This is an optimization exercise on Yosys and OpenROAD, whose aim is small area, not a production implementation. The RTL was checked by simulation tests, not by an equivalence proof against the original design. Not every run is shown, and edits may drop behaviour that the tests do not exercise. In runs 8 to 10 the design's own scripts or RTL, not TritonCTS, make the clock network. The flow treats the clock pin as an ideal source. Dropping or thinning the clock tree relies on that and would not hold on a real chip.

## flow/config.mk

```make
export PLATFORM = sky130hd
export DESIGN_NAME = top
export DESIGN_NICKNAME = top
export VERILOG_FILES = /design/flow/design.v
export SDC_FILE = /design/flow/constraint.sdc
export NUM_CORES = 4
export LEC_CHECK = 0
export CAP_MARGIN = 20
export CORE_MARGIN = 2
export CORE_UTILIZATION = 40
export SLEW_MARGIN = 20
```

## flow/constraint.sdc

```tcl
create_clock -name core_clock -period 10.0 [get_ports {clk}]
set_input_delay 2.0000 -clock core_clock [delete_from_list [all_inputs] [get_ports {clk}]]
set_output_delay 2.0000 -clock core_clock [all_outputs]
set_load 0.01 [all_outputs]
```

## flow/design.v

```verilog
`timescale 1ns / 1ps
module top(input clk, rst_raw, up, left, right, down, 
           input [15:0]switches, output dp,a,b,c,d,e,f,g, output [3:0]anode,
           output load_done, output reg fsm_done);
    wire [7:0] A, B;     
    wire [3:0] init_ram_addr, fsm_ram_addr, ram_addr;    
    wire [1:0] rf_w_addr;
    wire rf_w_en;
    wire ram_w_en, init_ram_w_en, fsm_ram_w_en;    
    wire [1:0] reg_r_addr1, reg_r_addr2, reg_r_addr3, reg_r_addr4;
    wire [7:0] init_w_ram_data, fsm_w_ram_data, 
               w_ram_data, r_ram_data;   
    wire acc_en, acc_clear;
    wire done;
    wire [3:0] pp0, pp1;  
    wire [1:0] A1, A2, B1, B2;   
    wire [4:0] acc;  
    wire [4:0] C11, C12, C21, C22;   
    wire up_clean, left_clean, rst, right_clean, down_clean;    
    reg load_en;
    reg load_button;     
    reg start_button;    
    reg C11_button, C12_button, C21_button, C22_button;  
    reg display;     
    debouncer udb(.clk(clk), .raw(up), .clean(up_clean)); 
    debouncer ldb(.clk(clk), .raw(left), .clean(left_clean)); 
    debouncer cdb(.clk(clk), .raw(rst_raw), .clean(rst));  
    debouncer rdb(.clk(clk), .raw(right), .clean(right_clean)); 
    debouncer ddb(.clk(clk), .raw(down), .clean(down_clean)); 
    load_RAM init(.clk(clk), 
                  .rst(rst), 
                  .en(load_en), 
                  .button(load_button), 
                  .matrices(switches), 
                  .write_en(init_ram_w_en), 
                  .done(load_done), 
                  .ram_addr(init_ram_addr),
                  .w_ram_data(init_w_ram_data));   
    controller fsm(.clk(clk),
                   .rst(rst),
                   .start(start_button),
                   .acc(acc),
                   .ram_addr(fsm_ram_addr),
                   .rf_w_addr(rf_w_addr),
                   .ram_w_en(fsm_ram_w_en), 
                   .rf_w_en(rf_w_en), 
                   .w_ram_data(fsm_w_ram_data), 
                   .reg_r_addr1(reg_r_addr1), 
                   .reg_r_addr2(reg_r_addr2), 
                   .reg_r_addr3(reg_r_addr3), 
                   .reg_r_addr4(reg_r_addr4),
                   .acc_en(acc_en),
                   .acc_clear(acc_clear),
                   .done(done),
                   .C11(C11), 
                   .C12(C12), 
                   .C21(C21), 
                   .C22(C22));
    register_file rf(.clk(clk), 
                     .rst(rst), 
                     .write_en(rf_w_en), 
                     .w_addr(rf_w_addr), 
                     .r_addr1(reg_r_addr1), 
                     .r_addr2(reg_r_addr2), 
                     .r_addr3(reg_r_addr3), 
                     .r_addr4(reg_r_addr4), 
                     .w_data(r_ram_data[1:0]),  
                     .data1(A1), 
                     .data2(A2), 
                     .data3(B1), 
                     .data4(B2));               
    RAM8bit ram(.clk(clk), .rst(rst), .write_en(ram_w_en), .address(ram_addr), 
                .w_data(w_ram_data), .r_data(r_ram_data));       
    multiplier multi0(.A(A1), .B(B1), .product(pp0));
    multiplier multi1(.A(A2), .B(B2), .product(pp1));
    accumulator accum(.clk(clk), .rst(rst), .acc_en(acc_en), .clear(acc_clear), 
                      .pp0(pp0), .pp1(pp1), .acc(acc));
    display seg(.clk(clk), 
                .rst(rst),
                .display(display), 
                .C11(C11), 
                .C12(C12), 
                .C21(C21), 
                .C22(C22),
                .C11_button(C11_button), 
                .C12_button(C12_button),
                .C21_button(C21_button),
                .C22_button(C22_button),
                .dp(dp),.a(a),.b(b),.c(c),.d(d),.e(e),.f(f),.g(g), 
                .anode(anode));   
    assign ram_addr = load_en ? init_ram_addr : fsm_ram_addr;
    assign w_ram_data = load_en ? init_w_ram_data : fsm_w_ram_data;
    assign ram_w_en = load_en ? init_ram_w_en : fsm_ram_w_en;    
    always @(posedge clk) begin
        if(rst)
            fsm_done <= 0;
        else if(done)
            fsm_done <= done;
        else
            fsm_done <= fsm_done;
    end
    always @(posedge clk) begin
        if(rst) begin
            load_en <= 1;    
            load_button <= 0;    
            start_button <= 0;   
            C11_button <= 0;     
            C12_button <= 0;
            C21_button <= 0;
            C22_button <= 0;
            display <= 0;    
        end else if(load_en) begin
            if(load_done) begin  
                load_en <= 0;    
                load_button <= 0;    
            end else begin
                load_en <= 1;
                load_button <= left_clean;    
            end
        end else if(!fsm_done) begin
            load_en <= 0;   
            load_button <= 0;   
            start_button <= right_clean & load_done;   
        end else if(fsm_done) begin  
            load_en <= 0;
            load_button <= 0;
            start_button <= 0;   
            C11_button <= up_clean;  
            C12_button <= left_clean;
            C21_button <= right_clean;
            C22_button <= down_clean;
            display <= 1;    
        end
    end
endmodule
module debouncer(input raw, input clk, output reg clean);
    reg [9:0]counter;    
    always @(posedge clk) begin
        if(raw) begin
            if(!(&counter))  
                counter <= counter + 1;  
        end else begin
            if(counter != 0) 
                counter <= counter - 1;  
        end
        if(&counter)
            clean <= 1;
        else if(counter == 0)
            clean <= 0;
    end
endmodule
module load_RAM(input clk, rst, en, button, input [15:0]matrices,
                output reg write_en, done, output reg [3:0]ram_addr,
                output reg [7:0]w_ram_data);
    reg [2:0]count;  
    reg [1:0]current;
    always @(*) begin
        case(count)
            0: current = matrices[15:14];    
            1: current = matrices[13:12];
            2: current = matrices[11:10];
            3: current = matrices[9:8];
            4: current = matrices[7:6];
            5: current = matrices[5:4];
            6: current = matrices[3:2];
            7: current = matrices[1:0];  
        endcase
    end    
    always @(posedge clk) begin
        if(rst) begin
            count <= 0;
            write_en <= 0;
            done <= 0;
            ram_addr <= 0;
            w_ram_data <= 0;
        end else if(en && button) begin    
            write_en <= done ? 0 : 1;    
            if(!done) begin     
                ram_addr <= count;
                w_ram_data <= {6'b000000,current};   
                count <= count + 1;
                if(&count)
                    done <= 1;   
            end 
        end else if(done) begin   
            count <= 0;
            write_en <= 0;
            done <= 1;   
            ram_addr <= 0;
            w_ram_data <= 0;
        end 
    end
endmodule
module controller(input clk,
                  input rst,
                  input start,
                  input [4:0] acc,
                  output reg [3:0] ram_addr,
                  output reg [1:0] rf_w_addr,
                  output reg ram_w_en, rf_w_en, 
                  output reg [7:0] w_ram_data, 
                  output reg [1:0] reg_r_addr1, reg_r_addr2, reg_r_addr3, reg_r_addr4,
                  output reg acc_en,
                  output reg acc_clear,
                  output reg done,
                  output reg [4:0] C11, C12, C21, C22);
    parameter IDLE = 0; 
    parameter READ_A1 = 1;
    parameter LOAD_A1_READ_A2 = 2;
    parameter LOAD_A2_READ_B1 = 3;
    parameter LOAD_B1_READ_B2 = 4;
    parameter LOAD_B2 = 5;
    parameter MULTIPLY = 6;
    parameter ADD = 7;
    parameter WRITE = 8;
    parameter UPDATE = 9;
    parameter DONE = 10;
    reg [3:0] PS, NS;
    reg [2:0] iteration, next_it;     
    reg [2:0] A1_addr, A2_addr, B1_addr, B2_addr; 
    always @(posedge clk) begin
        if(rst) begin
            PS <= IDLE;
            iteration <= 0;
        end else begin
            PS <= NS;
            iteration <= next_it;
        end
    end
    always @(posedge clk) begin
        if(rst)
            {C11,C12,C21,C22} <= 0;
        else if(PS == WRITE) begin
            case(iteration)
                0: C11 <= acc;
                1: C12 <= acc;
                2: C21 <= acc;
                3: C22 <= acc;
            endcase
        end 
    end
    always @(*) begin
        case(PS)
            IDLE: NS = start ? READ_A1 : IDLE;    
            READ_A1: NS = LOAD_A1_READ_A2;
            LOAD_A1_READ_A2: NS = LOAD_A2_READ_B1;
            LOAD_A2_READ_B1: NS = LOAD_B1_READ_B2;
            LOAD_B1_READ_B2: NS = LOAD_B2;
            LOAD_B2: NS = MULTIPLY;
            MULTIPLY: NS = ADD;
            ADD: NS = WRITE;
            WRITE: NS = UPDATE;  
            UPDATE: NS = (iteration == 4) ? DONE : READ_A1;   
            DONE: NS = IDLE;     
            default: NS = IDLE; 
        endcase     
    end
    always @(*) begin
        case(iteration)
            0: {A1_addr,A2_addr,B1_addr,B2_addr} = {3'd0,3'd1,3'd4,3'd6};
            1: {A1_addr,A2_addr,B1_addr,B2_addr} = {3'd0,3'd1,3'd5,3'd7};
            2: {A1_addr,A2_addr,B1_addr,B2_addr} = {3'd2,3'd3,3'd4,3'd6};
            3: {A1_addr,A2_addr,B1_addr,B2_addr} = {3'd2,3'd3,3'd5,3'd7};
            default: {A1_addr,A2_addr,B1_addr,B2_addr} = {3'd2,3'd3,3'd5,3'd7};
        endcase
    end
    always @(*) begin
        case(iteration)
            0: next_it = (PS == WRITE) ? 1 : 0;
            1: next_it = (PS == WRITE) ? 2 : 1;
            2: next_it = (PS == WRITE) ? 3 : 2;
            3: next_it = (PS == WRITE) ? 4 : 3;
            default: next_it = iteration;    
        endcase
    end
    always @(*) begin
        ram_addr = 0;
        rf_w_addr = 0;
        ram_w_en = 0;
        rf_w_en = 0;
        w_ram_data = 0;
        reg_r_addr1 = 0;
        reg_r_addr2 = 1;
        reg_r_addr3 = 2;
        reg_r_addr4 = 3;
        acc_en = 0;
        acc_clear = 0;
        done = 0;
        case(PS)
            READ_A1: begin  
                rf_w_en = 1;
                ram_addr = A1_addr;
            end
            LOAD_A1_READ_A2: begin    
                rf_w_en = 1;
                rf_w_addr = 0;
                ram_addr = A2_addr;
            end
            LOAD_A2_READ_B1: begin
                rf_w_en = 1;
                rf_w_addr = 1;   
                ram_addr = B1_addr;
            end
            LOAD_B1_READ_B2: begin
                rf_w_en = 1;
                rf_w_addr = 2;
                ram_addr = B2_addr;
            end
            LOAD_B2: begin
                rf_w_en = 1;
                rf_w_addr = 3;
                ram_addr = B2_addr;
            end
            MULTIPLY: begin
                rf_w_addr = 3;
                ram_addr = B2_addr;
            end
            ADD: begin
                acc_en = 1;
                rf_w_addr = 3;
                ram_addr = B2_addr;
            end
            WRITE: begin
                rf_w_addr = 3;
                ram_w_en = 1;
                w_ram_data = {3'b000, acc};    
                ram_addr = {2'b10, iteration[1:0]};    
            end   
            UPDATE: begin
                rf_w_addr = 3;
                done = (iteration == 4) ? 1 : 0;     
                acc_clear = 1;   
            end
            DONE: begin
                rf_w_addr = 3;
                acc_clear = 1;
                done = 1;
            end
            default: ;
        endcase
    end
endmodule
module register_file(clk, rst, write_en, w_addr, r_addr1, r_addr2, r_addr3, 
                     r_addr4, w_data, data1, data2, data3, data4);
    parameter DATA_W = 2;     
    parameter ADDR_CNT = 4;     
    parameter ADDR_W = $clog2(ADDR_CNT);    
    input clk, rst, write_en;
    input [ADDR_W-1:0]r_addr1, r_addr2, r_addr3, r_addr4, w_addr;
    input [DATA_W-1:0]w_data;
    output reg [DATA_W-1:0]data1, data2, data3, data4;
    reg[DATA_W-1:0] mem[0:ADDR_CNT-1];  
    integer i;
    always @(posedge clk) begin
        if(rst) begin
            for(i=0; i<ADDR_CNT; i=i+1) begin
                mem[i] <= 0; 
            end
        end else begin
            if(write_en)
                mem[w_addr] <= w_data;
        end
    end
    always @(*) begin
        data1 = mem[r_addr1];
        data2 = mem[r_addr2];
        data3 = mem[r_addr3];
        data4 = mem[r_addr4];
    end
endmodule
module RAM8bit(clk, rst, write_en, address, w_data, r_data);
    parameter DATA_W = 8;    
    parameter ADDR_CNT = 12;    
    parameter ADDR_W = $clog2(ADDR_CNT);  
    input clk,rst,write_en;
    input [ADDR_W-1:0]address;
    input [DATA_W-1:0]w_data;
    output reg [DATA_W-1:0]r_data;
    reg[DATA_W-1:0] mem[0:ADDR_CNT-1];  
    integer i;
    always @(posedge clk) begin     
        if(rst) begin
            for(i=0; i<ADDR_CNT; i=i+1) 
                mem[i] <= 0;
        end else begin
            if(write_en)
                mem[address] <= w_data;
            else
                r_data <= mem[address];   
        end
    end
endmodule
module multiplier(input [1:0] A, B, output [3:0] product);
    assign product = A * B;
endmodule
module accumulator(input clk, rst, acc_en, clear, input [3:0] pp0, pp1, 
                   output reg [4:0] acc);
    always @(posedge clk) begin
        if(rst || clear)
            acc <= 0;    
        else if(acc_en)
            acc <= pp0 + pp1;  
        else
            acc <= acc;
    end
endmodule
module display(input clk, 
               input rst, 
               input display,
               input [4:0]C11, 
               input [4:0]C12, 
               input [4:0]C21, 
               input [4:0]C22, 
               input C11_button,
               input C12_button,
               input C21_button,
               input C22_button,
               output dp,a,b,c,d,e,f,g, 
               output [3:0]anode);
    wire [4:0] Cij;  
    wire [7:0] bcd_Cij;  
    wire conv_en;   
    wire conv_done;
    wire [3:0] value;   
    display_controller ctrl(.clk(clk),
                            .rst(rst),
                            .display(display),
                            .conv_done(conv_done),
                            .C11(C11),
                            .C12(C12),
                            .C21(C21),
                            .C22(C22),
                            .C11_button(C11_button),
                            .C12_button(C12_button),
                            .C21_button(C21_button),
                            .C22_button(C22_button),
                            .Cij(Cij),
                            .conv_en(conv_en));
    BCDconv converter(.clk(clk), .rst(rst), .en(conv_en), .bin_in({7'b0000000,Cij}), 
                      .bcd_out(bcd_Cij), .done(conv_done));
    anodeGen gen(.clk(clk), .rst(rst), .bcd_in({11'd0, bcd_Cij}), 
                 .anode(anode), .val(value));
    segConv seg(.num(value), .dp(dp),.a(a),.b(b),.c(c),.d(d),.e(e),.f(f),.g(g));
endmodule
module display_controller(input clk,
                          input rst,
                          input display,
                          input conv_done,
                          input [4:0]C11,
                          input [4:0]C12,
                          input [4:0]C21,
                          input [4:0]C22,
                          input C11_button,
                          input C12_button,
                          input C21_button,
                          input C22_button,
                          output reg [4:0]Cij,
                          output reg conv_en);
    parameter IDLE = 0;
    parameter READ = 1;
    parameter CONVERT = 2;
    parameter DISPLAY = 3;
    parameter DONE = 4;
    reg [2:0]PS, NS;
    always @(posedge clk) begin
        if(rst)
            PS <= IDLE;
        else
            PS <= NS;
    end
    always @(*) begin
        case(PS)
            IDLE: NS = display ? READ : IDLE;    
            READ: NS = CONVERT;
            CONVERT: NS = conv_done ? DISPLAY : CONVERT;  
            DISPLAY: NS = (|{C11_button,C12_button,C21_button,C22_button}) 
                           ? READ : DISPLAY;    
            default: NS = IDLE;
        endcase
    end
    always @(*) conv_en = (PS == CONVERT) ? 1 : 0;   
    always @(posedge clk) begin
        if(rst)
            Cij <= 0;
        else begin
            if(PS == READ) begin
                if(C11_button)
                    Cij <= C11;
                else if(C12_button)
                    Cij <= C12;
                else if(C21_button)
                    Cij <= C21;
                else if(C22_button)
                    Cij <= C22;
            end
        end
    end
endmodule
module BCDconv(input clk, en, rst, input [11:0]bin_in, 
               output reg [15:0]bcd_out, output reg done);
    parameter IDLE = 2'b00;
    parameter ADD = 2'b01;
    parameter SHIFT = 2'b10;
    parameter DONE = 2'b11;
    reg [27:0]shift_reg;    
    reg [3:0]shift_idx;     
    reg [1:0]state;        
    always @(posedge clk) begin
        if(rst) begin   
            done <= 0;
            bcd_out <= 0;
            shift_reg <= 0;
            shift_idx <= 0;
            state <= IDLE;
        end else begin
            case(state)
                IDLE: begin
                    done <= 0;
                    if(en) begin
                        shift_idx <= 0;
                        shift_reg <= {16'b0, bin_in};    
                        state <= SHIFT;
                    end
                end
                ADD: begin
                    if(shift_reg[27:24] > 4)
                        shift_reg[27:24] <= shift_reg[27:24] + 3;
                    if(shift_reg[23:20] > 4)
                        shift_reg[23:20] <= shift_reg[23:20] + 3;
                    if(shift_reg[19:16] > 4)
                        shift_reg[19:16] <= shift_reg[19:16] + 3;
                    if(shift_reg[15:12] > 4)
                        shift_reg[15:12] <= shift_reg[15:12] + 3;
                    state <= SHIFT;
                end
                SHIFT: begin  
                    shift_reg <= shift_reg << 1;   
                    shift_idx <= shift_idx + 1;    
                    if(shift_idx == 11)
                        state <= DONE;
                    else
                        state <= ADD;
                end
                DONE: begin
                    bcd_out <= shift_reg[27:12];     
                    done <= 1;
                    state <= IDLE;    
                end
            endcase
        end
    end
endmodule
module anodeGen(input clk, rst, input [15:0]bcd_in, 
                output reg [3:0]anode, output reg [3:0] val);
    reg [9:0] count; 
    always @(posedge clk) begin
        if(rst) begin
            anode <= 4'b1110; 
            val <= 0;
            count <= 0;
        end else begin
            count <= count + 1;
            if(count == 1023) begin    
                anode <= {anode[0],anode[3:1]};	 
                count <= 0;   
            end
            case(anode)
                4'b1110: val <= bcd_in[3:0];
                4'b1101: val <= bcd_in[7:4];
                4'b1011: val <= bcd_in[11:8];
                4'b0111: val <= bcd_in[15:12];
            endcase
        end
    end
endmodule
module segConv(input [3:0]num, output reg dp,a,b,c,d,e,f,g);
    always @(*) begin
        dp = 1'b1;    
        case(num)    
            4'b0000: {a,b,c,d,e,f,g} = 7'b0000001;
            4'b0001: {a,b,c,d,e,f,g} = 7'b1001111;
            4'b0010: {a,b,c,d,e,f,g} = 7'b0010010;
            4'b0011: {a,b,c,d,e,f,g} = 7'b0000110;
            4'b0100: {a,b,c,d,e,f,g} = 7'b1001100;
            4'b0101: {a,b,c,d,e,f,g} = 7'b0100100;
            4'b0110: {a,b,c,d,e,f,g} = 7'b0100000;
            4'b0111: {a,b,c,d,e,f,g} = 7'b0001111;
            4'b1000: {a,b,c,d,e,f,g} = 7'b0000000;
            4'b1001: {a,b,c,d,e,f,g} = 7'b0001100;
            default: {a,b,c,d,e,f,g} = 7'b1111111;
        endcase
    end
endmodule
```

## flow/run.sh

```bash
#!/bin/bash
# synth_recipe.tcl (not shown) runs the flow's synth.tcl, then flattens the netlist and writes it again
# the make line also repeats each setting of config.mk as NAME=value (left out here)
make -C /OpenROAD-flow-scripts/flow DESIGN_CONFIG=/design/flow/config.mk WORK_HOME=/design/flow/orfs CLKGATE_MAP_FILE= SYNTH_SCRIPT=/design/flow/synth_recipe.tcl finish
```

run_1/clk_routes.png
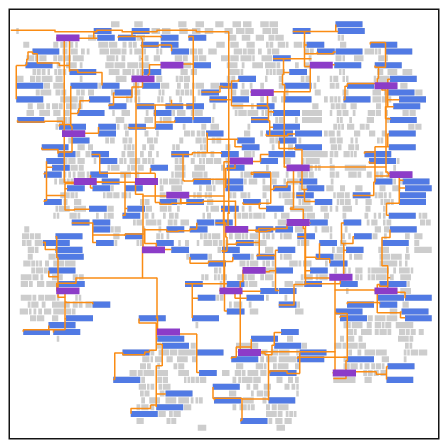
legend:
  purple:
    item: clock drivers
    count: 24
  orange:
    item: clock wires
    length: 2850 µm
  blue:
    item: flip-flops
    count: 207
routed clock nets: 25
Clock Skew: 0.007204 ns
worst skew pair latency: 0.52 ns

run_1/placement.png
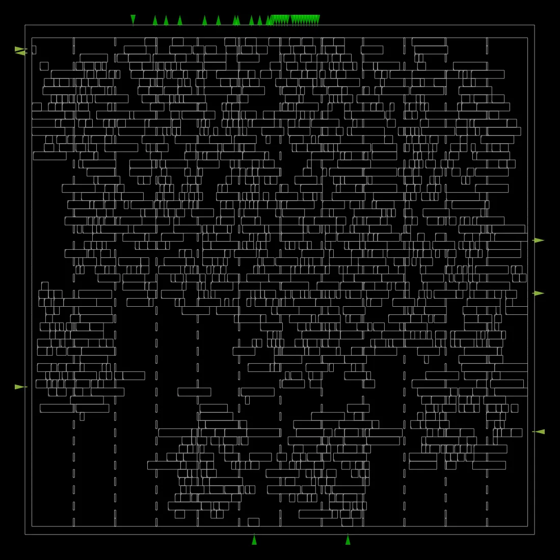
number of sequential cells: 207
Fillers: 2555

run_1/chip.png
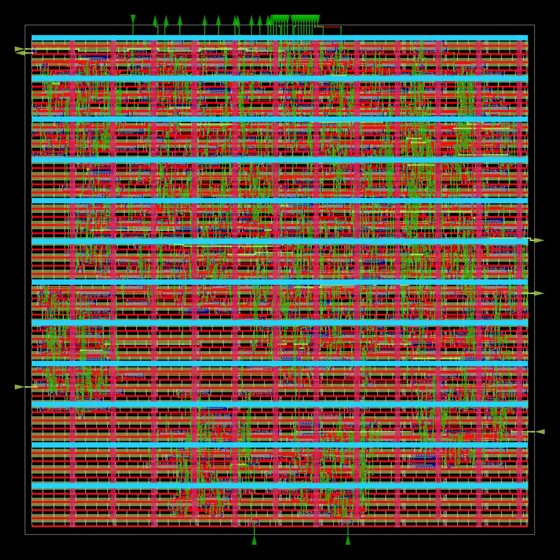
WL final: 20.99 mm
die area: 0.02896 mm²
die span in y: 170.2 µm
Finished Cell Area: 0.01244 mm²

==> out/results.txt, run 1 <==
RSZ-0062 raised after global routing: no
Crit path max fanout: 9
Startpoint types: input pin
Post-cts sizing count: 0
Relative slew margins: 28.49%
WP data arrival: 4.46 ns
DR pass1 iterations: 5
Ports: 36
Setup ws final: 5.800 ns
Hold Fails Final Rpt: 0
Area growth syn-to-layout: 12.63%
RR Startpoint: load_en$_SDFF_PP1_
Initial antenna violation count: 0
Top cells by area, synth: edfxtp_1 23%, dfxtp_1 22%, ha_1 8.0%
Slew Limit Fails: 0
Postcts setup bufs: 0
Core area: 0.02703 mm²
Vias in the first global route: 7598
GR Util All Layers: 14.82%
Min-delay worst type: register to register
DPL Wire Length: 14.73 mm
Number of antenna diodes: 0
Setup Viol. Count Final: 0
Synthesized Nets: 1243
Fin nets: 1265
Syn. warnings: 13
Syn Area/Cell: 9.673 µm²
GR Overflow Total: 0
Via density: 5.207
Area of the mapped netlist: 0.01105 mm²
Hold Buf Count CTS: 0
Reg area: 0.004989 mm²
Flops & latches, synth: 207
Dominant cell type by area after synthesis: edfxtp_1
Root Driver: clkbuf_16
Yosys cell types: 66
Top cell type's share of synthesized area: 22.83%
Initial core utilization: 40.88%
Max reg flops: 24
Ys flop type: dfxtp_1
Worst Max-Slew Pin Slew: 1.073 ns
Post-synthesis async set-or-reset flop share: 0%
Largest net degree at the start of global routing: 72
Fmax: 238.1 MHz
Global-route wire length before repair: 36.33 mm
Setup TNS: 0 ns
Post-route clock period utilization: 42.00%
Pre-CTS setup slack: 5.265 ns
Clk sinks: 207
Buffer depth of the longest clock path: 3
Drt wl/cell: 13.78 µm
Core Rows: 60
Status: no timing/DRC/antenna violations
Post-synth EDFFs: 84
CTS tree: done
Num CTS Buffers: 24
Port buffer count: 34
Leading cell types by count after synthesis: 181 x nor2_1, 123 x dfxtp_1, 84 x edfxtp_1
Worst EP required: 10.26 ns
Startpoint of the worst hold path: display$_SDFFE_PP0P_
Critical path class: input pin to register
Mapped Cells: 1142
Post-route ant nets: 0
Residual DRC: 0
Worst Setup End Kind: register
GPL Wtd Cong: 0.7896
Htree depth: 1
Max-Cap Viols: 0
Count leader, synth: nor2_1
Sequential share of the synthesized area: 45.12%
Vias: 7930
Die X: 170.2 µm
Crit. Startpoint: right
Fraction of layout instances using a drive strength above 1: 4.738%
CTS clk-pin slew, worst paths: 0.06 ns
DRT iter0 DRCs: 437
Clock period minus final worst setup slack: 4.200 ns
Area of the multi-input gates: 0.005689 mm²
run 1: layout by cell type, fill, tap and decap left out, types with 10 or more instances in the layout:
cell type | Yosys | routed
nor2_1 | 181 | 181
dfxtp_1 | 123 | 122
edfxtp_1 | 84 | 84
a21oi_1 | 78 | 78
ha_1 | 71 | 71
nand2_1 | 57 | 57
mux2i_1 | 56 | 56
inv_1 | 53 | 53
o21ai_0 | 39 | 39
nand3_1 | 35 | 35
clkdlybuf4s50_1 | 0 | 34
xnor2_1 | 28 | 28
xor2_1 | 27 | 27
clkbuf_16 | 0 | 27
nor3_1 | 21 | 21
nand2b_1 | 21 | 21
a21o_1 | 20 | 20
o21bai_1 | 16 | 16
a22oi_1 | 16 | 16
nor4_1 | 15 | 15
nor2b_1 | 14 | 14
o211ai_1 | 13 | 13
and3_1 | 13 | 13
nand4_1 | 12 | 12
clkbuf_1 | 29 | 10
run 1: routing by layer:
layer	wire length, µm	share of wire, %	track usage, %
met1	10460	50	20.85
met2	9571	46	23.91
met3	524	2.5	2.047
met4	434	2.1	4.051
met5	0	0	0
run 1: cells by family (layout without fill, tap and decap cells):
family,count (synthesis),after routing,share of synthesized area [%]
compound gates,238,238,14.23
xor+xnor,55,55,4.361
fa+ha+maj,79,79,9.491
buf+inv,93,133,3.375
flops,207,207,45.12
mux,64,64,6.094
other cells,1,1,0.03395
simple gates,405,405,17.30
run 1: through the flow:
stage	instance area [µm²]	hold WS (ns)	cells	utilization [%]
finish	12440	0.4483	1523	46.04
floorplan	11050	0.4258	1142	-
global route	12440	0.4948	1523	46.04
global placement	11660	0.4413	1479	43.14
CTS	12440	0.4554	1523	46.04
detailed placement	11660	0.4477	1479	43.14
run 1: cell type report:
cell class	count	area share (%)
clock buffer	41	6.175
sequential	207	40.09
inverter	53	1.599
tap	341	3.429
multi-input combinational	842	45.73
clock inverter	3	0.1207
timing repair buffer	36	2.856
run 1: worst paths after layout:
| check | endpoint | slack, ns | cells after the start |
|---|---|---|---|
| hold / removal | display$_SDFFE_PP0P_ | 0.45 | 2 |
| setup reg to reg | ram.r_data[1]$_DFFE_PP_ | 6.99 | 6 |
| hold reg to reg | display$_SDFFE_PP0P_ | 0.45 | 2 |
| setup / recovery | rdb.counter[7]$_DFFE_PP_ | 5.80 | 9 |
run 1: critical path, cell delays in order:
cell	delay, ns
clkdlybuf4s50_1	0.54
inv_1	0.20
ha_1	0.34
a21o_1	0.17
a21oi_1	0.21
o21bai_1	0.11
a2111oi_0	0.57
nor2_1	0.15
xor2_1	0.17
==> run 2: a larger rewrite; changed files in full <==
==> flow/design.v <==
module top(input clk, rst_raw, up, left, right, down,
           input [15:0] switches, output dp, a, b, c, d, e, f, g,
           output [3:0] anode, output load_done, output reg fsm_done);
    wire up_clean, left_clean, rst, right_clean, down_clean;
    debouncer udb(.clk(clk), .raw(up),      .clean(up_clean));
    debouncer ldb(.clk(clk), .raw(left),    .clean(left_clean));
    debouncer cdb(.clk(clk), .raw(rst_raw), .clean(rst));
    debouncer rdb(.clk(clk), .raw(right),   .clean(right_clean));
    debouncer ddb(.clk(clk), .raw(down),    .clean(down_clean));
    reg b_up, b_left, b_right, b_down;
    always @(posedge clk) begin
        b_up    <= up_clean    & ~rst;
        b_left  <= left_clean  & ~rst;
        b_right <= right_clean & ~rst;
        b_down  <= down_clean  & ~rst;
    end
    wire any_btn = b_up | b_left | b_right | b_down;
    reg [5:0] cnt;
    wire ld = |cnt[5:3];
    assign load_done = ld;
    localparam IDLE = 2'd0, READ = 2'd1, CONV = 2'd3, DISP = 2'd2;
    reg [1:0] ps;
    wire conv = (ps == CONV);
    wire c4849 = (cnt[5:1] == 5'b11000);
    always @(posedge clk) begin
        if (rst)
            cnt <= 6'd0;
        else if (!ld)
            cnt <= cnt + {5'd0, b_left};
        else if (!fsm_done) begin
            if (!(cnt == 6'd10 && !b_right))
                cnt <= cnt + 6'd1;
        end else if (c4849)
            cnt <= conv ? 6'd24 : 6'd49;
        else
            cnt <= cnt + 6'd1;
    end
    always @(posedge clk) begin
        if (rst)
            fsm_done <= 1'b0;
        else if (cnt == 6'd46)
            fsm_done <= 1'b1;
    end
    reg [15:0] mat;
    integer k;
    always @(posedge clk) begin
        for (k = 0; k < 8; k = k + 1)
            if (cnt == k)
                mat[15-2*k -: 2] <= switches[15-2*k -: 2];
    end
    always @(posedge clk) begin
        if (rst)
            ps <= IDLE;
        else case (ps)
            IDLE: if (fsm_done && !cnt[0]) ps <= READ;
            READ: ps <= CONV;
            CONV: if (cnt == 6'd48) ps <= DISP;
            DISP: if (any_btn) ps <= READ;
        endcase
    end
    reg [2:0] sel, cap, shown;    
    always @(posedge clk) begin
        if (rst) begin
            sel <= 3'd0;
            cap <= 3'd0;
            shown <= 3'd0;
        end else begin
            if (ps == READ && any_btn)
                sel <= {1'b1, ~(b_up | b_left), ~b_up & (b_left | ~b_right)};
            if (conv && c4849)
                cap <= sel;
            if (cnt == 6'd48)
                shown <= cap;
        end
    end
    reg [11:0] acnt;
    always @(posedge clk) begin
        if (rst)
            acnt <= 12'd0;
        else
            acnt <= acnt + 12'd1;
    end
    assign anode = (acnt[11:10] == 2'd0) ? 4'b1110 :
                   (acnt[11:10] == 2'd1) ? 4'b0111 :
                   (acnt[11:10] == 2'd2) ? 4'b1011 : 4'b1101;
    wire [1:0] pidx = acnt[11:10] - {1'b0, (acnt[9:0] == 10'd0)};
    wire [1:0] a1 = shown[1] ? mat[11:10] : mat[15:14];
    wire [1:0] a2 = shown[1] ? mat[9:8]   : mat[13:12];
    wire [1:0] b1 = shown[0] ? mat[5:4]   : mat[7:6];
    wire [1:0] b2 = shown[0] ? mat[1:0]   : mat[3:2];
    wire [4:0] val = shown[2] ? (a1 * b1 + a2 * b2) : 5'd0;
    wire tens = (val >= 5'd10);
    wire [3:0] ones = tens ? val - 5'd10 : val[3:0];
    wire [3:0] num = (pidx == 2'd0) ? ones : (pidx == 2'd3) ? {3'b000, tens} : 4'd0;
    reg [6:0] seg;
    always @(*) begin
        case (num)
            4'd0: seg = 7'b0000001;
            4'd1: seg = 7'b1001111;
            4'd2: seg = 7'b0010010;
            4'd3: seg = 7'b0000110;
            4'd4: seg = 7'b1001100;
            4'd5: seg = 7'b0100100;
            4'd6: seg = 7'b0100000;
            4'd7: seg = 7'b0001111;
            4'd8: seg = 7'b0000000;
            4'd9: seg = 7'b0001100;
            default: seg = 7'b1111111;
        endcase
    end
    assign {a, b, c, d, e, f, g} = seg;
    assign dp = 1'b1;
endmodule
module debouncer(input raw, input clk, output reg clean);
    reg [9:0] q;
    wire z8 = ~|q[8:1];
    wire a9 = &q[9:1];                        
    wire fu = q[9] ^ q[6] ^ (z8 & ~q[0]);     
    wire fd = q[0] ^ q[7] ^ (z8 & ~q[9]);     
    wire hold0 = a9 & (q[0] ~^ raw);          
    always @(posedge clk) begin
        q[9:1] <= raw ? q[8:0] : {fd, q[9:2]};
        q[0] <= hold0 ? q[0] : (raw ? fu : q[1]);
        if (a9) clean <= q[0];
    end
endmodule
==> run 2 against run 1 <==
Die area shrank 53%; count of clock-buffer cells in the layout decreased by 31; critical path depth increased by 9; register-to-register slack gained 0.67 ns; worst setup slack worse by 2.8 ns; area after synthesis is 54% lower; critical endpoint is now g; routed wire length fell by 57%; sequential share of layout area is 0.20 points lower; non-clock buffer count fell by 1; first-iteration DRC count down 76%.
==> out/results.txt, run 2 <==
Setup TNS: 0 ns
Count leader, synth: dfxtp_1
Post-synth EDFFs: 26
Leading cell types by count after synthesis: 79 x dfxtp_1, 49 x mux2_2, 47 x nand2_1
Worst Setup End Kind: output port
Initial antenna violation count: 0
Critical path class: register to output port
Area growth syn-to-layout: 15.69%
CTS tree: done
Relative slew margins: 28.22%
Area post-placement: 0.005613 mm²
Max reg flops: 16
Postcts setup bufs: 0
Post-synthesis async set-or-reset flop share: 0%
Placed cells: 690
Fmax: 142.4 MHz
Clk sinks: 105
Ys flop type: dfxtp_1
Synthesized Nets: 546
Die X: 117.1 µm
Top cell type's share of synthesized area: 30.90%
Slew Limit Fails: 0
Top reg by flops: mat
Fraction of layout instances using a drive strength above 1: 14.98%
Top cells by area, synth: dfxtp_1 31%, edfxtp_1 15%, mux2_2 11%
Post-cts sizing count: 0
Yosys cell types: 61
Worst EP required: 8.00 ns
Finished Cell Area: 0.005922 mm²
RSZ-0062 raised after global routing: no
DPL Wire Length: 6.598 mm
Clock Skew: 0.01082 ns
Hold Fails Final Rpt: 0
Setup Viol. Count Final: 0
DRT iter0 DRCs: 107
Buffer depth of the longest clock path: 2
Fin nets: 576
Status: no timing/DRC/antenna violations
Worst skew pair latency: 0.35 ns
Most frequent cells in the layout: 79 x dfxtp_1, 49 x mux2_2, 47 x nand2_1
Vias in the first global route: 3548
Area of the mapped netlist: 0.005119 mm²
Syn. warnings: 2
Sequential share of the synthesized area: 46.15%
Number of antenna diodes: 0
Commonest non-fill, non-tap cell in the layout: dfxtp_1
Port buffer count: 34
Max-Cap Viols: 0
Startpoint types: register
GPL Wtd Cong: 0.8614
Clock period minus final worst setup slack: 7.024 ns
Ports: 36
Via density: 5.059
Mapped Cells: 499
Drt wl/cell: 12.67 µm
Flops & latches, synth: 105
Hold Buf Count CTS: 0
WL final: 8.944 mm
Crit path max fanout: 5
GR Overflow Total: 0
Post-route clock period utilization: 70.24%
DR pass1 iterations: 4
Residual DRC: 0
Worst Max-Slew Pin Slew: 1.068 ns
Num CTS Buffers: 9
Vias: 3572
WP data arrival: 5.02 ns
Syn Area/Cell: 10.26 µm²
GR Util All Layers: 14.44%
Min-delay worst type: register to register
Initial core utilization: 40.73%
Global-route wire length before repair: 15.79 mm
Root Driver: clkbuf_16
CTS clk-pin slew, worst paths: 0.07 ns
Dominant cell type by area after synthesis: dfxtp_1
Post-route ant nets: 0
Largest net degree at the start of global routing: 33
Htree depth: 3
==> run 2: changes by cell type after synthesis, moves of 15 or more <==
cell      previous run  this run
edfxtp_1            84        26
nor2_1             181        43
mux2i_1             56        10
mux2_2               4        49
o21ai_0             39        11
clkbuf_1            29         8
nand3_1             35        15
inv_1               53        19
a22oi_1             16         1
nand2b_1            21         4
a21oi_1             78        14
a21o_1              20         0
ha_1                71        22
dfxtp_1            123        79
==> run 2: cells by family (layout without fill, tap and decap cells) <==
kind of cell	Yosys count	count (layout)	share of synthesized area, %
AO/OA/AOI/OAI	55	55	7.480
flip-flops	105	105	46.15
AND/OR/NAND/NOR	186	186	18.48
XOR/XNOR	33	33	5.793
other	1	1	0.07326
multiplexers	59	59	12.74
buffers and inverters	35	70	2.738
adder cells (fa/ha/maj)	25	25	6.551
==> run 2: worst paths after layout <==
| check | cells after the start | startpoint | slack (ns) | endpoint |
|---|---|---|---|---|
| max | 18 | shown[1]$_SDFFE_PP0N_ | 2.98 | g |
| min | 1 | rdb.clean$_DFFE_PP_ | 0.45 | b_right$_DFF_P_ |
| max reg2reg | 4 | cnt[3]$_SDFFE_PP0P_ | 7.66 | mat[10]$_DFFE_PN_ |
| min reg2reg | 1 | rdb.clean$_DFFE_PP_ | 0.45 | b_right$_DFF_P_ |
==> run 2: cell type report <==
class                           count  area, µm²  area share [%]
Timing Repair Buffer               35      347.8           5.874
Inverter                           19      71.32           1.204
Clock buffer                       10      239.0           4.035
Tap cell                          172      215.2           3.634
Sequential cell                   105       2362           39.89
Clock inverter                      6      70.07           1.183
Multi-Input combinational cell    359       2616           44.18
==> run 2: stage by stage <==
step           hold WS (ns)  util [%]  worst slack, ns
2_1_floorplan        0.4258         -            4.034
3_3_place_gp         0.4310     44.66            3.500
3_5_place_dp         0.4423     44.66            3.369
4_1_cts              0.4579     47.12            2.963
5_1_grt              0.4726     47.12            2.604
6_report             0.4508     47.12            2.976
==> run 2: routing by layer <==
metal	track usage [%]	part of all wire, %	vias up
li1	-	-	1829
met1	17.23	46	1695
met2	24.59	49	37
met3	3.708	3.3	11
met4	6.431	1.6	0
met5	0	0	-
==> run 2: worst max-delay path: stages (launching register included) <==
cell	delay, ns
dfxtp_1	0.47
mux2_2	0.38
nand2_1	0.08
fa_1	0.42
inv_1	0.07
ha_1	0.22
ha_1	0.25
fa_1	0.53
nand2_1	0.11
ha_1	0.22
inv_1	0.10
a221oi_1	0.35
o22ai_2	0.14
nand2_1	0.15
inv_1	0.08
ha_1	0.18
nor4_1	0.35
nor3_1	0.09
clkdlybuf4s50_1	0.49
run_2/chip.png
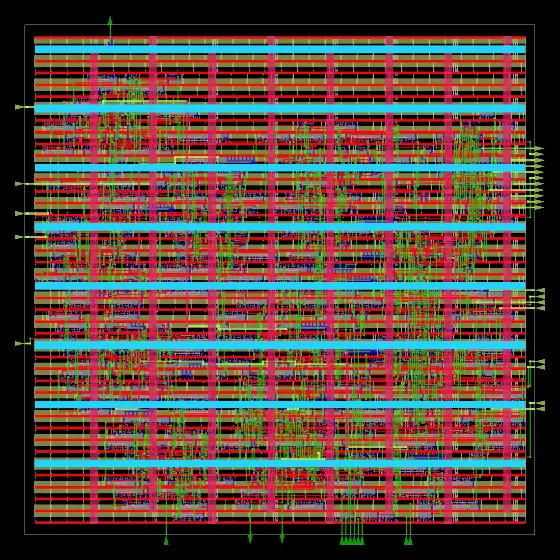
die span in y: 117.1 µm
die area: 0.01372 mm²
final cell count without fillers: 706
Core Rows: 41

run_2/placement.png
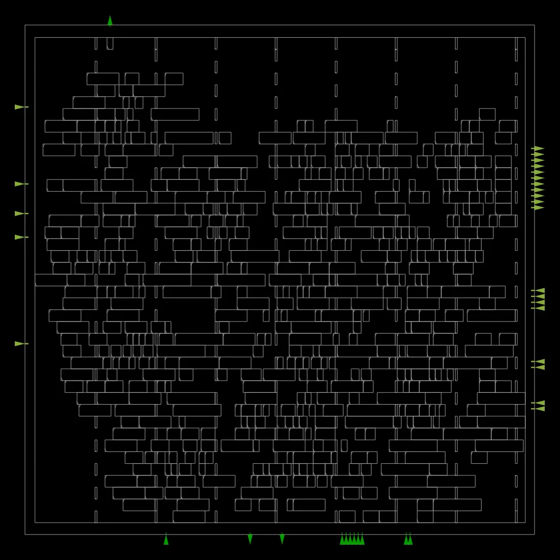
number of sequential cells: 105
Fillers: 1216
core area: 0.01257 mm²

==> run 3: changes to the inputs <==
--- a/flow/design.v
+++ b/flow/design.v
@@ -1,6 +1,6 @@
 module top(input clk, rst_raw, up, left, right, down,
            input [15:0] switches, output dp, a, b, c, d, e, f, g,
-           output [3:0] anode, output load_done, output reg fsm_done);
+           output [3:0] anode, output load_done, output fsm_done);
     wire up_clean, left_clean, rst, right_clean, down_clean;
     debouncer udb(.clk(clk), .raw(up),      .clean(up_clean));
     debouncer ldb(.clk(clk), .raw(left),    .clean(left_clean));
@@ -15,31 +15,28 @@
         b_down  <= down_clean  & ~rst;
     end
     wire any_btn = b_up | b_left | b_right | b_down;
-    reg [5:0] cnt;
-    wire ld = |cnt[5:3];
-    assign load_done = ld;
     localparam IDLE = 2'd0, READ = 2'd1, CONV = 2'd3, DISP = 2'd2;
     reg [1:0] ps;
     wire conv = (ps == CONV);
+    reg [5:0] cnt;
+    wire ld = |cnt[5:3];
+    wire c48 = (cnt == 6'd48);
     wire c4849 = (cnt[5:1] == 5'b11000);
+    wire fd = (ps != IDLE) | c48 | (cnt == 6'd47);
+    assign load_done = ld;
+    assign fsm_done = fd;
     always @(posedge clk) begin
         if (rst)
             cnt <= 6'd0;
         else if (!ld)
             cnt <= cnt + {5'd0, b_left};
-        else if (!fsm_done) begin
+        else if (!fd) begin
             if (!(cnt == 6'd10 && !b_right))
                 cnt <= cnt + 6'd1;
         end else if (c4849)
             cnt <= conv ? 6'd24 : 6'd49;
         else
             cnt <= cnt + 6'd1;
-    end
-    always @(posedge clk) begin
-        if (rst)
-            fsm_done <= 1'b0;
-        else if (cnt == 6'd46)
-            fsm_done <= 1'b1;
     end
     reg [15:0] mat;
     integer k;
@@ -52,9 +49,9 @@
         if (rst)
             ps <= IDLE;
         else case (ps)
-            IDLE: if (fsm_done && !cnt[0]) ps <= READ;
+            IDLE: if (c48) ps <= READ;
             READ: ps <= CONV;
-            CONV: if (cnt == 6'd48) ps <= DISP;
+            CONV: if (c48) ps <= DISP;
             DISP: if (any_btn) ps <= READ;
         endcase
     end
@@ -69,21 +66,26 @@
                 sel <= {1'b1, ~(b_up | b_left), ~b_up & (b_left | ~b_right)};
             if (conv && c4849)
                 cap <= sel;
-            if (cnt == 6'd48)
+            if (c48)
                 shown <= cap;
         end
     end
-    reg [11:0] acnt;
+    reg [9:0] lo;
+    reg [1:0] hi;
+    wire lz = ~|lo[8:0];
+    wire lo_first = lz & ~lo[9];
+    wire lo_last = lz & lo[9];
     always @(posedge clk) begin
+        lo <= {lo[8:0], (lo[9] ^ lo[6] ^ lz) & ~rst};
         if (rst)
-            acnt <= 12'd0;
+            hi <= 2'd0;
         else
-            acnt <= acnt + 12'd1;
+            hi <= hi + {1'b0, lo_last};
     end
-    assign anode = (acnt[11:10] == 2'd0) ? 4'b1110 :
-                   (acnt[11:10] == 2'd1) ? 4'b0111 :
-                   (acnt[11:10] == 2'd2) ? 4'b1011 : 4'b1101;
-    wire [1:0] pidx = acnt[11:10] - {1'b0, (acnt[9:0] == 10'd0)};
+    assign anode = (hi == 2'd0) ? 4'b1110 :
+                   (hi == 2'd1) ? 4'b0111 :
+                   (hi == 2'd2) ? 4'b1011 : 4'b1101;
+    wire [1:0] pidx = hi - {1'b0, lo_first};
     wire [1:0] a1 = shown[1] ? mat[11:10] : mat[15:14];
     wire [1:0] a2 = shown[1] ? mat[9:8]   : mat[13:12];
     wire [1:0] b1 = shown[0] ? mat[5:4]   : mat[7:6];
@@ -114,13 +116,13 @@
 module debouncer(input raw, input clk, output reg clean);
     reg [9:0] q;
     wire z8 = ~|q[8:1];
-    wire a9 = &q[9:1];                        
+    wire z9 = z8 & ~q[9];                     
     wire fu = q[9] ^ q[6] ^ (z8 & ~q[0]);     
-    wire fd = q[0] ^ q[7] ^ (z8 & ~q[9]);     
-    wire hold0 = a9 & (q[0] ~^ raw);          
+    wire fd = q[0] ^ q[7] ^ z9;               
+    wire hold0 = z9 & (q[0] ^ raw);           
     always @(posedge clk) begin
         q[9:1] <= raw ? q[8:0] : {fd, q[9:2]};
         q[0] <= hold0 ? q[0] : (raw ? fu : q[1]);
-        if (a9) clean <= q[0];
+        if (z9) clean <= ~q[0];
     end
 endmodule
==> run 3 against run 2 <==
Synthesized cell count decreased by 13%; sequential cell count down 1; fmax decreased by 10%; hold slack worse by 0.10 ns; worst setup slack lost 0.78 ns; still clean; via count decreased by 15%; global-route usage shrank 1.5 points; highest routed layer unchanged; area after synthesis is 7.8% lower.
==> out/results.txt, run 3 <==
Crit path max fanout: 7
Area of the multi-input gates: 0.002207 mm²
Area of the mapped netlist: 0.004718 mm²
CP top delay family: adder cells
Core area: 0.01147 mm²
Dominant cell type by area after synthesis: dfxtp_1
Post-synthesis async set-or-reset flop share: 0%
Clock Skew: 0.006697 ns
Crit-path max cell delay: 0.55 ns
Pre-CTS setup slack: 2.586 ns
Final cell count without fillers: 609
Hold Path End: lo[5]$_DFF_P_
Top cell type's share of synthesized area: 33.09%
GPL Wtd Cong: 0.8199
Die span in y: 112.6 µm
RR Startpoint: cnt[0]$_SDFFE_PP0P_
Die area: 0.01268 mm²
Global-route wire length before repair: 13.42 mm
Most frequent cells in the layout: 78 x dfxtp_1, 46 x mux2_2, 41 x nor2_1
GR Overflow Total: 0
Mapped Cells: 432
GR Util All Layers: 12.93%
Most used cell along the critical path: ha_1
Max reg flops: 16
Vias in the first global route: 2933
Worst Setup End Kind: output port
Fraction of layout instances using a drive strength above 1: 16.52%
Hold Buf Count CTS: 0
Port buffer count: 34
Hold path depth: 0
Setup ws final: 2.193 ns
Worst skew pair latency: 0.35 ns
Ports: 36
Drt wl/cell: 12.59 µm
Yosys cell types: 54
Top reg by flops: mat
Hold Fails Final Rpt: 0
CTS tree: done
Critical path class: register to output port
Critical path buffers and inverters: 3
Setup Viol. Count Final: 0
Commonest non-fill, non-tap cell in the layout: dfxtp_1
Root Driver: clkbuf_16
Largest net degree at the start of global routing: 25
Clk sinks: 104
Worst Max-Slew Pin Slew: 1.014 ns
Number of antenna diodes: 0
Clock period minus final worst setup slack: 7.807 ns
Startpoint types: register
DR pass1 iterations: 4
Sequential share of the synthesized area: 49.64%
CTS clk-pin slew, worst paths: 0.07 ns
Post-route ant nets: 0
Leading cell types by count after synthesis: 78 x dfxtp_1, 46 x mux2_2, 41 x nor2_1
Max-Cap Viols: 0
Ys flop type: dfxtp_1
Syn Area/Cell: 10.92 µm²
Worst R2R Path Depth: 7
Reg-to-Reg End: cnt[1]$_SDFFE_PP0P_
RSZ-0062 raised after global routing: no
Setup TNS: 0 ns
R2R Setup Slk: 7.58 ns
Die X: 112.6 µm
Min-delay worst type: register to register
Num CTS Buffers: 9
Slew Limit Fails: 0
Via density: 4.967
Startpoint of the worst hold path: lo[4]$_DFF_P_
Crit-path cells: mux2_2, inv_1, or2_2, fa_1, inv_1, ha_1, ha_1, fa_1, nand2_1, ha_1, a21oi_1, or3_1, a32oi_2, ha_1, or3_1, or2_2, a21oi_1, clkdlybuf4s50_1
Residual DRC: 0
Post-synth EDFFs: 26
Initial antenna violation count: 0
Slowest CP cell: clkdlybuf4s50_1
Post-route clock period utilization: 78.07%
Post-cts sizing count: 0
Worst EP required: 8.00 ns
Status: no timing/DRC/antenna violations
Syn. warnings: 2
WP data arrival: 5.81 ns
DPL Wire Length: 5.582 mm
Fillers: 1059
Top cells by area, synth: dfxtp_1 33%, edfxtp_1 17%, mux2_2 11%
Count leader, synth: dfxtp_1
Area growth syn-to-layout: 15.80%
Relative slew margins: 31.85%
Buffer depth of the longest clock path: 2
Fmax: 128.1 MHz
Flops & latches, synth: 104
Synthesized Nets: 476
Fin nets: 505
Vias: 3025
Htree depth: 3
Initial core utilization: 41.15%
Postcts setup bufs: 0
Placed cells: 593
DRT iter0 DRCs: 95
[run 3: cell types whose count changed in the layout (fill, tap and decap cells not counted), sizes merged, moves of 5 or more]
cell | before | now
or4 | 1 | 6
inv | 21 | 29
xor2 | 18 | 13
nor4 | 14 | 9
nand4 | 11 | 1
nand2 | 47 | 24
nand3 | 15 | 6
[run 3: how the worst max path moves through the flow]
stage                     startpoint  cells after the start  slack, ns  end
2_1_floorplan  shown[1]$_SDFFE_PP0N_                     18       3.34    b
3_3_place_gp   shown[0]$_SDFFE_PP0N_                     18       2.72    b
3_5_place_dp   shown[0]$_SDFFE_PP0N_                     18       2.59    b
4_1_cts        shown[0]$_SDFFE_PP0N_                     18       2.18    b
5_1_grt        shown[0]$_SDFFE_PP0N_                     19       1.88    b
6_report       shown[0]$_SDFFE_PP0N_                     18       2.19    b
[run 3: cell families after synthesis]
logic type / count (synthesis) / share of synthesized area, %
AO/OA/AOI/OAI: 47 / 6.736
XOR/XNOR: 26 / 4.826
adder cells (fa/ha/maj): 22 / 6.311
buffers and inverters: 41 / 3.580
flip-flops: 104 / 49.64
multiplexers: 60 / 14.05
other: 1 / 0.07948
AND/OR/NAND/NOR: 131 / 14.77
[run 3: layer usage]
metal | up-vias | wire (µm) | share of wire, % | global-route usage, %
met5 | - | 0 | 0 | 0
met4 | 0 | 108 | 1.4 | 4.146
met3 | 10 | 351 | 4.6 | 4.752
met2 | 43 | 3550 | 46 | 20.44
met1 | 1398 | 3658 | 48 | 16.50
li1 | 1574 | - | - | -
[run 3: area by class of cell]
type | instances | area share (%)
clock buffer | 10 | 4.191
clock inverter | 6 | 1.328
inverter | 25 | 1.717
multi-input combinational | 287 | 40.39
sequential | 104 | 42.87
tap | 143 | 3.275
timing repair buffer | 34 | 6.229
[run 3: stage by stage]
step / instance area (µm²) / hold slack (ns)
CTS: 5464 / 0.3542
global placement: 5162 / 0.3373
global route: 5464 / 0.3603
finish: 5464 / 0.3511
floorplan: 4718 / 0.3311
detailed placement: 5162 / 0.3412
run_3/chip.png
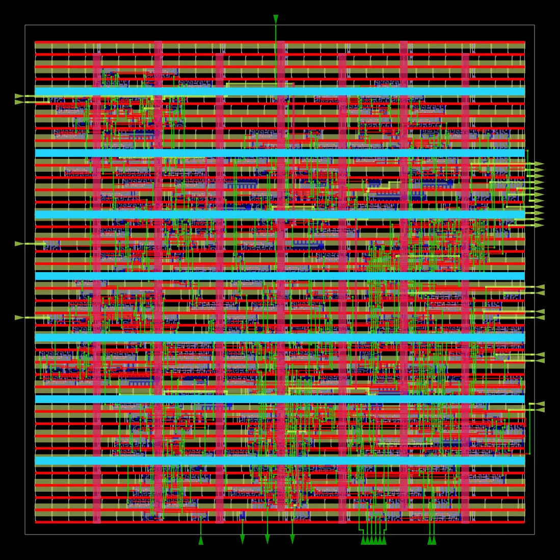
WL final: 7.668 mm
Layout Utilization: 47.65%
Core Rows: 39

run_3/flops_by_reg.png
Bar = 20 µm. Other sequential cells in the stronger grey, the rest of the logic in the fainter grey.
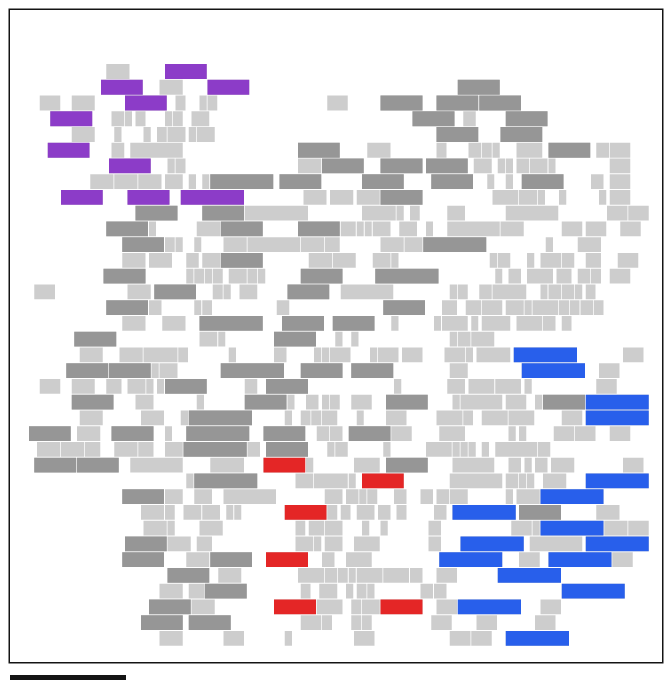
legend:
  red:
    netlist_name: cnt
    sequential_cells: 6
    where: south
  blue:
    netlist_name: mat
    sequential_cells: 16
    where: south-east
  purple:
    netlist_name: udb.q
    sequential_cells: 10
    where: north-west
not coloured: 72
Reg area: 0.002342 mm²

==> run 4: changes to the inputs <==
==> flow/flow/run.sh (new file) <==
#!/bin/bash
# Layout flow: the standard ORFS flow with
#  - synthesis as standard (same yosys synth, flop mapping and register
#    names) but ABC mapping the logic with an area-oriented script
#  - port buffers of the smallest buffer cell
#  - clock tree without dummy loads
# Each tool's output goes to ORFS's own logs under orfs/logs; this script's
# and make's output goes to flow_run.log.
set -euo pipefail
HERE=$(pwd)
export MY_ABC_SCRIPT=$HERE/flow/abc_area.script
{
  bash standard.sh \
    SYNTH_SCRIPT=$HERE/flow/my_synth.tcl \
    "BUFFER_PORTS_ARGS=-buffer_cell sky130_fd_sc_hd__buf_1" \
    "CTS_ARGS=-sink_clustering_enable -repair_clock_nets -dont_use_dummy_load" \
    finish
} > flow_run.log 2>&1
==> flow/flow/abc_area.script (new file) <==
strash
dch -f
amap
topo
==> flow/flow/my_synth.tcl (new file) <==
# synth_recipe.tcl with ABC given an area-oriented script
proc synth {args} { yosys synth -nofsm -noshare {*}$args }
proc abc {args} {
  set i [lsearch -exact $args -script]
  if { $i >= 0 } { lset args [expr {$i + 1}] $::env(MY_ABC_SCRIPT) }
  yosys abc {*}$args
}
source $::env(SCRIPTS_DIR)/synth.tcl
# left out here: clear keep_hierarchy, flatten, clean up, hide names made inside functions, write 1_2_yosys.v
==> flow/standard.sh (new file) <==
#!/bin/bash
# synth_recipe.tcl (not shown) runs the flow's synth.tcl, then flattens the netlist and writes it again
# the make line also repeats each setting of config.mk as NAME=value (left out here)
make -C /OpenROAD-flow-scripts/flow DESIGN_CONFIG=/design/flow/config.mk WORK_HOME=/design/flow/orfs CLKGATE_MAP_FILE= SYNTH_SCRIPT=/design/flow/synth_recipe.tcl "${@:-finish}"
removed: flow/run.sh
==> run 4 against run 3 <==
Worst setup slack improved by 0.72 ns; fmax increased by 10%; critical endpoint is now a; area after synthesis decreased by 6.8%; sequential share of layout area increased by 5.7 points; highest routed layer unchanged; critical path depth increased by 1; non-clock buffer count increased by 1.
==> out/results.txt, run 4 <==
WP data arrival: 5.09 ns
Initial antenna violation count: 0
Top cell type's share of synthesized area: 35.52%
Post-cts sizing count: 0
Count leader, synth: dfxtp_1
Most Crowded Layer GR: met2
CTS clk-pin slew, worst paths: 0.09 ns
Number of antenna diodes: 0
Most frequent cells in the layout: 78 x dfxtp_1, 70 x nor2_1, 69 x clkinv_1
Fraction of layout instances using a drive strength above 1: 1.934%
Hold Path End: lo[3]$_DFF_P_
Vias: 3459
Die X: 108.8 µm
Startpoint types: register
Post-route clock period utilization: 70.91%
Vias in the first global route: 3165
Area of the mapped netlist: 0.004397 mm²
GR Overflow Total: 0
Die span in y: 108.8 µm
RSZ-0062 raised after global routing: no
Fmax: 141.0 MHz
Hold Fails Final Rpt: 0
Top cells by area, synth: dfxtp_1 36%, edfxtp_1 18%, nor2_1 6.0%
Relative slew margins: 54.38%
Crit-path max cell delay: 0.62 ns
Htree depth: 3
Hold Buf Count CTS: 0
Area growth syn-to-layout: 9.647%
Setup ws final: 2.909 ns
Setup TNS: 0 ns
Reg-to-Reg End: cnt[2]$_SDFFE_PP0P_
Syn Area/Cell: 9.276 µm²
Status: no timing/DRC/antenna violations
R2R Setup Slk: 7.58 ns
M1 GR Usage: 17.31%
Num CTS Buffers: 9
Leading cell types by count after synthesis: 78 x dfxtp_1, 70 x nor2_1, 69 x clkinv_1
Port buffer count: 34
Critical path class: register to output port
Residual DRC: 0
Clock Skew: 0.02391 ns
Via density: 5.265
Startpoint of the worst hold path: lo[2]$_DFF_P_
Die area: 0.01185 mm²
Clock period minus final worst setup slack: 7.091 ns
Max reg flops: 16
Worst Max-Slew Pin Slew: 0.6791 ns
Commonest non-fill, non-tap cell in the layout: dfxtp_1
Buffer depth of the longest clock path: 2
Crit-path cells: clkinv_1, o22ai_1, or2_0, fa_1, fa_1, clkinv_1, fa_1, nand2_1, ha_1, clkinv_1, a21oi_1, o21ai_0, clkinv_1, a221oi_1, clkbuf_2, nor2_1, a22oi_1, o21ai_0, buf_1
Min-delay worst type: register to register
Crit path max fanout: 6
Slowest CP cell: a221oi_1
M2 GR Usage: 25.09%
Worst R2R Path Depth: 10
Worst EP required: 8.00 ns
Post-synth EDFFs: 26
Ports: 36
Root Driver: clkbuf_8
GR Util All Layers: 14.45%
Syn. warnings: 2
Slew Limit Fails: 0
Pre-CTS setup slack: 3.053 ns
Synthesized Nets: 518
Fillers: 1075
CTS tree: done
Mapped Cells: 474
DR pass1 iterations: 4
Most used cell along the critical path: clkinv_1
Ys flop type: dfxtp_1
Hold path depth: 0
Initial core utilization: 40.74%
Worst Setup End Kind: output port
GPL Wtd Cong: 0.8460
DPL Wire Length: 6.247 mm
Max-Cap Viols: 0
Core area: 0.01079 mm²
Post-synthesis async set-or-reset flop share: 0%
Top reg by flops: mat
GR Util met3: 4.363%
Yosys cell types: 32
Post-route ant nets: 0
WL final: 8.322 mm
RR Startpoint: cnt[0]$_SDFFE_PP0P_
Global-route wire length before repair: 13.69 mm
Largest net degree at the start of global routing: 21
Dominant cell type by area after synthesis: dfxtp_1
Fin nets: 563
DRT iter0 DRCs: 170
Drt wl/cell: 12.67 µm
Postcts setup bufs: 0
Setup Viol. Count Final: 0
Flops & latches, synth: 104
Sequential share of the synthesized area: 53.27%
Clk sinks: 104
-- run 4: stage by stage --
| stage | cell area [µm²] | hold WS, ns | utilization [%] | instances |
|---|---|---|---|---|
| 4_1_cts | 4816 | 0.3490 | 44.62 | 656 |
| 3_5_place_dp | 4692 | 0.3410 | 43.47 | 647 |
| 3_3_place_gp | 4692 | 0.3395 | 43.47 | 647 |
| 6_report | 4821 | 0.3459 | 44.67 | 657 |
| 2_1_floorplan | 4397 | 0.3311 | - | 474 |
| 5_1_grt | 4821 | 0.3639 | 44.67 | 657 |
-- run 4: cell type report --
cell class | instances | area (µm²) | share of cell area, %
clock buffers | 9 | 123.9 | 2.569
multi-input cells | 300 | 1788 | 37.09
well taps | 140 | 175.2 | 3.634
repair buffers | 35 | 132.6 | 2.751
flip-flops and latches | 104 | 2342 | 48.59
inverters | 69 | 259.0 | 5.372
-- run 4: worst max-delay path by stage --
stage	cells after the start	to	slack [ns]	start
2_1_floorplan	16	a	3.66	shown[0]$_SDFFE_PP0N_
3_3_place_gp	17	c	3.33	shown[0]$_SDFFE_PP0N_
3_5_place_dp	17	a	3.05	shown[0]$_SDFFE_PP0N_
4_1_cts	17	a	2.66	shown[0]$_SDFFE_PP0N_
5_1_grt	19	a	2.53	shown[0]$_SDFFE_PP0N_
6_report	19	a	2.91	shown[0]$_SDFFE_PP0N_
-- run 4: logic make-up after synthesis --
group | count (synthesis) | share of synthesized area, %
AOI/OAI and AO/OA | 134 | 19.44
other | 1 | 0.08529
buffers and inverters | 70 | 6.062
adders and majority gates | 22 | 6.773
DFF | 104 | 53.27
and+or+nand+nor | 143 | 14.37
-- run 4: worst max-delay path: cells and delay by family, from the launching register on --
family,cells,cell delay (ns)
AO/OA/AOI/OAI,6,1.31
adder cells (fa/ha/maj),4,1.76
buffers and inverters,6,0.90
flip-flops,1,0.35
AND/OR/NAND/NOR,3,0.42
-- run 4: per-layer routing --
metal  vias up  wire length [µm]
met4         0                89
li1       1785                 -
met1      1583              3896
met2        82              3964
met3         9               372
met5         -                 0
run_4/chip.png
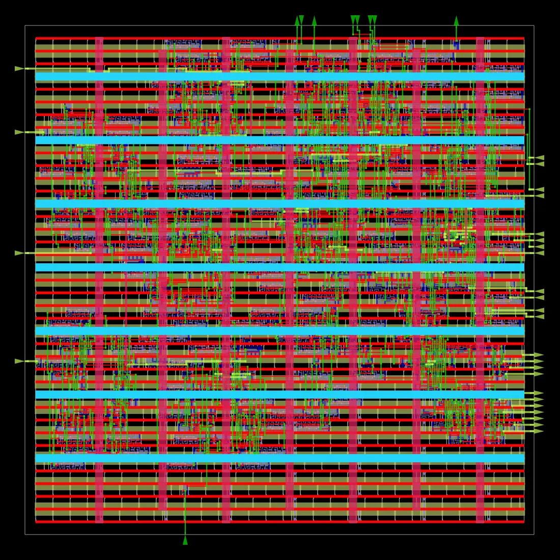
Layout Utilization: 44.67%
Core Rows: 38

run_4/clk_routes.png
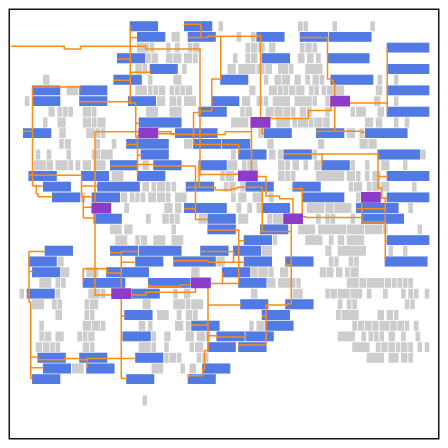
legend:
  purple:
    item: clock drivers
    count: 9
  orange:
    item: clock wires
    length: 1130 µm
  blue:
    item: flip-flops
    count: 104
routed clock nets: 10
worst skew pair latency: 0.37 ns

==> run 5: changes to the inputs <==
--- a/flow/design.v
+++ b/flow/design.v
@@ -9,10 +9,10 @@
     debouncer ddb(.clk(clk), .raw(down),    .clean(down_clean));
     reg b_up, b_left, b_right, b_down;
     always @(posedge clk) begin
-        b_up    <= up_clean    & ~rst;
+        b_up    <= up_clean;
         b_left  <= left_clean  & ~rst;
-        b_right <= right_clean & ~rst;
-        b_down  <= down_clean  & ~rst;
+        b_right <= right_clean;
+        b_down  <= down_clean;
     end
     wire any_btn = b_up | b_left | b_right | b_down;
     localparam IDLE = 2'd0, READ = 2'd1, CONV = 2'd3, DISP = 2'd2;
@@ -55,20 +55,22 @@
             DISP: if (any_btn) ps <= READ;
         endcase
     end
-    reg [2:0] sel, cap, shown;    
+    reg [2:0] sel, cap, shown;
+    wire pick = (ps == READ) && any_btn;
+    wire start = conv && c4849;
     always @(posedge clk) begin
         if (rst) begin
-            sel <= 3'd0;
-            cap <= 3'd0;
-            shown <= 3'd0;
+            sel[2] <= 1'b0;
+            cap[2] <= 1'b0;
+            shown[2] <= 1'b0;
         end else begin
-            if (ps == READ && any_btn)
-                sel <= {1'b1, ~(b_up | b_left), ~b_up & (b_left | ~b_right)};
-            if (conv && c4849)
-                cap <= sel;
-            if (c48)
-                shown <= cap;
+            if (pick) sel[2] <= 1'b1;
+            if (start) cap[2] <= sel[2];
+            if (c48) shown[2] <= cap[2];
         end
+        if (pick) sel[1:0] <= {~(b_up | b_left), ~b_up & (b_left | ~b_right)};
+        if (start) cap[1:0] <= sel[1:0];
+        if (c48) shown[1:0] <= cap[1:0];
     end
     reg [9:0] lo;
     reg [1:0] hi;
@@ -114,15 +116,18 @@
     assign dp = 1'b1;
 endmodule
 module debouncer(input raw, input clk, output reg clean);
-    reg [9:0] q;
+    localparam [9:0] INV = 10'b1010101010;
+    reg [9:0] s;
+    wire [9:0] q = s ^ INV;
     wire z8 = ~|q[8:1];
     wire z9 = z8 & ~q[9];                     
     wire fu = q[9] ^ q[6] ^ (z8 & ~q[0]);     
     wire fd = q[0] ^ q[7] ^ z9;               
     wire hold0 = z9 & (q[0] ^ raw);           
+    wire [9:0] nq = {raw ? q[8:0] : {fd, q[9:2]},
+                     hold0 ? q[0] : (raw ? fu : q[1])};
     always @(posedge clk) begin
-        q[9:1] <= raw ? q[8:0] : {fd, q[9:2]};
-        q[0] <= hold0 ? q[0] : (raw ? fu : q[1]);
+        s <= nq ^ INV;
         if (z9) clean <= ~q[0];
     end
 endmodule
==> flow/flow/run.sh (replaced) <==
#!/bin/bash
# Layout flow: the standard ORFS flow with
#  - synthesis as standard (same yosys synth, flop mapping and register
#    names), except that ABC maps all the logic, adders included, with an
#    area-oriented script
#  - port buffers of the smallest buffer cell
#  - clock tree without dummy loads
# Each tool's output goes to ORFS's own logs under orfs/logs; this script's
# and make's output goes to flow_run.log.
set -euo pipefail
HERE=$(pwd)
export MY_ABC_SCRIPT=$HERE/flow/abc_area.script
{
  bash standard.sh \
    SYNTH_SCRIPT=$HERE/flow/my_synth.tcl \
    ADDER_MAP_FILE= \
    "BUFFER_PORTS_ARGS=-buffer_cell sky130_fd_sc_hd__buf_1" \
    "CTS_ARGS=-sink_clustering_enable -sink_clustering_size 30 -sink_clustering_max_diameter 60 -buf_list sky130_fd_sc_hd__clkbuf_8 -repair_clock_nets -dont_use_dummy_load" \
    finish
} > flow_run.log 2>&1
==> flow/flow/abc_area.script (replaced) <==
strash
balance
rewrite
refactor
balance
rewrite
rewrite -z
balance
refactor -z
rewrite -z
balance
dch -f
amap
topo
==> run 5 against run 4 <==
Synthesized cell count shrank 15%; clock skew decreased by 0.0012 ns; fmax increased by 23%; area after synthesis is 11% lower; critical endpoint unchanged; highest routed layer unchanged; largest cell class unchanged.
==> out/results.txt, run 5 <==
Status: no timing/DRC/antenna violations
Largest net degree at the start of global routing: 18
Sequential share of the synthesized area: 61.36%
Core area: 0.009639 mm²
Fillers: 965
Vias in the first global route: 2762
Worst Max-Slew Pin Slew: 0.7487 ns
Yosys cell types: 31
Post-cts sizing count: 0
Syn. warnings: 2
Worst Setup End Kind: output port
DPL Wire Length: 5.211 mm
Core Rows: 36
Min-delay worst type: register to register
Mapped Cells: 403
Num CTS Buffers: 9
Htree depth: 3
Hold Buf Count CTS: 0
Root Driver: clkbuf_8
Count leader, synth: dfxtp_1
DR pass1 iterations: 4
Final cell count without fillers: 578
Ys flop type: dfxtp_1
Clock Skew: 0.02273 ns
Number of antenna diodes: 0
Buffer depth of the longest clock path: 2
Hold Fails Final Rpt: 0
GR Overflow Total: 0
Slew Limit Fails: 0
Residual DRC: 0
Top cell type's share of synthesized area: 36.82%
Worst EP required: 8.00 ns
Crit path max fanout: 5
Via density: 5.225
Port buffer count: 34
Fmax: 173.2 MHz
Critical path class: register to output port
Layout Utilization: 44.87%
Global-route wire length before repair: 11.98 mm
Max-Cap Viols: 0
Postcts setup bufs: 0
Die X: 102.9 µm
Setup Viol. Count Final: 0
Fin nets: 469
Placed cells: 569
Area growth syn-to-layout: 10.48%
GPL Wtd Cong: 0.8044
Most frequent cells in the layout: 72 x dfxtp_1, 69 x nor2_1, 57 x o22ai_1
CTS clk-pin slew, worst paths: 0.09 ns
DRT iter0 DRCs: 107
Synthesized Nets: 425
Relative slew margins: 49.70%
RSZ-0062 raised after global routing: no
Area of the mapped netlist: 0.003915 mm²
Top reg by flops: mat
Flops & latches, synth: 104
Clock period minus final worst setup slack: 5.774 ns
Ports: 36
Dominant cell type by area after synthesis: dfxtp_1
WP data arrival: 3.77 ns
Fraction of layout instances using a drive strength above 1: 2.022%
Leading cell types by count after synthesis: 72 x dfxtp_1, 69 x nor2_1, 57 x o22ai_1
Initial core utilization: 40.62%
CTS tree: done
==> run 5: cells by family (layout without fill, tap and decap cells) <==
logic type      count (synthesis)  count (layout)  synth area share [%]
compound gates                117             117                 18.66
flops                         104             104                 61.36
simple gates                  142             142                 16.04
other cells                     1               1               0.09579
buf+inv                        39              81                 3.835
==> run 5: through the flow <==
stage / setup slack, ns / hold slack, ns / cell area, µm²
global route: 3.723 / 0.3470 / 4325
global placement: 4.836 / 0.3236 / 4202
floorplan: 5.106 / 0.3233 / 3915
CTS: 4.226 / 0.3422 / 4325
detailed placement: 4.629 / 0.3278 / 4202
finish: 4.226 / 0.3384 / 4325
==> run 5: path summary, 6_finish.rpt <==
kind                    endpoint  cells after the start                start  slack, ns
min                lo[1]$_DFF_P_                      0        lo[0]$_DFF_P_       0.34
min reg2reg        lo[1]$_DFF_P_                      0        lo[0]$_DFF_P_       0.34
max                            a                     22   shown[1]$_DFFE_PN_       4.23
max reg2reg  cnt[1]$_SDFFE_PP0P_                      9  cnt[4]$_SDFFE_PP0P_       7.14
==> run 5: cell type report <==
class / instances / area [µm²] / share of cell area, %
flip-flops and latches: 104 / 2402 / 55.54
multi-input cells: 260 / 1363 / 31.50
well taps: 133 / 166.4 / 3.847
inverters: 38 / 142.6 / 3.298
repair buffers: 34 / 127.6 / 2.951
clock buffers: 9 / 123.9 / 2.864
==> run 5: metal layers <==
layer  wire length, µm  part of all wire (%)  track usage (%)
met4                57                  0.80            4.150
met2              3370                    47            23.98
met1              3397                    48            17.53
met3               280                   3.9            4.203
met5                 0                     0                0
==> run 5: worst max-delay path, stage by stage, from the launching register on <==
cell and delay (ns):
edfxtp_1 0.43, clkinv_1 0.15, o22ai_1 0.25, nor2_1 0.11, nand2_1 0.10, o21a_1 0.14, nand2_1 0.07, o21a_1 0.11
o21ai_0 0.23, nor2_1 0.08, a21oi_1 0.17, nand2_1 0.09, nand2_1 0.09, a21oi_1 0.04, or2_0 0.25, nor2_1 0.13
nor2_1 0.06, nor2_1 0.19, nor2_1 0.11, nor2_1 0.18, clkinv_1 0.11, o22ai_1 0.17, buf_1 0.17
run_5/clk_routes.png
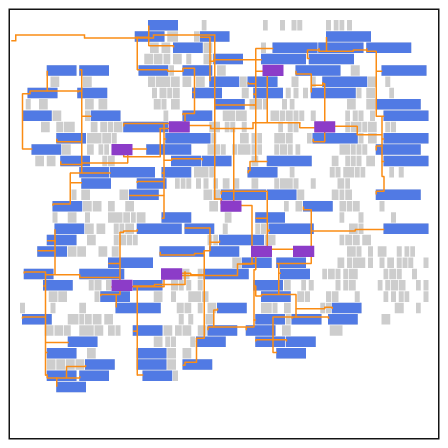
legend:
  orange:
    item: clock wires
    length: 1110 µm
  purple:
    item: clock drivers
    count: 9
  blue:
    item: flip-flops
    count: 104
flops lie: all over the die
worst skew pair latency: 0.35 ns

run_5/wires.png
Only two layers are drawn.
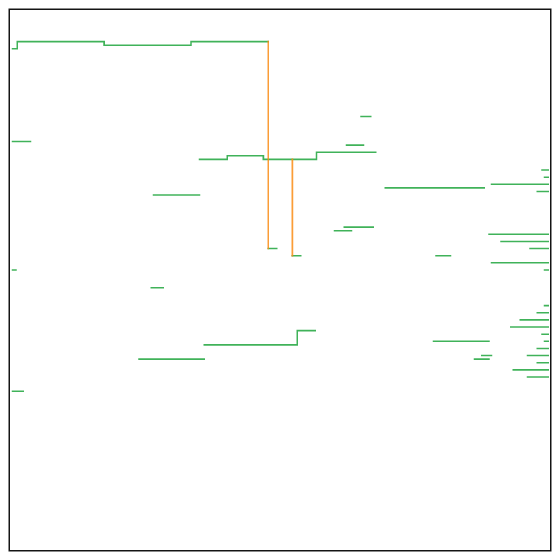
legend:
  green:
    layer: metal 3
    wire_length: 281 µm
  orange:
    layer: metal 4
    wire_length: 57.8 µm
Vias: 3020
GR Util All Layers: 14.17%
WL final: 7.106 mm
drt wl/cell: 12.29 µm

==> run 6: changes to the inputs <==
--- a/flow/flow/run.sh
+++ b/flow/flow/run.sh
@@ -15,6 +15,6 @@
     SYNTH_SCRIPT=$HERE/flow/my_synth.tcl \
     ADDER_MAP_FILE= \
     "BUFFER_PORTS_ARGS=-buffer_cell sky130_fd_sc_hd__buf_1" \
-    "CTS_ARGS=-sink_clustering_enable -sink_clustering_size 30 -sink_clustering_max_diameter 60 -buf_list sky130_fd_sc_hd__clkbuf_8 -repair_clock_nets -dont_use_dummy_load" \
+    "CTS_ARGS=-buf_list sky130_fd_sc_hd__clkbuf_16 -repair_clock_nets -dont_use_dummy_load" \
     finish
 } > flow_run.log 2>&1
==> run 6 against run 5 <==
Non-clock buffer count did not move; routed wire length rose by 0.83%; still clean; worst setup slack improved by 0.044 ns; clock skew fell by 0.011 ns.
==> out/results.txt, run 6 <==
CTS clk-pin slew, worst paths: 0.06 ns
Count leader, synth: dfxtp_1
Largest family of logic cells by synthesized area: compound AO/OA/AOI/OAI gates
Status: no timing/DRC/antenna violations
Fin nets: 469
Compound-gate portion of the synthesized area: 18.66%
Most used cell along the critical path: nor2_1
Startpoint types: register
Initial core utilization: 40.62%
Initial antenna violation count: 0
Hold Buf Count CTS: 0
Max-Cap Viols: 0
Buffer depth of the longest clock path: 2
Crit path max fanout: 5
Top reg by flops: mat
Reg area: 0.002402 mm²
Leading cell types by count after synthesis: 72 x dfxtp_1, 69 x nor2_1, 57 x o22ai_1
Post-synthesis async set-or-reset flop share: 0%
Worst EP required: 8.00 ns
DRT iter0 DRCs: 114
Fillers: 951
Mapped Cells: 403
Slowest CP cell: edfxtp_1
Ys flop type: dfxtp_1
Area growth syn-to-layout: 13.07%
GR Overflow Total: 0
Die area: 0.01059 mm²
CTS tree: done
Global-route wire length before repair: 12.05 mm
Mux cell area share after synthesis: 0%
Syn Area/Cell: 9.715 µm²
Relative slew margins: 49.97%
Critical path class: register to output port
Via density: 5.232
Postcts setup bufs: 0
Vias in the first global route: 2777
Root Driver: clkbuf_16
Core area: 0.009639 mm²
Max reg flops: 16
Worst Setup End Kind: output port
CP top delay family: simple AND/OR/NAND/NOR gates
Crit-path max cell delay: 0.42 ns
Hold Fails Final Rpt: 0
Setup Viol. Count Final: 0
Htree depth: 3
Placed cells: 569
Core Rows: 36
Worst skew pair latency: 0.33 ns
Syn. warnings: 2
Synth Area in Simple Gates: 16.04%
Sequential share of the synthesized area: 61.36%
Dominant cell type by area after synthesis: dfxtp_1
Setup ws final: 4.270 ns
Number of antenna diodes: 0
Worst Max-Slew Pin Slew: 0.7446 ns
Yosys cell types: 31
Synthesized Nets: 425
Residual DRC: 0
DR pass1 iterations: 4
Commonest non-fill, non-tap cell in the layout: dfxtp_1
Flops & latches, synth: 104
Critical path buffers and inverters: 3
Fmax: 174.5 MHz
Min-delay worst type: register to register
Slew Limit Fails: 0
Die span in y: 102.9 µm
Xor/xnor share of the synthesized area: 0%
Top cell type's share of synthesized area: 36.82%
Port buffer count: 34
GPL Wtd Cong: 0.8044
Pre-CTS setup slack: 4.629 ns
Area of the mapped netlist: 0.003915 mm²
Area of the multi-input gates: 0.001363 mm²
RSZ-0062 raised after global routing: no
Crit-path cells: clkinv_1, o22ai_1, nor2_1, nand2_1, o21a_1, nand2_1, o21a_1, o21ai_0, nor2_1, a21oi_1, nand2_1, nand2_1, a21oi_1, or2_0, nor2_1, nor2_1, nor2_1, nor2_1, nor2_1, clkinv_1, o22ai_1, buf_1
Ports: 36
Post-cts sizing count: 0
Post-synth EDFFs: 32
WP data arrival: 3.73 ns
Synth Area in Adders: 0%
Setup TNS: 0 ns
Die X: 102.9 µm
Clock period minus final worst setup slack: 5.730 ns
DPL Wire Length: 5.211 mm
Clk sinks: 104
Post-route ant nets: 0
Largest net degree at the start of global routing: 18
Num CTS Buffers: 9
Final cell count without fillers: 578
Clock Skew: 0.01217 ns
Top cells by area, synth: dfxtp_1 37%, edfxtp_1 25%, o22ai_1 9.1%
Post-route clock period utilization: 57.30%
Most frequent cells in the layout: 72 x dfxtp_1, 69 x nor2_1, 57 x o22ai_1
Fraction of layout instances using a drive strength above 1: 2.022%
-- run 6: changes by cell type in the layout (fill, tap and decap cells not counted) --
cell	change
clkbuf_8	-9
clkbuf_16	+9
-- run 6: cell families (layout without fill, tap and decap cells) --
logic type / Yosys count / count (layout)
AND/OR/NAND/NOR: 142 / 142
AO/OA/AOI/OAI: 117 / 117
flip-flops: 104 / 104
buffers and inverters: 39 / 81
other: 1 / 1
-- run 6: area by class of cell --
cell class	count	share of cell area (%)
Timing Repair Buffer	34	2.883
Inverter	38	3.222
Sequential cell	104	54.27
Multi-Input combinational cell	260	30.78
Tap cell	133	3.759
Clock buffer	9	5.088
-- run 6: worst reg2reg max path, stage by stage (launching register included) --
cell       delay [ns]
dfxtp_1          0.33
clkinv_1         0.14
or4_1            0.64
nor2_1           0.37
nor2_1           0.10
o311ai_0         0.20
clkinv_1         0.19
a32oi_1          0.27
nand2_1          0.13
a2111oi_0        0.38
-- run 6: per-stage QoR --
| stage | hold slack (ns) | instance area (µm²) | utilization, % |
|---|---|---|---|
| floorplan | 0.3233 | 3915 | - |
| global placement | 0.3236 | 4202 | 43.59 |
| detailed placement | 0.3278 | 4202 | 43.59 |
| CTS | 0.3445 | 4427 | 45.92 |
| global route | 0.3525 | 4427 | 45.92 |
| finish | 0.3421 | 4427 | 45.92 |
-- run 6: worst paths after layout --
kind / from / to / slack, ns / cells after the start
hold / removal: lo[0]$_DFF_P_ / lo[1]$_DFF_P_ / 0.34 / 0
hold reg to reg: lo[0]$_DFF_P_ / lo[1]$_DFF_P_ / 0.34 / 0
setup reg to reg: cnt[4]$_SDFFE_PP0P_ / cnt[1]$_SDFFE_PP0P_ / 7.14 / 9
setup / recovery: shown[1]$_DFFE_PN_ / a / 4.27 / 22
-- run 6: metal layers --
| metal | vias up | wire (µm) | global-route usage [%] |
|---|---|---|---|
| li1 | 1564 | - | - |
| met1 | 1402 | 3431 | 17.68 |
| met2 | 48 | 3376 | 24.18 |
| met3 | 10 | 235 | 3.119 |
| met4 | 0 | 121 | 5.870 |
| met5 | - | 0 | 0 |
run_6/detail.png
Bar = 20 µm. Window x 26 to 76, y 47 to 97 µm. Cells in grey, sequential cells in the stronger grey; small squares are vias.
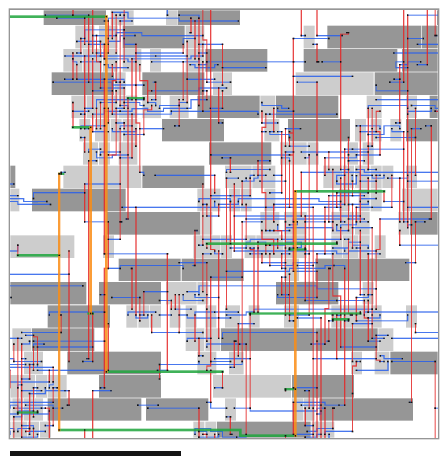
legend:
  orange:
    layer: metal 4
  green:
    layer: metal 3
  blue:
    layer: metal 1
  red:
    layer: metal 2
most frequent: nor2_1 (29), dfxtp_1 (23), clkinv_1 (18)
cells with their middle in the window: 149
sequential cells in the window: 35
netlist names of flops here include: ddb.s (9), cnt (6), cap (3)

run_6/wires.png
Only two layers are drawn.
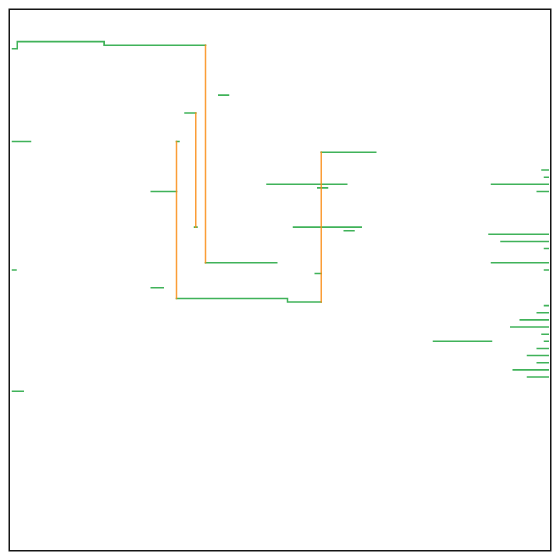
legend:
  green:
    layer: metal 3
    wire_length: 236 µm
  orange:
    layer: metal 4
    wire_length: 122 µm
Vias: 3024
GR Util All Layers: 14.28%
drt wl/cell: 12.40 µm
WL final: 7.165 mm

==> run 7: changes to the inputs <==
--- a/flow/flow/run.sh
+++ b/flow/flow/run.sh
@@ -15,6 +15,6 @@
     SYNTH_SCRIPT=$HERE/flow/my_synth.tcl \
     ADDER_MAP_FILE= \
     "BUFFER_PORTS_ARGS=-buffer_cell sky130_fd_sc_hd__buf_1" \
-    "CTS_ARGS=-buf_list sky130_fd_sc_hd__clkbuf_16 -repair_clock_nets -dont_use_dummy_load" \
+    "CTS_ARGS=-sink_clustering_enable -repair_clock_nets -dont_use_dummy_load" \
     finish
 } > flow_run.log 2>&1
==> flow/flow/abc_area.script (replaced) <==
strash
balance
rewrite
refactor
balance
rewrite
rewrite -z
balance
refactor -z
rewrite -z
balance
&get -n
&deepsyn -T 30 -S 1
&put
dch -f
amap
topo
==> run 7 against run 6 <==
Area after synthesis decreased by 1.8%; cell count down 2.9%; cell area shrank 4.0%; critical path type unchanged; global-route usage grew 0.24 points; hold slack got worse by 0.0079 ns; die area decreased by 1.8%.
==> out/results.txt, run 7 <==
DPL Wire Length: 5.040 mm
Post-synthesis async set-or-reset flop share: 0%
Status: no timing/DRC/antenna violations
Drt wl/cell: 12.59 µm
Min-delay worst type: register to register
Dominant cell type by area after synthesis: dfxtp_1
Flops & latches, synth: 104
Top reg by flops: mat
Startpoint types: register
Relative slew margins: 54.50%
Buffer depth of the longest clock path: 2
Post-cts sizing count: 0
Vias in the first global route: 2765
Fmax: 164.6 MHz
Fillers: 913
Die X: 102.0 µm
Area of the mapped netlist: 0.003844 mm²
Setup TNS: 0 ns
RSZ-0062 raised after global routing: no
Crit-path cells: clkinv_1, o22ai_1, nor2_1, nand2_1, o21a_1, nor2_1, a21oi_1, nor2_1, nor2_1, nor2_1, o21ai_0, nor2_1, a21oi_1, nor2_1, a2111oi_0, or2_0, nor2_1, o21ai_0, buf_1
Worst Max-Slew Pin Slew: 0.6772 ns
Ys flop type: dfxtp_1
CTS tree: done
Num CTS Buffers: 9
Max reg flops: 16
CP top delay family: compound AO/OA/AOI/OAI gates
Hold Fails Final Rpt: 0
Critical path buffers and inverters: 2
Worst Setup End Kind: output port
Synthesized Nets: 412
Fin nets: 456
Area post-placement: 0.004125 mm²
Fraction of layout instances using a drive strength above 1: 2.083%
Vias: 2932
Top cells by area, synth: dfxtp_1 38%, edfxtp_1 25%, o22ai_1 8.5%
Area of the multi-input gates: 0.001287 mm²
Critical path class: register to output port
Crit path max fanout: 5
Yosys cell types: 33
GPL Wtd Cong: 0.9219
Postcts setup bufs: 0
Setup Viol. Count Final: 0
Reg area: 0.002402 mm²
Worst skew pair latency: 0.36 ns
Max-Cap Viols: 0
Sequential share of the synthesized area: 62.50%
WP data arrival: 4.07 ns
DRT iter0 DRCs: 113
Global-route wire length before repair: 11.98 mm
CTS clk-pin slew, worst paths: 0.08 ns
Die area: 0.01041 mm²
Root Driver: clkbuf_8
Area growth syn-to-layout: 10.55%
Slowest CP cell: a2111oi_0
Worst EP required: 8.00 ns
Count leader, synth: nor2_1
Core Rows: 35
Port buffer count: 34
Syn. warnings: 2
DR pass1 iterations: 4
Number of antenna diodes: 0
Initial antenna violation count: 0
GR Overflow Total: 0
Slew Limit Fails: 0
Core area: 0.009284 mm²
Clock Skew: 0.02879 ns
Leading cell types by count after synthesis: 75 x nor2_1, 72 x dfxtp_1, 52 x o22ai_1
Htree depth: 3
Post-route ant nets: 0
Clock period minus final worst setup slack: 6.075 ns
Via density: 5.226
GR Util All Layers: 14.52%
Post-synth EDFFs: 32
Crit-path max cell delay: 0.48 ns
Mapped Cells: 390
Residual DRC: 0
Worst hold slack: 0.3342 ns
Initial core utilization: 41.40%
Most frequent cells in the layout: 75 x nor2_1, 72 x dfxtp_1, 52 x o22ai_1
Largest net degree at the start of global routing: 18
Hold Buf Count CTS: 0
Die span in y: 102.0 µm
Clk sinks: 104
Top cell type's share of synthesized area: 37.50%
Most used cell along the critical path: nor2_1
Post-route clock period utilization: 60.75%
Syn Area/Cell: 9.856 µm²
Commonest non-fill, non-tap cell in the layout: nor2_1
## run 7: cell count changes in the layout (fill, tap and decap cells not counted), moves of 5 or more
cell	change
clkbuf_8	+9
nor2_1	+6
o21ai_0	-9
clkbuf_16	-9
nand2_1	-13
nor2b_1	-8
o22ai_1	-5
## run 7: stage by stage
stage / setup WS, ns / std cells
4_1_cts: 4.024 / 561
5_1_grt: 3.214 / 561
2_1_floorplan: 4.944 / 390
6_report: 3.925 / 561
3_3_place_gp: 4.716 / 552
3_5_place_dp: 4.429 / 552
## run 7: routing by layer
layer,up-vias,GRT usage (%),share of wire [%],routed length [µm]
li1,1513,-,-,-
met4,0,6.359,2.3,162
met3,15,4.446,4.9,349
met1,1327,18.30,48,3406
met2,77,23.13,45,3145
met5,-,0,0,0
## run 7: logic make-up (layout without fill, tap and decap cells)
group | Yosys count | in the layout | share of synthesized area (%)
other | 1 | 1 | 0.09756
XOR/XNOR | 1 | 1 | 0.2279
buffers and inverters | 40 | 82 | 4.004
AO/OA/AOI/OAI | 103 | 103 | 16.44
AND/OR/NAND/NOR | 141 | 141 | 16.73
flip-flops | 104 | 104 | 62.50
## run 7: worst paths after layout
check / to / startpoint / slack (ns) / cells past startpoint
min reg2reg: lo[6]$_DFF_P_ / lo[5]$_DFF_P_ / 0.33 / 0
max reg2reg: udb.s[0]$_DFFE_PN_ / udb.s[4]$_DFF_P_ / 7.72 / 8
max: d / shown[0]$_DFFE_PN_ / 3.93 / 19
min: lo[6]$_DFF_P_ / lo[5]$_DFF_P_ / 0.33 / 0
## run 7: layout make-up
| class | instances | area share (%) |
|---|---|---|
| multi-input combinational | 246 | 30.30 |
| timing repair buffer | 34 | 3.004 |
| clock buffer | 9 | 2.915 |
| tap | 129 | 3.799 |
| sequential | 104 | 56.54 |
| inverter | 39 | 3.445 |
## run 7: worst reg2reg max path: stages, from the launching register on
cell     delay, ns
dfxtp_1       0.33
or4b_1        0.50
or4_1         0.50
nor2b_1       0.22
nor2_1        0.08
nor2_1        0.09
a21oi_1       0.04
o22ai_1       0.18
nand3_1       0.11
run_7/detail.png
Bar = 20 µm. Window x 26 to 76, y 46 to 96 µm. Cells in grey, sequential cells in the stronger grey; small squares are vias.
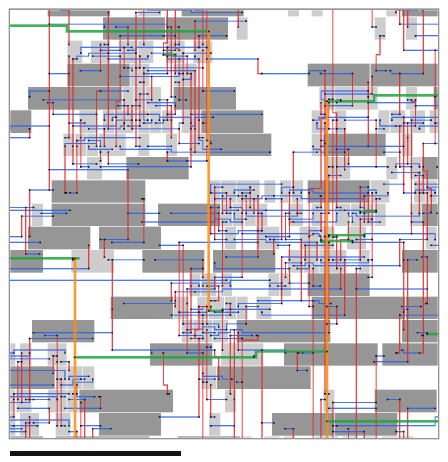
legend:
  blue:
    layer: metal 1
  orange:
    layer: metal 4
  green:
    layer: metal 3
  red:
    layer: metal 2
most frequent: nor2_1 (27), dfxtp_1 (24), clkinv_1 (17)
cells with their middle in the window: 137
netlist names of flops here include: ddb.s (8), cnt (6), cap (2)
sequential cells in the window: 34

run_7/chip.png
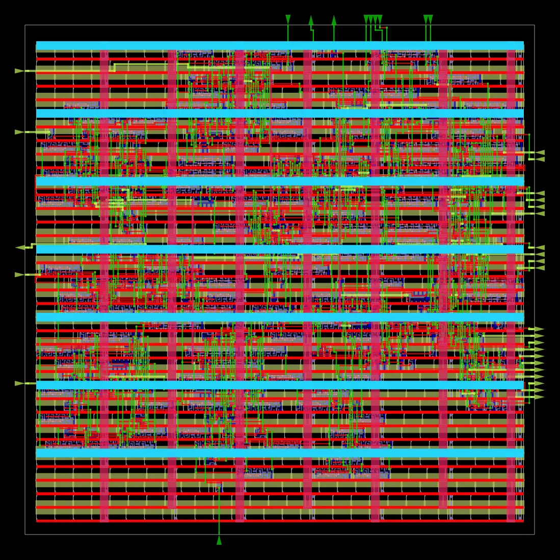
WL final: 7.063 mm
Ports: 36
Finished Cell Area: 0.004249 mm²
Layout Utilization: 45.77%

==> run 8: changes to the inputs <==
==> flow/flow/run.sh (replaced) <==
#!/bin/bash
# Layout flow: the standard ORFS flow with
#  - synthesis as standard (same yosys synth, flop mapping and register
#    names), except that ABC maps all the logic, adders included, with an
#    area-oriented script (my_synth.tcl, abc_area.script)
#  - port buffers of the smallest buffer cell
#  - a one-level clock tree of four buffers (cts_hook.tcl) instead of
#    TritonCTS's H-tree
# Each tool's output goes to ORFS's own logs under orfs/logs; this script's
# and make's output goes to flow_run.log.
set -euo pipefail
HERE=$(pwd)
export MY_ABC_SCRIPT=$HERE/flow/abc_area.script
export PRE_CTS_TCL=$HERE/flow/cts_hook.tcl
export MY_CTS_BUF=sky130_fd_sc_hd__clkbuf_8
export MY_CTS_NX=3
export MY_CTS_NY=2
export MY_CTS_ROOT=sky130_fd_sc_hd__clkbuf_2
{
  bash standard.sh \
    SYNTH_SCRIPT=$HERE/flow/my_synth.tcl \
    ADDER_MAP_FILE= \
    "BUFFER_PORTS_ARGS=-buffer_cell sky130_fd_sc_hd__buf_1" \
    finish
} > flow_run.log 2>&1
==> flow/flow/abc_area.script (replaced) <==
strash
balance
rewrite
refactor
balance
rewrite
rewrite -z
balance
refactor -z
rewrite -z
balance
dch -f
amap
topo
==> flow/flow/cts_hook.tcl (new file) <==
# Sourced by ORFS's cts.tcl before clock tree synthesis (PRE_CTS_TCL).
# Replaces TritonCTS's H-tree with a small balanced clock tree: the
# flip-flops are split into MY_CTS_NX columns at x medians, each column
# into MY_CTS_NY groups at y medians; a MY_CTS_BUF buffer placed at each
# group's centre drives the group. The clock port drives these buffers,
# or, if MY_CTS_ROOT names a cell, one such root buffer that drives them.
# All flip-flops see the same buffer depth.
proc clock_tree_synthesis {args} {
  set block [ord::get_db_block]
  set db [ord::get_db]
  set master [$db findMaster $::env(MY_CTS_BUF)]
  set nx $::env(MY_CTS_NX)
  set ny $::env(MY_CTS_NY)
  foreach clk [all_clocks] {
    foreach src [get_property $clk sources] {
      set bterm [$block findBTerm [get_full_name $src]]
      set clknet [$bterm getNet]
      set sinks [$clknet getITerms]
      puts "manual CTS: net [$clknet getName], [llength $sinks] sinks, ${nx}x${ny} [$master getName]"
      set cols [my_cts_chunks [lsort -command my_cts_cmpx $sinks] $nx]
      set groups {}
      foreach col $cols {
        foreach grp [my_cts_chunks [lsort -command my_cts_cmpy $col] $ny] {
          if {[llength $grp] > 0} { lappend groups $grp }
        }
      }
      set drv $clknet
      if {[info exists ::env(MY_CTS_ROOT)] && $::env(MY_CTS_ROOT) ne ""} {
        set rinst [odb::dbInst_create $block [$db findMaster $::env(MY_CTS_ROOT)] "clkbuf_root_[$clknet getName]"]
        set drv [odb::dbNet_create $block "clknet_root_[$clknet getName]"]
        $drv setSigType CLOCK
        [$rinst findITerm A] connect $clknet
        [$rinst findITerm X] connect $drv
        set rx 0
        set ry 0
        foreach it $sinks {
          set rx [expr {$rx + [my_cts_x $it]}]
          set ry [expr {$ry + [my_cts_y $it]}]
        }
        $rinst setLocation [expr {int($rx / [llength $sinks])}] [expr {int($ry / [llength $sinks])}]
        $rinst setPlacementStatus PLACED
      }
      set i 0
      foreach grp $groups {
        set name "clkbuf_q${i}_[$clknet getName]"
        set inst [odb::dbInst_create $block $master $name]
        set net [odb::dbNet_create $block "clknet_q${i}_[$clknet getName]"]
        $net setSigType CLOCK
        set gx 0
        set gy 0
        foreach it $grp {
          $it disconnect
          $it connect $net
          set gx [expr {$gx + [my_cts_x $it]}]
          set gy [expr {$gy + [my_cts_y $it]}]
        }
        [$inst findITerm A] connect $drv
        [$inst findITerm X] connect $net
        $inst setLocation [expr {int($gx / [llength $grp])}] [expr {int($gy / [llength $grp])}]
        $inst setPlacementStatus PLACED
        incr i
      }
    }
  }
}
proc my_cts_x {it} { return [[[$it getInst] getBBox] xMin] }
proc my_cts_y {it} { return [[[$it getInst] getBBox] yMin] }
proc my_cts_cmpx {a b} { expr {[my_cts_x $a] - [my_cts_x $b]} }
proc my_cts_cmpy {a b} { expr {[my_cts_y $a] - [my_cts_y $b]} }
proc my_cts_chunks {lst n} {
  set out {}
  set len [llength $lst]
  for {set i 0} {$i < $n} {incr i} {
    lappend out [lrange $lst [expr {$i * $len / $n}] [expr {($i + 1) * $len / $n - 1}]]
  }
  return $out
}
==> run 8 against run 7 <==
Global-route usage down 1.2 points; still clean on timing, DRC and antenna; fmax up 2.4%; clock skew down 0.021 ns; largest cell class unchanged; critical path type unchanged; cell area up 0.94%; area after synthesis up 1.9%.
==> out/results.txt, run 8 <==
Post-route ant nets: 0
Post-synthesis async set-or-reset flop share: 0%
Pre-CTS setup slack: 4.629 ns
Top cells by area, synth: dfxtp_1 37%, edfxtp_1 25%, o22ai_1 9.1%
Setup TNS: 0 ns
Status: no timing/DRC/antenna violations
Max-Cap Viols: 0
GPL Wtd Cong: 0.8044
Hold Buf Count CTS: 0
Max reg flops: 16
Die area: 0.01059 mm²
Min-delay worst type: register to register
Mapped Cells: 403
Setup ws final: 4.070 ns
Largest net degree at the start of global routing: 19
Postcts setup bufs: 0
Critical path class: register to output port
DR pass1 iterations: 6
Worst Setup End Kind: output port
Ys flop type: dfxtp_1
Area of the mapped netlist: 0.003915 mm²
CTS clk-pin slew, worst paths: 0.11 ns
Worst hold slack: 0.3494 ns
Most frequent cells in the layout: 72 x dfxtp_1, 69 x nor2_1, 57 x o22ai_1
Slowest CP cell: edfxtp_1
Initial core utilization: 40.62%
Area of the multi-input gates: 0.001363 mm²
Fin nets: 467
Yosys cell types: 31
Relative slew margins: 49.69%
Syn Area/Cell: 9.715 µm²
M2 GR Usage: 23.63%
Critical path buffers and inverters: 3
CP top delay family: simple AND/OR/NAND/NOR gates
GR Util All Layers: 13.30%
Global-route wire length before repair: 11.99 mm
DRT iter0 DRCs: 147
Count leader, synth: dfxtp_1
Hold Fails Final Rpt: 0
Most used cell along the critical path: nor2_1
Top reg by flops: mat
Crit-path cells: clkinv_1, o22ai_1, nor2_1, nand2_1, o21a_1, nand2_1, o21a_1, o21ai_0, nor2_1, a21oi_1, nand2_1, nand2_1, a21oi_1, or2_0, nor2_1, nor2_1, nor2_1, nor2_1, nor2_1, clkinv_1, o22ai_1, buf_1
Drt wl/cell: 12.33 µm
Port buffer count: 34
GR Util met3: 1.627%
Worst skew pair latency: 0.50 ns
Post-synth EDFFs: 32
Post-cts sizing count: 0
GR Overflow Total: 0
Most Crowded Layer GR: met2
Fraction of layout instances using a drive strength above 1: 1.580%
Leading cell types by count after synthesis: 72 x dfxtp_1, 69 x nor2_1, 57 x o22ai_1
Top cell type's share of synthesized area: 36.82%
Sequential share of the synthesized area: 61.36%
Post-route clock period utilization: 59.30%
Reg area: 0.002402 mm²
M1 GR Usage: 18.00%
Vias: 3008
Setup Viol. Count Final: 0
Crit path max fanout: 5
Via density: 5.222
Dominant cell type by area after synthesis: dfxtp_1
Worst EP required: 8.00 ns
Flops & latches, synth: 104
DPL Wire Length: 5.211 mm
Worst Max-Slew Pin Slew: 0.7489 ns
Area growth syn-to-layout: 9.556%
Ports: 36
Residual DRC: 0
Core Rows: 36
Vias in the first global route: 2754
Fmax: 168.6 MHz
Commonest non-fill, non-tap cell in the layout: dfxtp_1
Slew Limit Fails: 0
Synthesized Nets: 425
RSZ-0062 raised after global routing: no
Clock period minus final worst setup slack: 5.930 ns
Syn. warnings: 2
Initial antenna violation count: 0
Startpoint types: register
Crit-path max cell delay: 0.43 ns
Number of antenna diodes: 0
WP data arrival: 3.93 ns
Clock Skew: 0.007523 ns
[run 8: cell types whose count changed after synthesis, moves of 5 or more]
cell,before,now
nand2_1,15,28
o22ai_1,52,57
nor2b_1,2,10
nor2_1,75,69
o21ai_0,9,18
[run 8: final cells by class]
class	instances	area share (%)
multi-input cells	260	31.77
flip-flops and latches	104	56.01
well taps	133	3.880
inverters	38	3.326
plain buffers	7	2.042
repair buffers	34	2.975
[run 8: kinds of logic (layout without fill, tap and decap cells)]
kind of cell,Yosys count,in the layout,synth area share [%]
AND/OR/NAND/NOR,142,142,16.04
flip-flops,104,104,61.36
other,1,1,0.09579
AO/OA/AOI/OAI,117,117,18.66
buffers and inverters,39,79,3.835
[run 8: path summary, 6_finish.rpt]
| kind | startpoint | to | slack, ns | cells after the start |
|---|---|---|---|---|
| setup / recovery | shown[1]$_DFFE_PN_ | a | 4.07 | 22 |
| hold / removal | udb.clean$_DFFE_PP_ | b_up$_DFF_P_ | 0.35 | 0 |
| setup reg to reg | cnt[4]$_SDFFE_PP0P_ | cnt[1]$_SDFFE_PP0P_ | 7.14 | 9 |
| hold reg to reg | udb.clean$_DFFE_PP_ | b_up$_DFF_P_ | 0.35 | 0 |
[run 8: stage by stage]
stage | cell area (µm²) | utilization (%) | instances
CTS | 4289 | 44.50 | 576
global placement | 4202 | 43.59 | 569
finish | 4289 | 44.50 | 576
global route | 4289 | 44.50 | 576
floorplan | 3915 | - | 403
detailed placement | 4202 | 43.59 | 569
[run 8: worst register-to-register path: cells and delay by family, from the launching register on]
kind | cells | cell delay [ns]
simple gates | 4 | 1.25
compound gates | 3 | 0.84
flops | 1 | 0.34
buf+inv | 2 | 0.33
[run 8: per-layer routing]
metal	vias up	share of wire [%]
li1	1557	-
met1	1392	48
met2	53	47
met3	6	4.5
met4	0	0.91
met5	-	0
run_8/placement.png
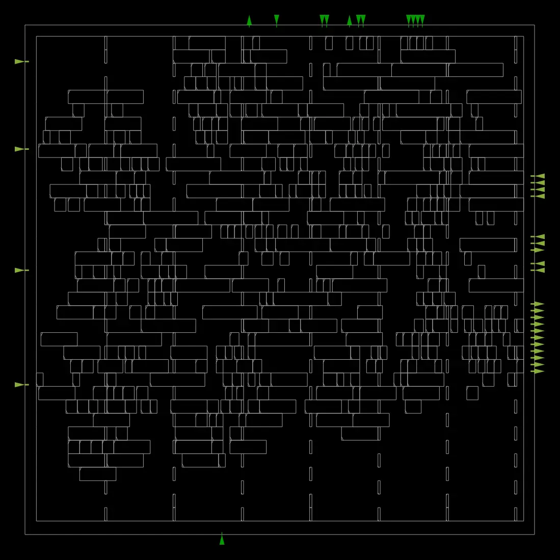
core area: 0.009639 mm²
Fillers: 966
Layout Utilization: 44.50%

run_8/chip.png
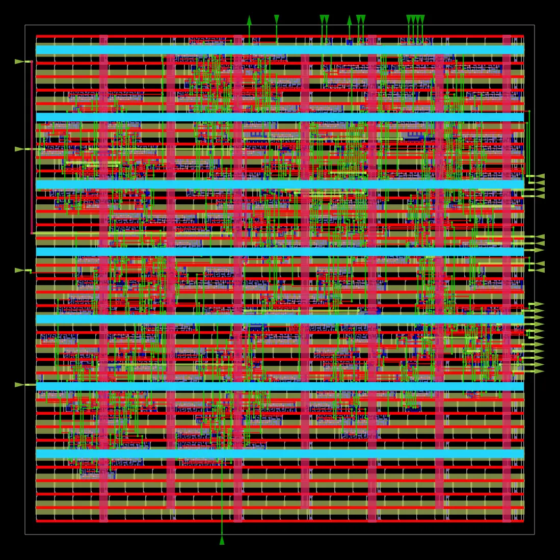
Finished Cell Area: 0.004289 mm²
WL final: 7.104 mm
Die X: 102.9 µm

==> run 9: changes to the inputs <==
--- a/flow/flow/run.sh
+++ b/flow/flow/run.sh
@@ -4,7 +4,8 @@
 #    names), except that ABC maps all the logic, adders included, with an
 #    area-oriented script (my_synth.tcl, abc_area.script)
 #  - port buffers of the smallest buffer cell
-#  - a one-level clock tree of four buffers (cts_hook.tcl) instead of
+#  - a two-level clock tree, a root buffer driving six buffers
+#    (cts_hook.tcl), instead of
 #    TritonCTS's H-tree
 # Each tool's output goes to ORFS's own logs under orfs/logs; this script's
 # and make's output goes to flow_run.log.
==> flow/flow/abc_area.script (replaced) <==
strash
balance
rewrite
refactor
balance
rewrite
rewrite -z
balance
refactor -z
rewrite -z
balance
&get -n
&deepsyn -T 30 -S 1
&put
dch -f
amap
topo
==> run 9 against run 8 <==
Cell count fell by 3.0%; highest routed layer unchanged; routed wire length down 2.1%.
==> out/results.txt, run 9 <==
Sequential share of the synthesized area: 62.50%
Critical path buffers and inverters: 2
Reg-to-Reg End: udb.s[0]$_DFFE_PN_
Syn Area/Cell: 9.856 µm²
Crit. Startpoint: shown[0]$_DFFE_PN_
Status: no timing/DRC/antenna violations
DRT iter0 DRCs: 139
RR Startpoint: udb.s[6]$_DFF_P_
Core area: 0.009284 mm²
Initial core utilization: 41.40%
Max-Cap Viols: 0
Commonest non-fill, non-tap cell in the layout: nor2_1
Top cell type's share of synthesized area: 37.50%
Top cells by area, synth: dfxtp_1 38%, edfxtp_1 25%, o22ai_1 8.5%
RSZ-0062 raised after global routing: no
GPL Wtd Cong: 0.9219
Fmax: 160.5 MHz
Post-synthesis async set-or-reset flop share: 0%
Die area: 0.01041 mm²
Slowest CP cell: a2111oi_0
Mapped Cells: 390
CTS clk-pin slew, worst paths: 0.11 ns
Largest net degree at the start of global routing: 19
Crit path max fanout: 5
Max reg flops: 16
Vias in the first global route: 2714
Ys flop type: dfxtp_1
Most frequent cells in the layout: 75 x nor2_1, 72 x dfxtp_1, 52 x o22ai_1
CP top delay family: compound AO/OA/AOI/OAI gates
Fillers: 906
Fraction of layout instances using a drive strength above 1: 1.628%
Yosys cell types: 33
Global-route wire length before repair: 11.86 mm
Area growth syn-to-layout: 9.603%
Syn. warnings: 2
Hold Buf Count CTS: 0
Post-route clock period utilization: 62.31%
Area of the multi-input gates: 0.001287 mm²
Residual DRC: 0
Hold Fails Final Rpt: 0
Post-synth EDFFs: 32
Slew Limit Fails: 0
Flops & latches, synth: 104
Via density: 5.216
Post-cts sizing count: 0
Synthesized Nets: 412
Worst setup path end: d
Clock period minus final worst setup slack: 6.231 ns
Post-route ant nets: 0
Dominant cell type by area after synthesis: dfxtp_1
Core Rows: 35
Min-delay worst type: register to register
Clock Skew: 0.005369 ns
Ports: 36
GR Overflow Total: 0
Relative slew margins: 55.58%
Count leader, synth: nor2_1
CP Depth: 19
Port buffer count: 34
Crit-path cells: clkinv_1, o22ai_1, nor2_1, nand2_1, o21a_1, nor2_1, a21oi_1, nor2_1, nor2_1, nor2_1, o21ai_0, nor2_1, a21oi_1, nor2_1, a2111oi_0, or2_0, nor2_1, o21ai_0, buf_1
DPL Wire Length: 5.040 mm
Crit-path max cell delay: 0.48 ns
Setup Viol. Count Final: 0
Number of antenna diodes: 0
Initial antenna violation count: 0
Critical path class: register to output port
Worst skew pair latency: 0.51 ns
Worst Max-Slew Pin Slew: 0.6612 ns
Startpoint types: register
Top reg by flops: mat
Worst Setup End Kind: output port
R2R Setup Slk: 7.71 ns
Leading cell types by count after synthesis: 75 x nor2_1, 72 x dfxtp_1, 52 x o22ai_1
WP data arrival: 4.23 ns
Setup TNS: 0 ns
Postcts setup bufs: 0
DR pass1 iterations: 4
Drt wl/cell: 12.44 µm
Die X: 102.0 µm
Hold path depth: 0
Most used cell along the critical path: nor2_1
Worst EP required: 8.00 ns
Worst R2R Path Depth: 8
-- run 9: cells by family after synthesis --
logic type,after synthesis,synth area share [%]
AOI/OAI and AO/OA,103,16.44
other,1,0.09756
and+or+nand+nor,141,16.73
xor gates and xnor gates,1,0.2279
buffers and inverters,40,4.004
DFF,104,62.50
-- run 9: worst min-delay path by stage --
stage / from / end / slack (ns)
floorplan: lo[4]$_DFF_P_ / lo[5]$_DFF_P_ / 0.32
global placement: udb.clean$_DFFE_PP_ / b_up$_DFF_P_ / 0.33
detailed placement: lo[5]$_DFF_P_ / lo[6]$_DFF_P_ / 0.33
CTS: lo[7]$_DFF_P_ / lo[8]$_DFF_P_ / 0.33
global route: lo[3]$_DFF_P_ / lo[4]$_DFF_P_ / 0.36
finish: rdb.clean$_DFFE_PP_ / b_right$_DFF_P_ / 0.35
-- run 9: cell type report --
cell class | count | share of cell area, %
buffer | 7 | 2.079
inverter | 39 | 3.475
multi-input combinational | 246 | 30.56
sequential | 104 | 57.02
tap | 129 | 3.831
timing repair buffer | 34 | 3.029
-- run 9: worst reg2reg max path, delay by kind of cell, from the launching register on --
kind	cells	cell delay (ns)
AO/OA/AOI/OAI	2	0.22
AND/OR/NAND/NOR	6	1.48
flip-flops	1	0.35
-- run 9: routing by layer --
metal  GRT usage (%)  wire [µm]  part of all wire [%]
met4           2.667        119                   1.7
met1           18.56       3390                    49
met2           22.47       3086                    44
met3           1.710        356                   5.1
met5               0          0                     0
-- run 9: per-stage QoR --
step	hold WS (ns)	instance area [µm²]	setup slack, ns	instances
finish	0.3510	4213	3.769	559
floorplan	0.3227	3844	4.944	390
global placement	0.3258	4125	4.716	552
global route	0.3631	4213	3.028	559
detailed placement	0.3307	4125	4.429	552
CTS	0.3332	4213	4.428	559
run_9/flops_by_reg.png
Bar = 20 µm. Other sequential cells in the stronger grey, the rest of the logic in the fainter grey.
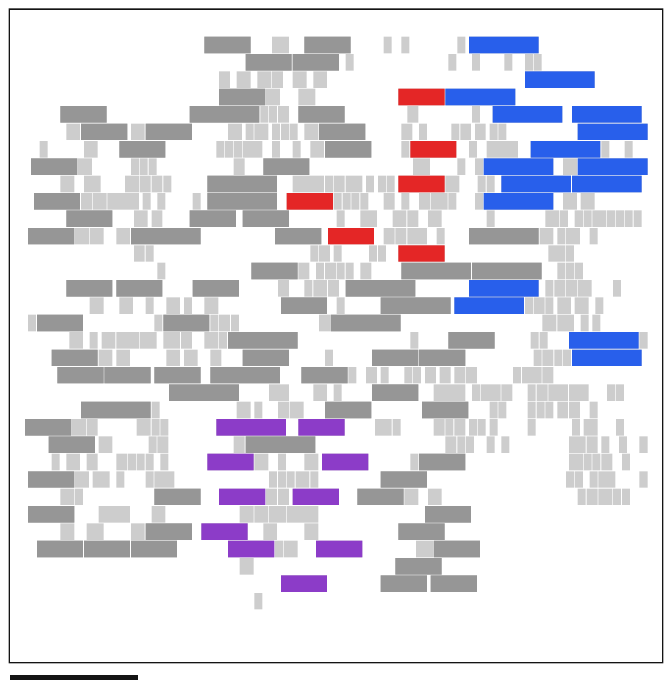
legend:
  blue:
    netlist_name: mat
    sequential_cells: 16
  purple:
    netlist_name: ldb.s
    sequential_cells: 10
    where: south
  red:
    netlist_name: cnt
    sequential_cells: 6
sequential portion of the cell area: 57.02%
Reg area: 0.002402 mm²
Layout Utilization: 45.38%

run_9/wires.png
Only two layers are drawn.
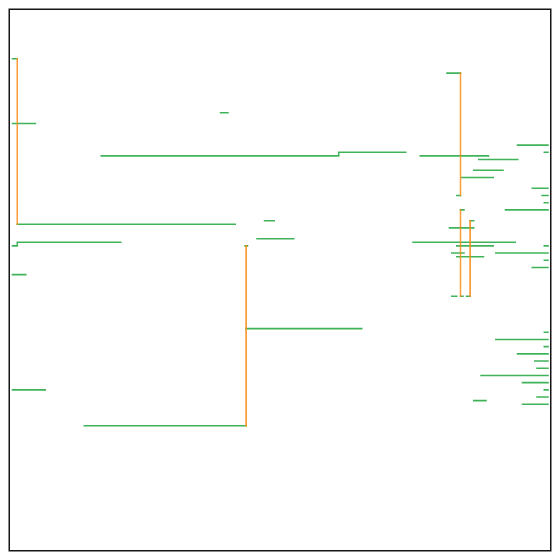
legend:
  orange:
    layer: metal 4
    wire_length: 119 µm
  green:
    layer: metal 3
    wire_length: 356 µm
WL final: 6.952 mm
GR Util All Layers: 13.32%
Vias: 2916

==> run 10: changes to the inputs <==
--- a/flow/design.v
+++ b/flow/design.v
@@ -7,14 +7,14 @@
     debouncer cdb(.clk(clk), .raw(rst_raw), .clean(rst));
     debouncer rdb(.clk(clk), .raw(right),   .clean(right_clean));
     debouncer ddb(.clk(clk), .raw(down),    .clean(down_clean));
-    reg b_up, b_left, b_right, b_down;
+    reg b_left, b_right, b_ud;
     always @(posedge clk) begin
-        b_up    <= up_clean;
-        b_left  <= left_clean  & ~rst;
+        b_left  <= left_clean & ~rst;
         b_right <= right_clean;
-        b_down  <= down_clean;
+        b_ud    <= up_clean | down_clean;
     end
-    wire any_btn = b_up | b_left | b_right | b_down;
+    wire any_btn = b_left | b_right | b_ud;
+    wire any_now = up_clean | left_clean | right_clean | down_clean;
     localparam IDLE = 2'd0, READ = 2'd1, CONV = 2'd3, DISP = 2'd2;
     reg [1:0] ps;
     wire conv = (ps == CONV);
@@ -56,7 +56,8 @@
         endcase
     end
     reg [2:0] sel, cap, shown;
-    wire pick = (ps == READ) && any_btn;
+    wire to_read = (ps == IDLE) ? c48 : (ps == DISP) && any_btn;
+    wire pick = to_read && any_now;
     wire start = conv && c4849;
     always @(posedge clk) begin
         if (rst) begin
@@ -68,7 +69,7 @@
             if (start) cap[2] <= sel[2];
             if (c48) shown[2] <= cap[2];
         end
-        if (pick) sel[1:0] <= {~(b_up | b_left), ~b_up & (b_left | ~b_right)};
+        if (pick) sel[1:0] <= {~(up_clean | left_clean), ~up_clean & (left_clean | ~right_clean)};
         if (start) cap[1:0] <= sel[1:0];
         if (c48) shown[1:0] <= cap[1:0];
     end
@@ -92,26 +93,27 @@
     wire [1:0] a2 = shown[1] ? mat[9:8]   : mat[13:12];
     wire [1:0] b1 = shown[0] ? mat[5:4]   : mat[7:6];
     wire [1:0] b2 = shown[0] ? mat[1:0]   : mat[3:2];
-    wire [4:0] val = shown[2] ? (a1 * b1 + a2 * b2) : 5'd0;
+    wire [4:0] val = a1 * b1 + a2 * b2;
     wire tens = (val >= 5'd10);
     wire [3:0] ones = tens ? val - 5'd10 : val[3:0];
-    wire [3:0] num = (pidx == 2'd0) ? ones : (pidx == 2'd3) ? {3'b000, tens} : 4'd0;
-    reg [6:0] seg;
+    reg [6:0] seg_ones;
     always @(*) begin
-        case (num)
-            4'd0: seg = 7'b0000001;
-            4'd1: seg = 7'b1001111;
-            4'd2: seg = 7'b0010010;
-            4'd3: seg = 7'b0000110;
-            4'd4: seg = 7'b1001100;
-            4'd5: seg = 7'b0100100;
-            4'd6: seg = 7'b0100000;
-            4'd7: seg = 7'b0001111;
-            4'd8: seg = 7'b0000000;
-            4'd9: seg = 7'b0001100;
-            default: seg = 7'b1111111;
+        case (ones)
+            4'd0: seg_ones = 7'b0000001;
+            4'd1: seg_ones = 7'b1001111;
+            4'd2: seg_ones = 7'b0010010;
+            4'd3: seg_ones = 7'b0000110;
+            4'd4: seg_ones = 7'b1001100;
+            4'd5: seg_ones = 7'b0100100;
+            4'd6: seg_ones = 7'b0100000;
+            4'd7: seg_ones = 7'b0001111;
+            4'd8: seg_ones = 7'b0000000;
+            4'd9: seg_ones = 7'b0001100;
+            default: seg_ones = 7'b1111111;    
         endcase
     end
+    wire t1 = shown[2] & (pidx == 2'd3) & tens;
+    wire [6:0] seg = (shown[2] && pidx == 2'd0) ? seg_ones : {t1, 2'b00, t1, t1, t1, 1'b1};
     assign {a, b, c, d, e, f, g} = seg;
     assign dp = 1'b1;
 endmodule
@@ -123,9 +125,8 @@
     wire z9 = z8 & ~q[9];                     
     wire fu = q[9] ^ q[6] ^ (z8 & ~q[0]);     
     wire fd = q[0] ^ q[7] ^ z9;               
-    wire hold0 = z9 & (q[0] ^ raw);           
     wire [9:0] nq = {raw ? q[8:0] : {fd, q[9:2]},
-                     hold0 ? q[0] : (raw ? fu : q[1])};
+                     raw ? (fu & ~(z9 & ~q[0])) : (q[1] | (z9 & q[0]))};
     always @(posedge clk) begin
         s <= nq ^ INV;
         if (z9) clean <= ~q[0];
==> run 10 against run 9 <==
Sequential share of layout area fell by 0.38 points; critical path type unchanged; routed wire length decreased by 4.0%; cell area is 2.3% lower; cell count decreased by 3.8%; die area decreased by 1.8%; critical endpoint unchanged; utilization down 0.60 points; first-iteration DRC count shrank 6.5%; global-route usage down 0.18 points.
==> out/results.txt, run 10 <==
Top reg by flops: mat
Setup Viol. Count Final: 0
Area of the multi-input gates: 0.001274 mm²
Post-synth EDFFs: 27
Clock period minus final worst setup slack: 6.116 ns
Min-delay worst type: register to register
Post-route clock period utilization: 61.16%
Via density: 5.297
Top cell type's share of synthesized area: 40.35%
Dominant cell type by area after synthesis: dfxtp_1
Initial antenna violation count: 0
GR Util All Layers: 13.14%
Slew Limit Fails: 0
Synthesized Nets: 409
Hold Buf Count CTS: 0
Die area: 0.01022 mm²
Vias in the first global route: 2637
Flops & latches, synth: 103
Critical path class: register to output port
Pre-CTS setup slack: 4.476 ns
Fraction of layout instances using a drive strength above 1: 1.639%
Fin nets: 451
Hold Fails Final Rpt: 0
Number of antenna diodes: 0
DR pass1 iterations: 4
Die X: 101.1 µm
DPL Wire Length: 5.027 mm
Worst EP required: 8.00 ns
Startpoint types: register
Post-cts sizing count: 0
WP data arrival: 4.12 ns
Syn. warnings: 2
Ys flop type: dfxtp_1
Fmax: 163.5 MHz
Postcts setup bufs: 0
CTS clk-pin slew, worst paths: 0.10 ns
Core Rows: 35
Commonest non-fill, non-tap cell in the layout: dfxtp_1
WL final: 6.675 mm
Worst skew pair latency: 0.51 ns
Max-Cap Viols: 0
Syn Area/Cell: 9.744 µm²
Post-route ant nets: 0
GPL Wtd Cong: 0.8535
Crit path max fanout: 5
Clock Skew: 0.009580 ns
Area of the mapped netlist: 0.003771 mm²
Drt wl/cell: 12.41 µm
Leading cell types by count after synthesis: 76 x dfxtp_1, 60 x o22ai_1, 45 x nor2_1
R2R Setup Slk: 7.60 ns
Top cells by area, synth: dfxtp_1 40%, edfxtp_1 21%, o22ai_1 10%
Initial core utilization: 41.01%
DRT iter0 DRCs: 130
Count leader, synth: dfxtp_1
Residual DRC: 0
Post-synthesis async set-or-reset flop share: 0%
Worst Max-Slew Pin Slew: 0.7612 ns
Ports: 36
Setup TNS: 0 ns
GR Overflow Total: 0
Mapped Cells: 387
Largest net degree at the start of global routing: 19
Global-route wire length before repair: 11.59 mm
Yosys cell types: 30
Fillers: 910
Setup ws final: 3.884 ns
Sequential share of the synthesized area: 61.84%
Die span in y: 101.1 µm
RSZ-0062 raised after global routing: no
Relative slew margins: 48.86%
Status: no timing/DRC/antenna violations
Worst Setup End Kind: output port
Most frequent cells in the layout: 76 x dfxtp_1, 60 x o22ai_1, 45 x nor2_1
Area growth syn-to-layout: 9.190%
Port buffer count: 34
Vias: 2850
Max reg flops: 16
Core area: 0.009196 mm²
## run 10: cell count changes after synthesis, sizes merged, moves of 5 or more
cell,before,now
o22ai,52,60
a21oi,25,13
nand2,15,31
edfxtp,32,27
o21ai,9,25
nor2,75,45
## run 10: area by class of cell
type,instances,share of cell area (%)
multi-input combinational,241,30.93
buffer,7,2.127
inverter,42,3.829
tap,111,3.373
timing repair buffer,34,3.099
sequential,103,56.64
## run 10: critical path, stage by stage (launching register included)
cell and delay (ns):
edfxtp_1 0.43, clkinv_1 0.15, o22ai_1 0.29, nor2_1 0.10
nor2_1 0.10, a21oi_1 0.06, o21ai_0 0.27, nor2_1 0.09
a21oi_1 0.23, nand2_1 0.10, o21ai_0 0.11, nand2_1 0.13
o21ai_0 0.46, o22ai_1 0.20, nor2_1 0.18, o22ai_1 0.13
o22ai_1 0.15, nand3_1 0.14, o311ai_0 0.10, buf_1 0.19
## run 10: through the flow
stage | utilization (%) | cell area (µm²) | instances | hold WS [ns]
after global routing | 44.78 | 4118 | 538 | 0.3595
after detailed placement | 43.82 | 4030 | 531 | 0.3328
final | 44.78 | 4118 | 538 | 0.3507
after global placement | 43.82 | 4030 | 531 | 0.3291
after CTS | 44.78 | 4118 | 538 | 0.3328
after floorplan | - | 3771 | 387 | 0.3227
## run 10: logic make-up after synthesis
| group | after synthesis | share of synthesized area [%] |
|---|---|---|
| simple gates | 126 | 15.40 |
| compound gates | 114 | 18.28 |
| flops | 103 | 61.84 |
| buf+inv | 43 | 4.380 |
| other cells | 1 | 0.09944 |
## run 10: layer usage
metal	GRT usage (%)	vias to the layer above	part of all wire (%)
met1	18.55	1288	48
met3	1.734	8	5.1
li1	-	1512	-
met4	1.455	0	1.3
met2	22.31	42	46
met5	0	-	0
## run 10: final timing paths
kind	startpoint	endpoint	depth (start not counted)
max reg2reg	cnt[4]$_SDFFE_PP0P_	sel[0]$_DFFE_PP_	5
min	lo[8]$_DFF_P_	lo[9]$_DFF_P_	0
max	shown[0]$_DFFE_PP_	d	19
min reg2reg	lo[8]$_DFF_P_	lo[9]$_DFF_P_	0
run_10/flops_by_reg.png
Bar = 20 µm. Other sequential cells in the stronger grey, the rest of the logic in the fainter grey.
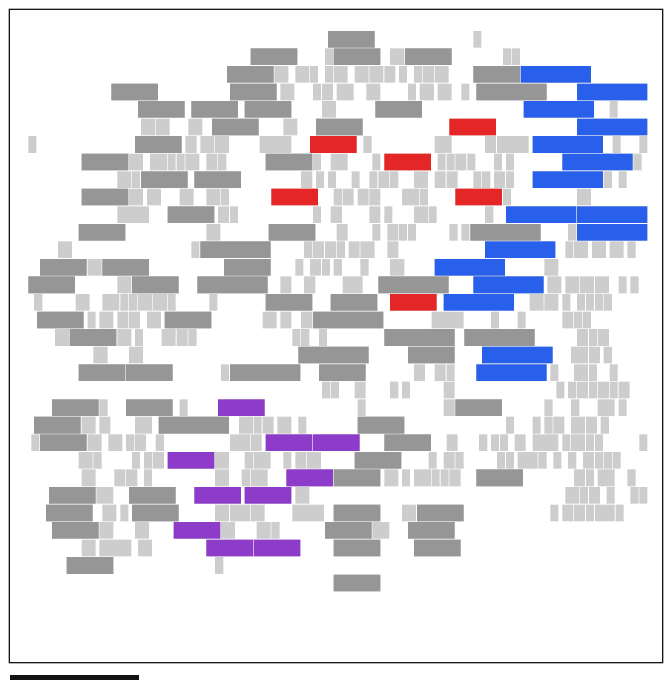
legend:
  purple:
    netlist_name: ldb.s
    sequential_cells: 10
  blue:
    netlist_name: mat
    sequential_cells: 16
  red:
    netlist_name: cnt
    sequential_cells: 6
not coloured: 71
sequential portion of the cell area: 56.64%
Reg area: 0.002332 mm²

run_10/detail.png
Bar = 20 µm. Window x 26 to 76, y 46 to 96 µm. Cells in grey, sequential cells in the stronger grey; small squares are vias.
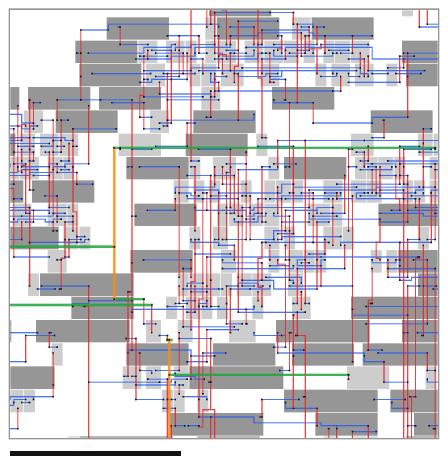
legend:
  blue:
    layer: metal 1
  red:
    layer: metal 2
  orange:
    layer: metal 4
  green:
    layer: metal 3
sequential cells in the window: 35
cells with their middle in the window: 147
most frequent: dfxtp_1 (26), clkinv_1 (19), nor2_1 (15)
netlist names of flops here include: cdb.s (9), cnt (6), ddb.s (4)


## Gallery

Cell placement.
panel A
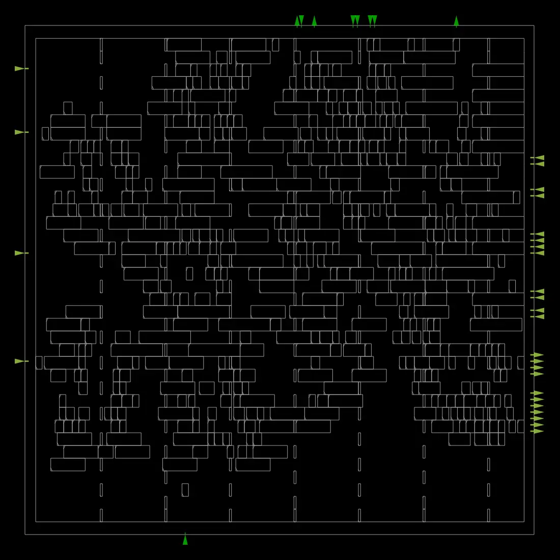
panel B
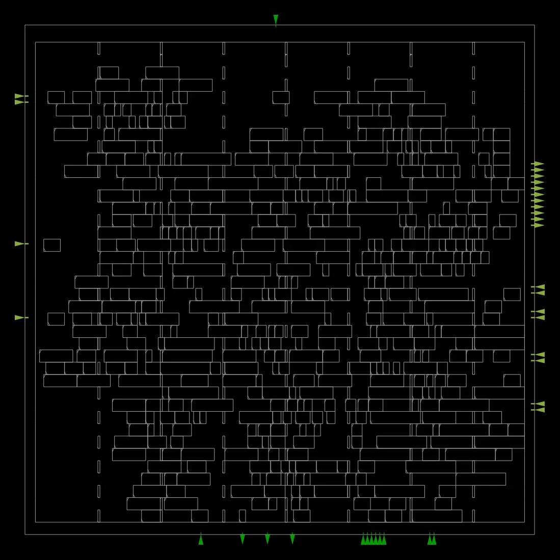
Run 3 is panel B.
Run 4 is panel A.

==> separate check: timing with driven ports <==
Ports are ideal in the flow. The routed layouts listed here were re-timed in OpenROAD.
Step 1 sets driving cells, clkbuf_16 on the clock port and buf_2 on the other inputs (assumed; they add their load-dependent delay and slew).
Step 2 also shifts input and output timing later by t, the mid clock arrival at the registers, as if the neighbouring blocks saw the same clock.
a / b / c = ideal / step 1 / step 2; a / b = the first two.
run	shift t [ns]	slack for setup (ns)	worst setup path after step 2	slew at the worst register clock pin (ns)	pins driven straight from the clock port
run 1	0.557	5.800 / 5.823 / 5.265	input to register	0.06 / 0.06	1
run 2	0.385	2.976 / 2.936 / 3.320	register to output	0.08 / 0.08	1
run 3	0.383	2.193 / 2.156 / 2.538	register to output	0.07 / 0.07	1
run 4	0.384	2.909 / 2.878 / 3.261	register to output	0.10 / 0.10	1
run 5	0.374	4.226 / 4.193 / 4.567	register to output	0.10 / 0.10	1
run 6	0.362	4.270 / 4.233 / 4.595	register to output	0.07 / 0.07	1
run 7	0.382	3.925 / 3.894 / 4.276	register to output	0.10 / 0.10	1
run 8	0.515	4.070 / 4.045 / 4.560	register to output	0.11 / 0.11	1
run 9	0.526	3.769 / 3.745 / 4.271	register to output	0.11 / 0.11	1
run 10	0.526	3.884 / 3.859 / 4.386	register to output	0.10 / 0.10	1
After both steps setup and hold are still met in every run listed. For run 1, which loses most, drivers alone change the setup slack by +0.023 ns; drivers and shift together by -0.535 ns.
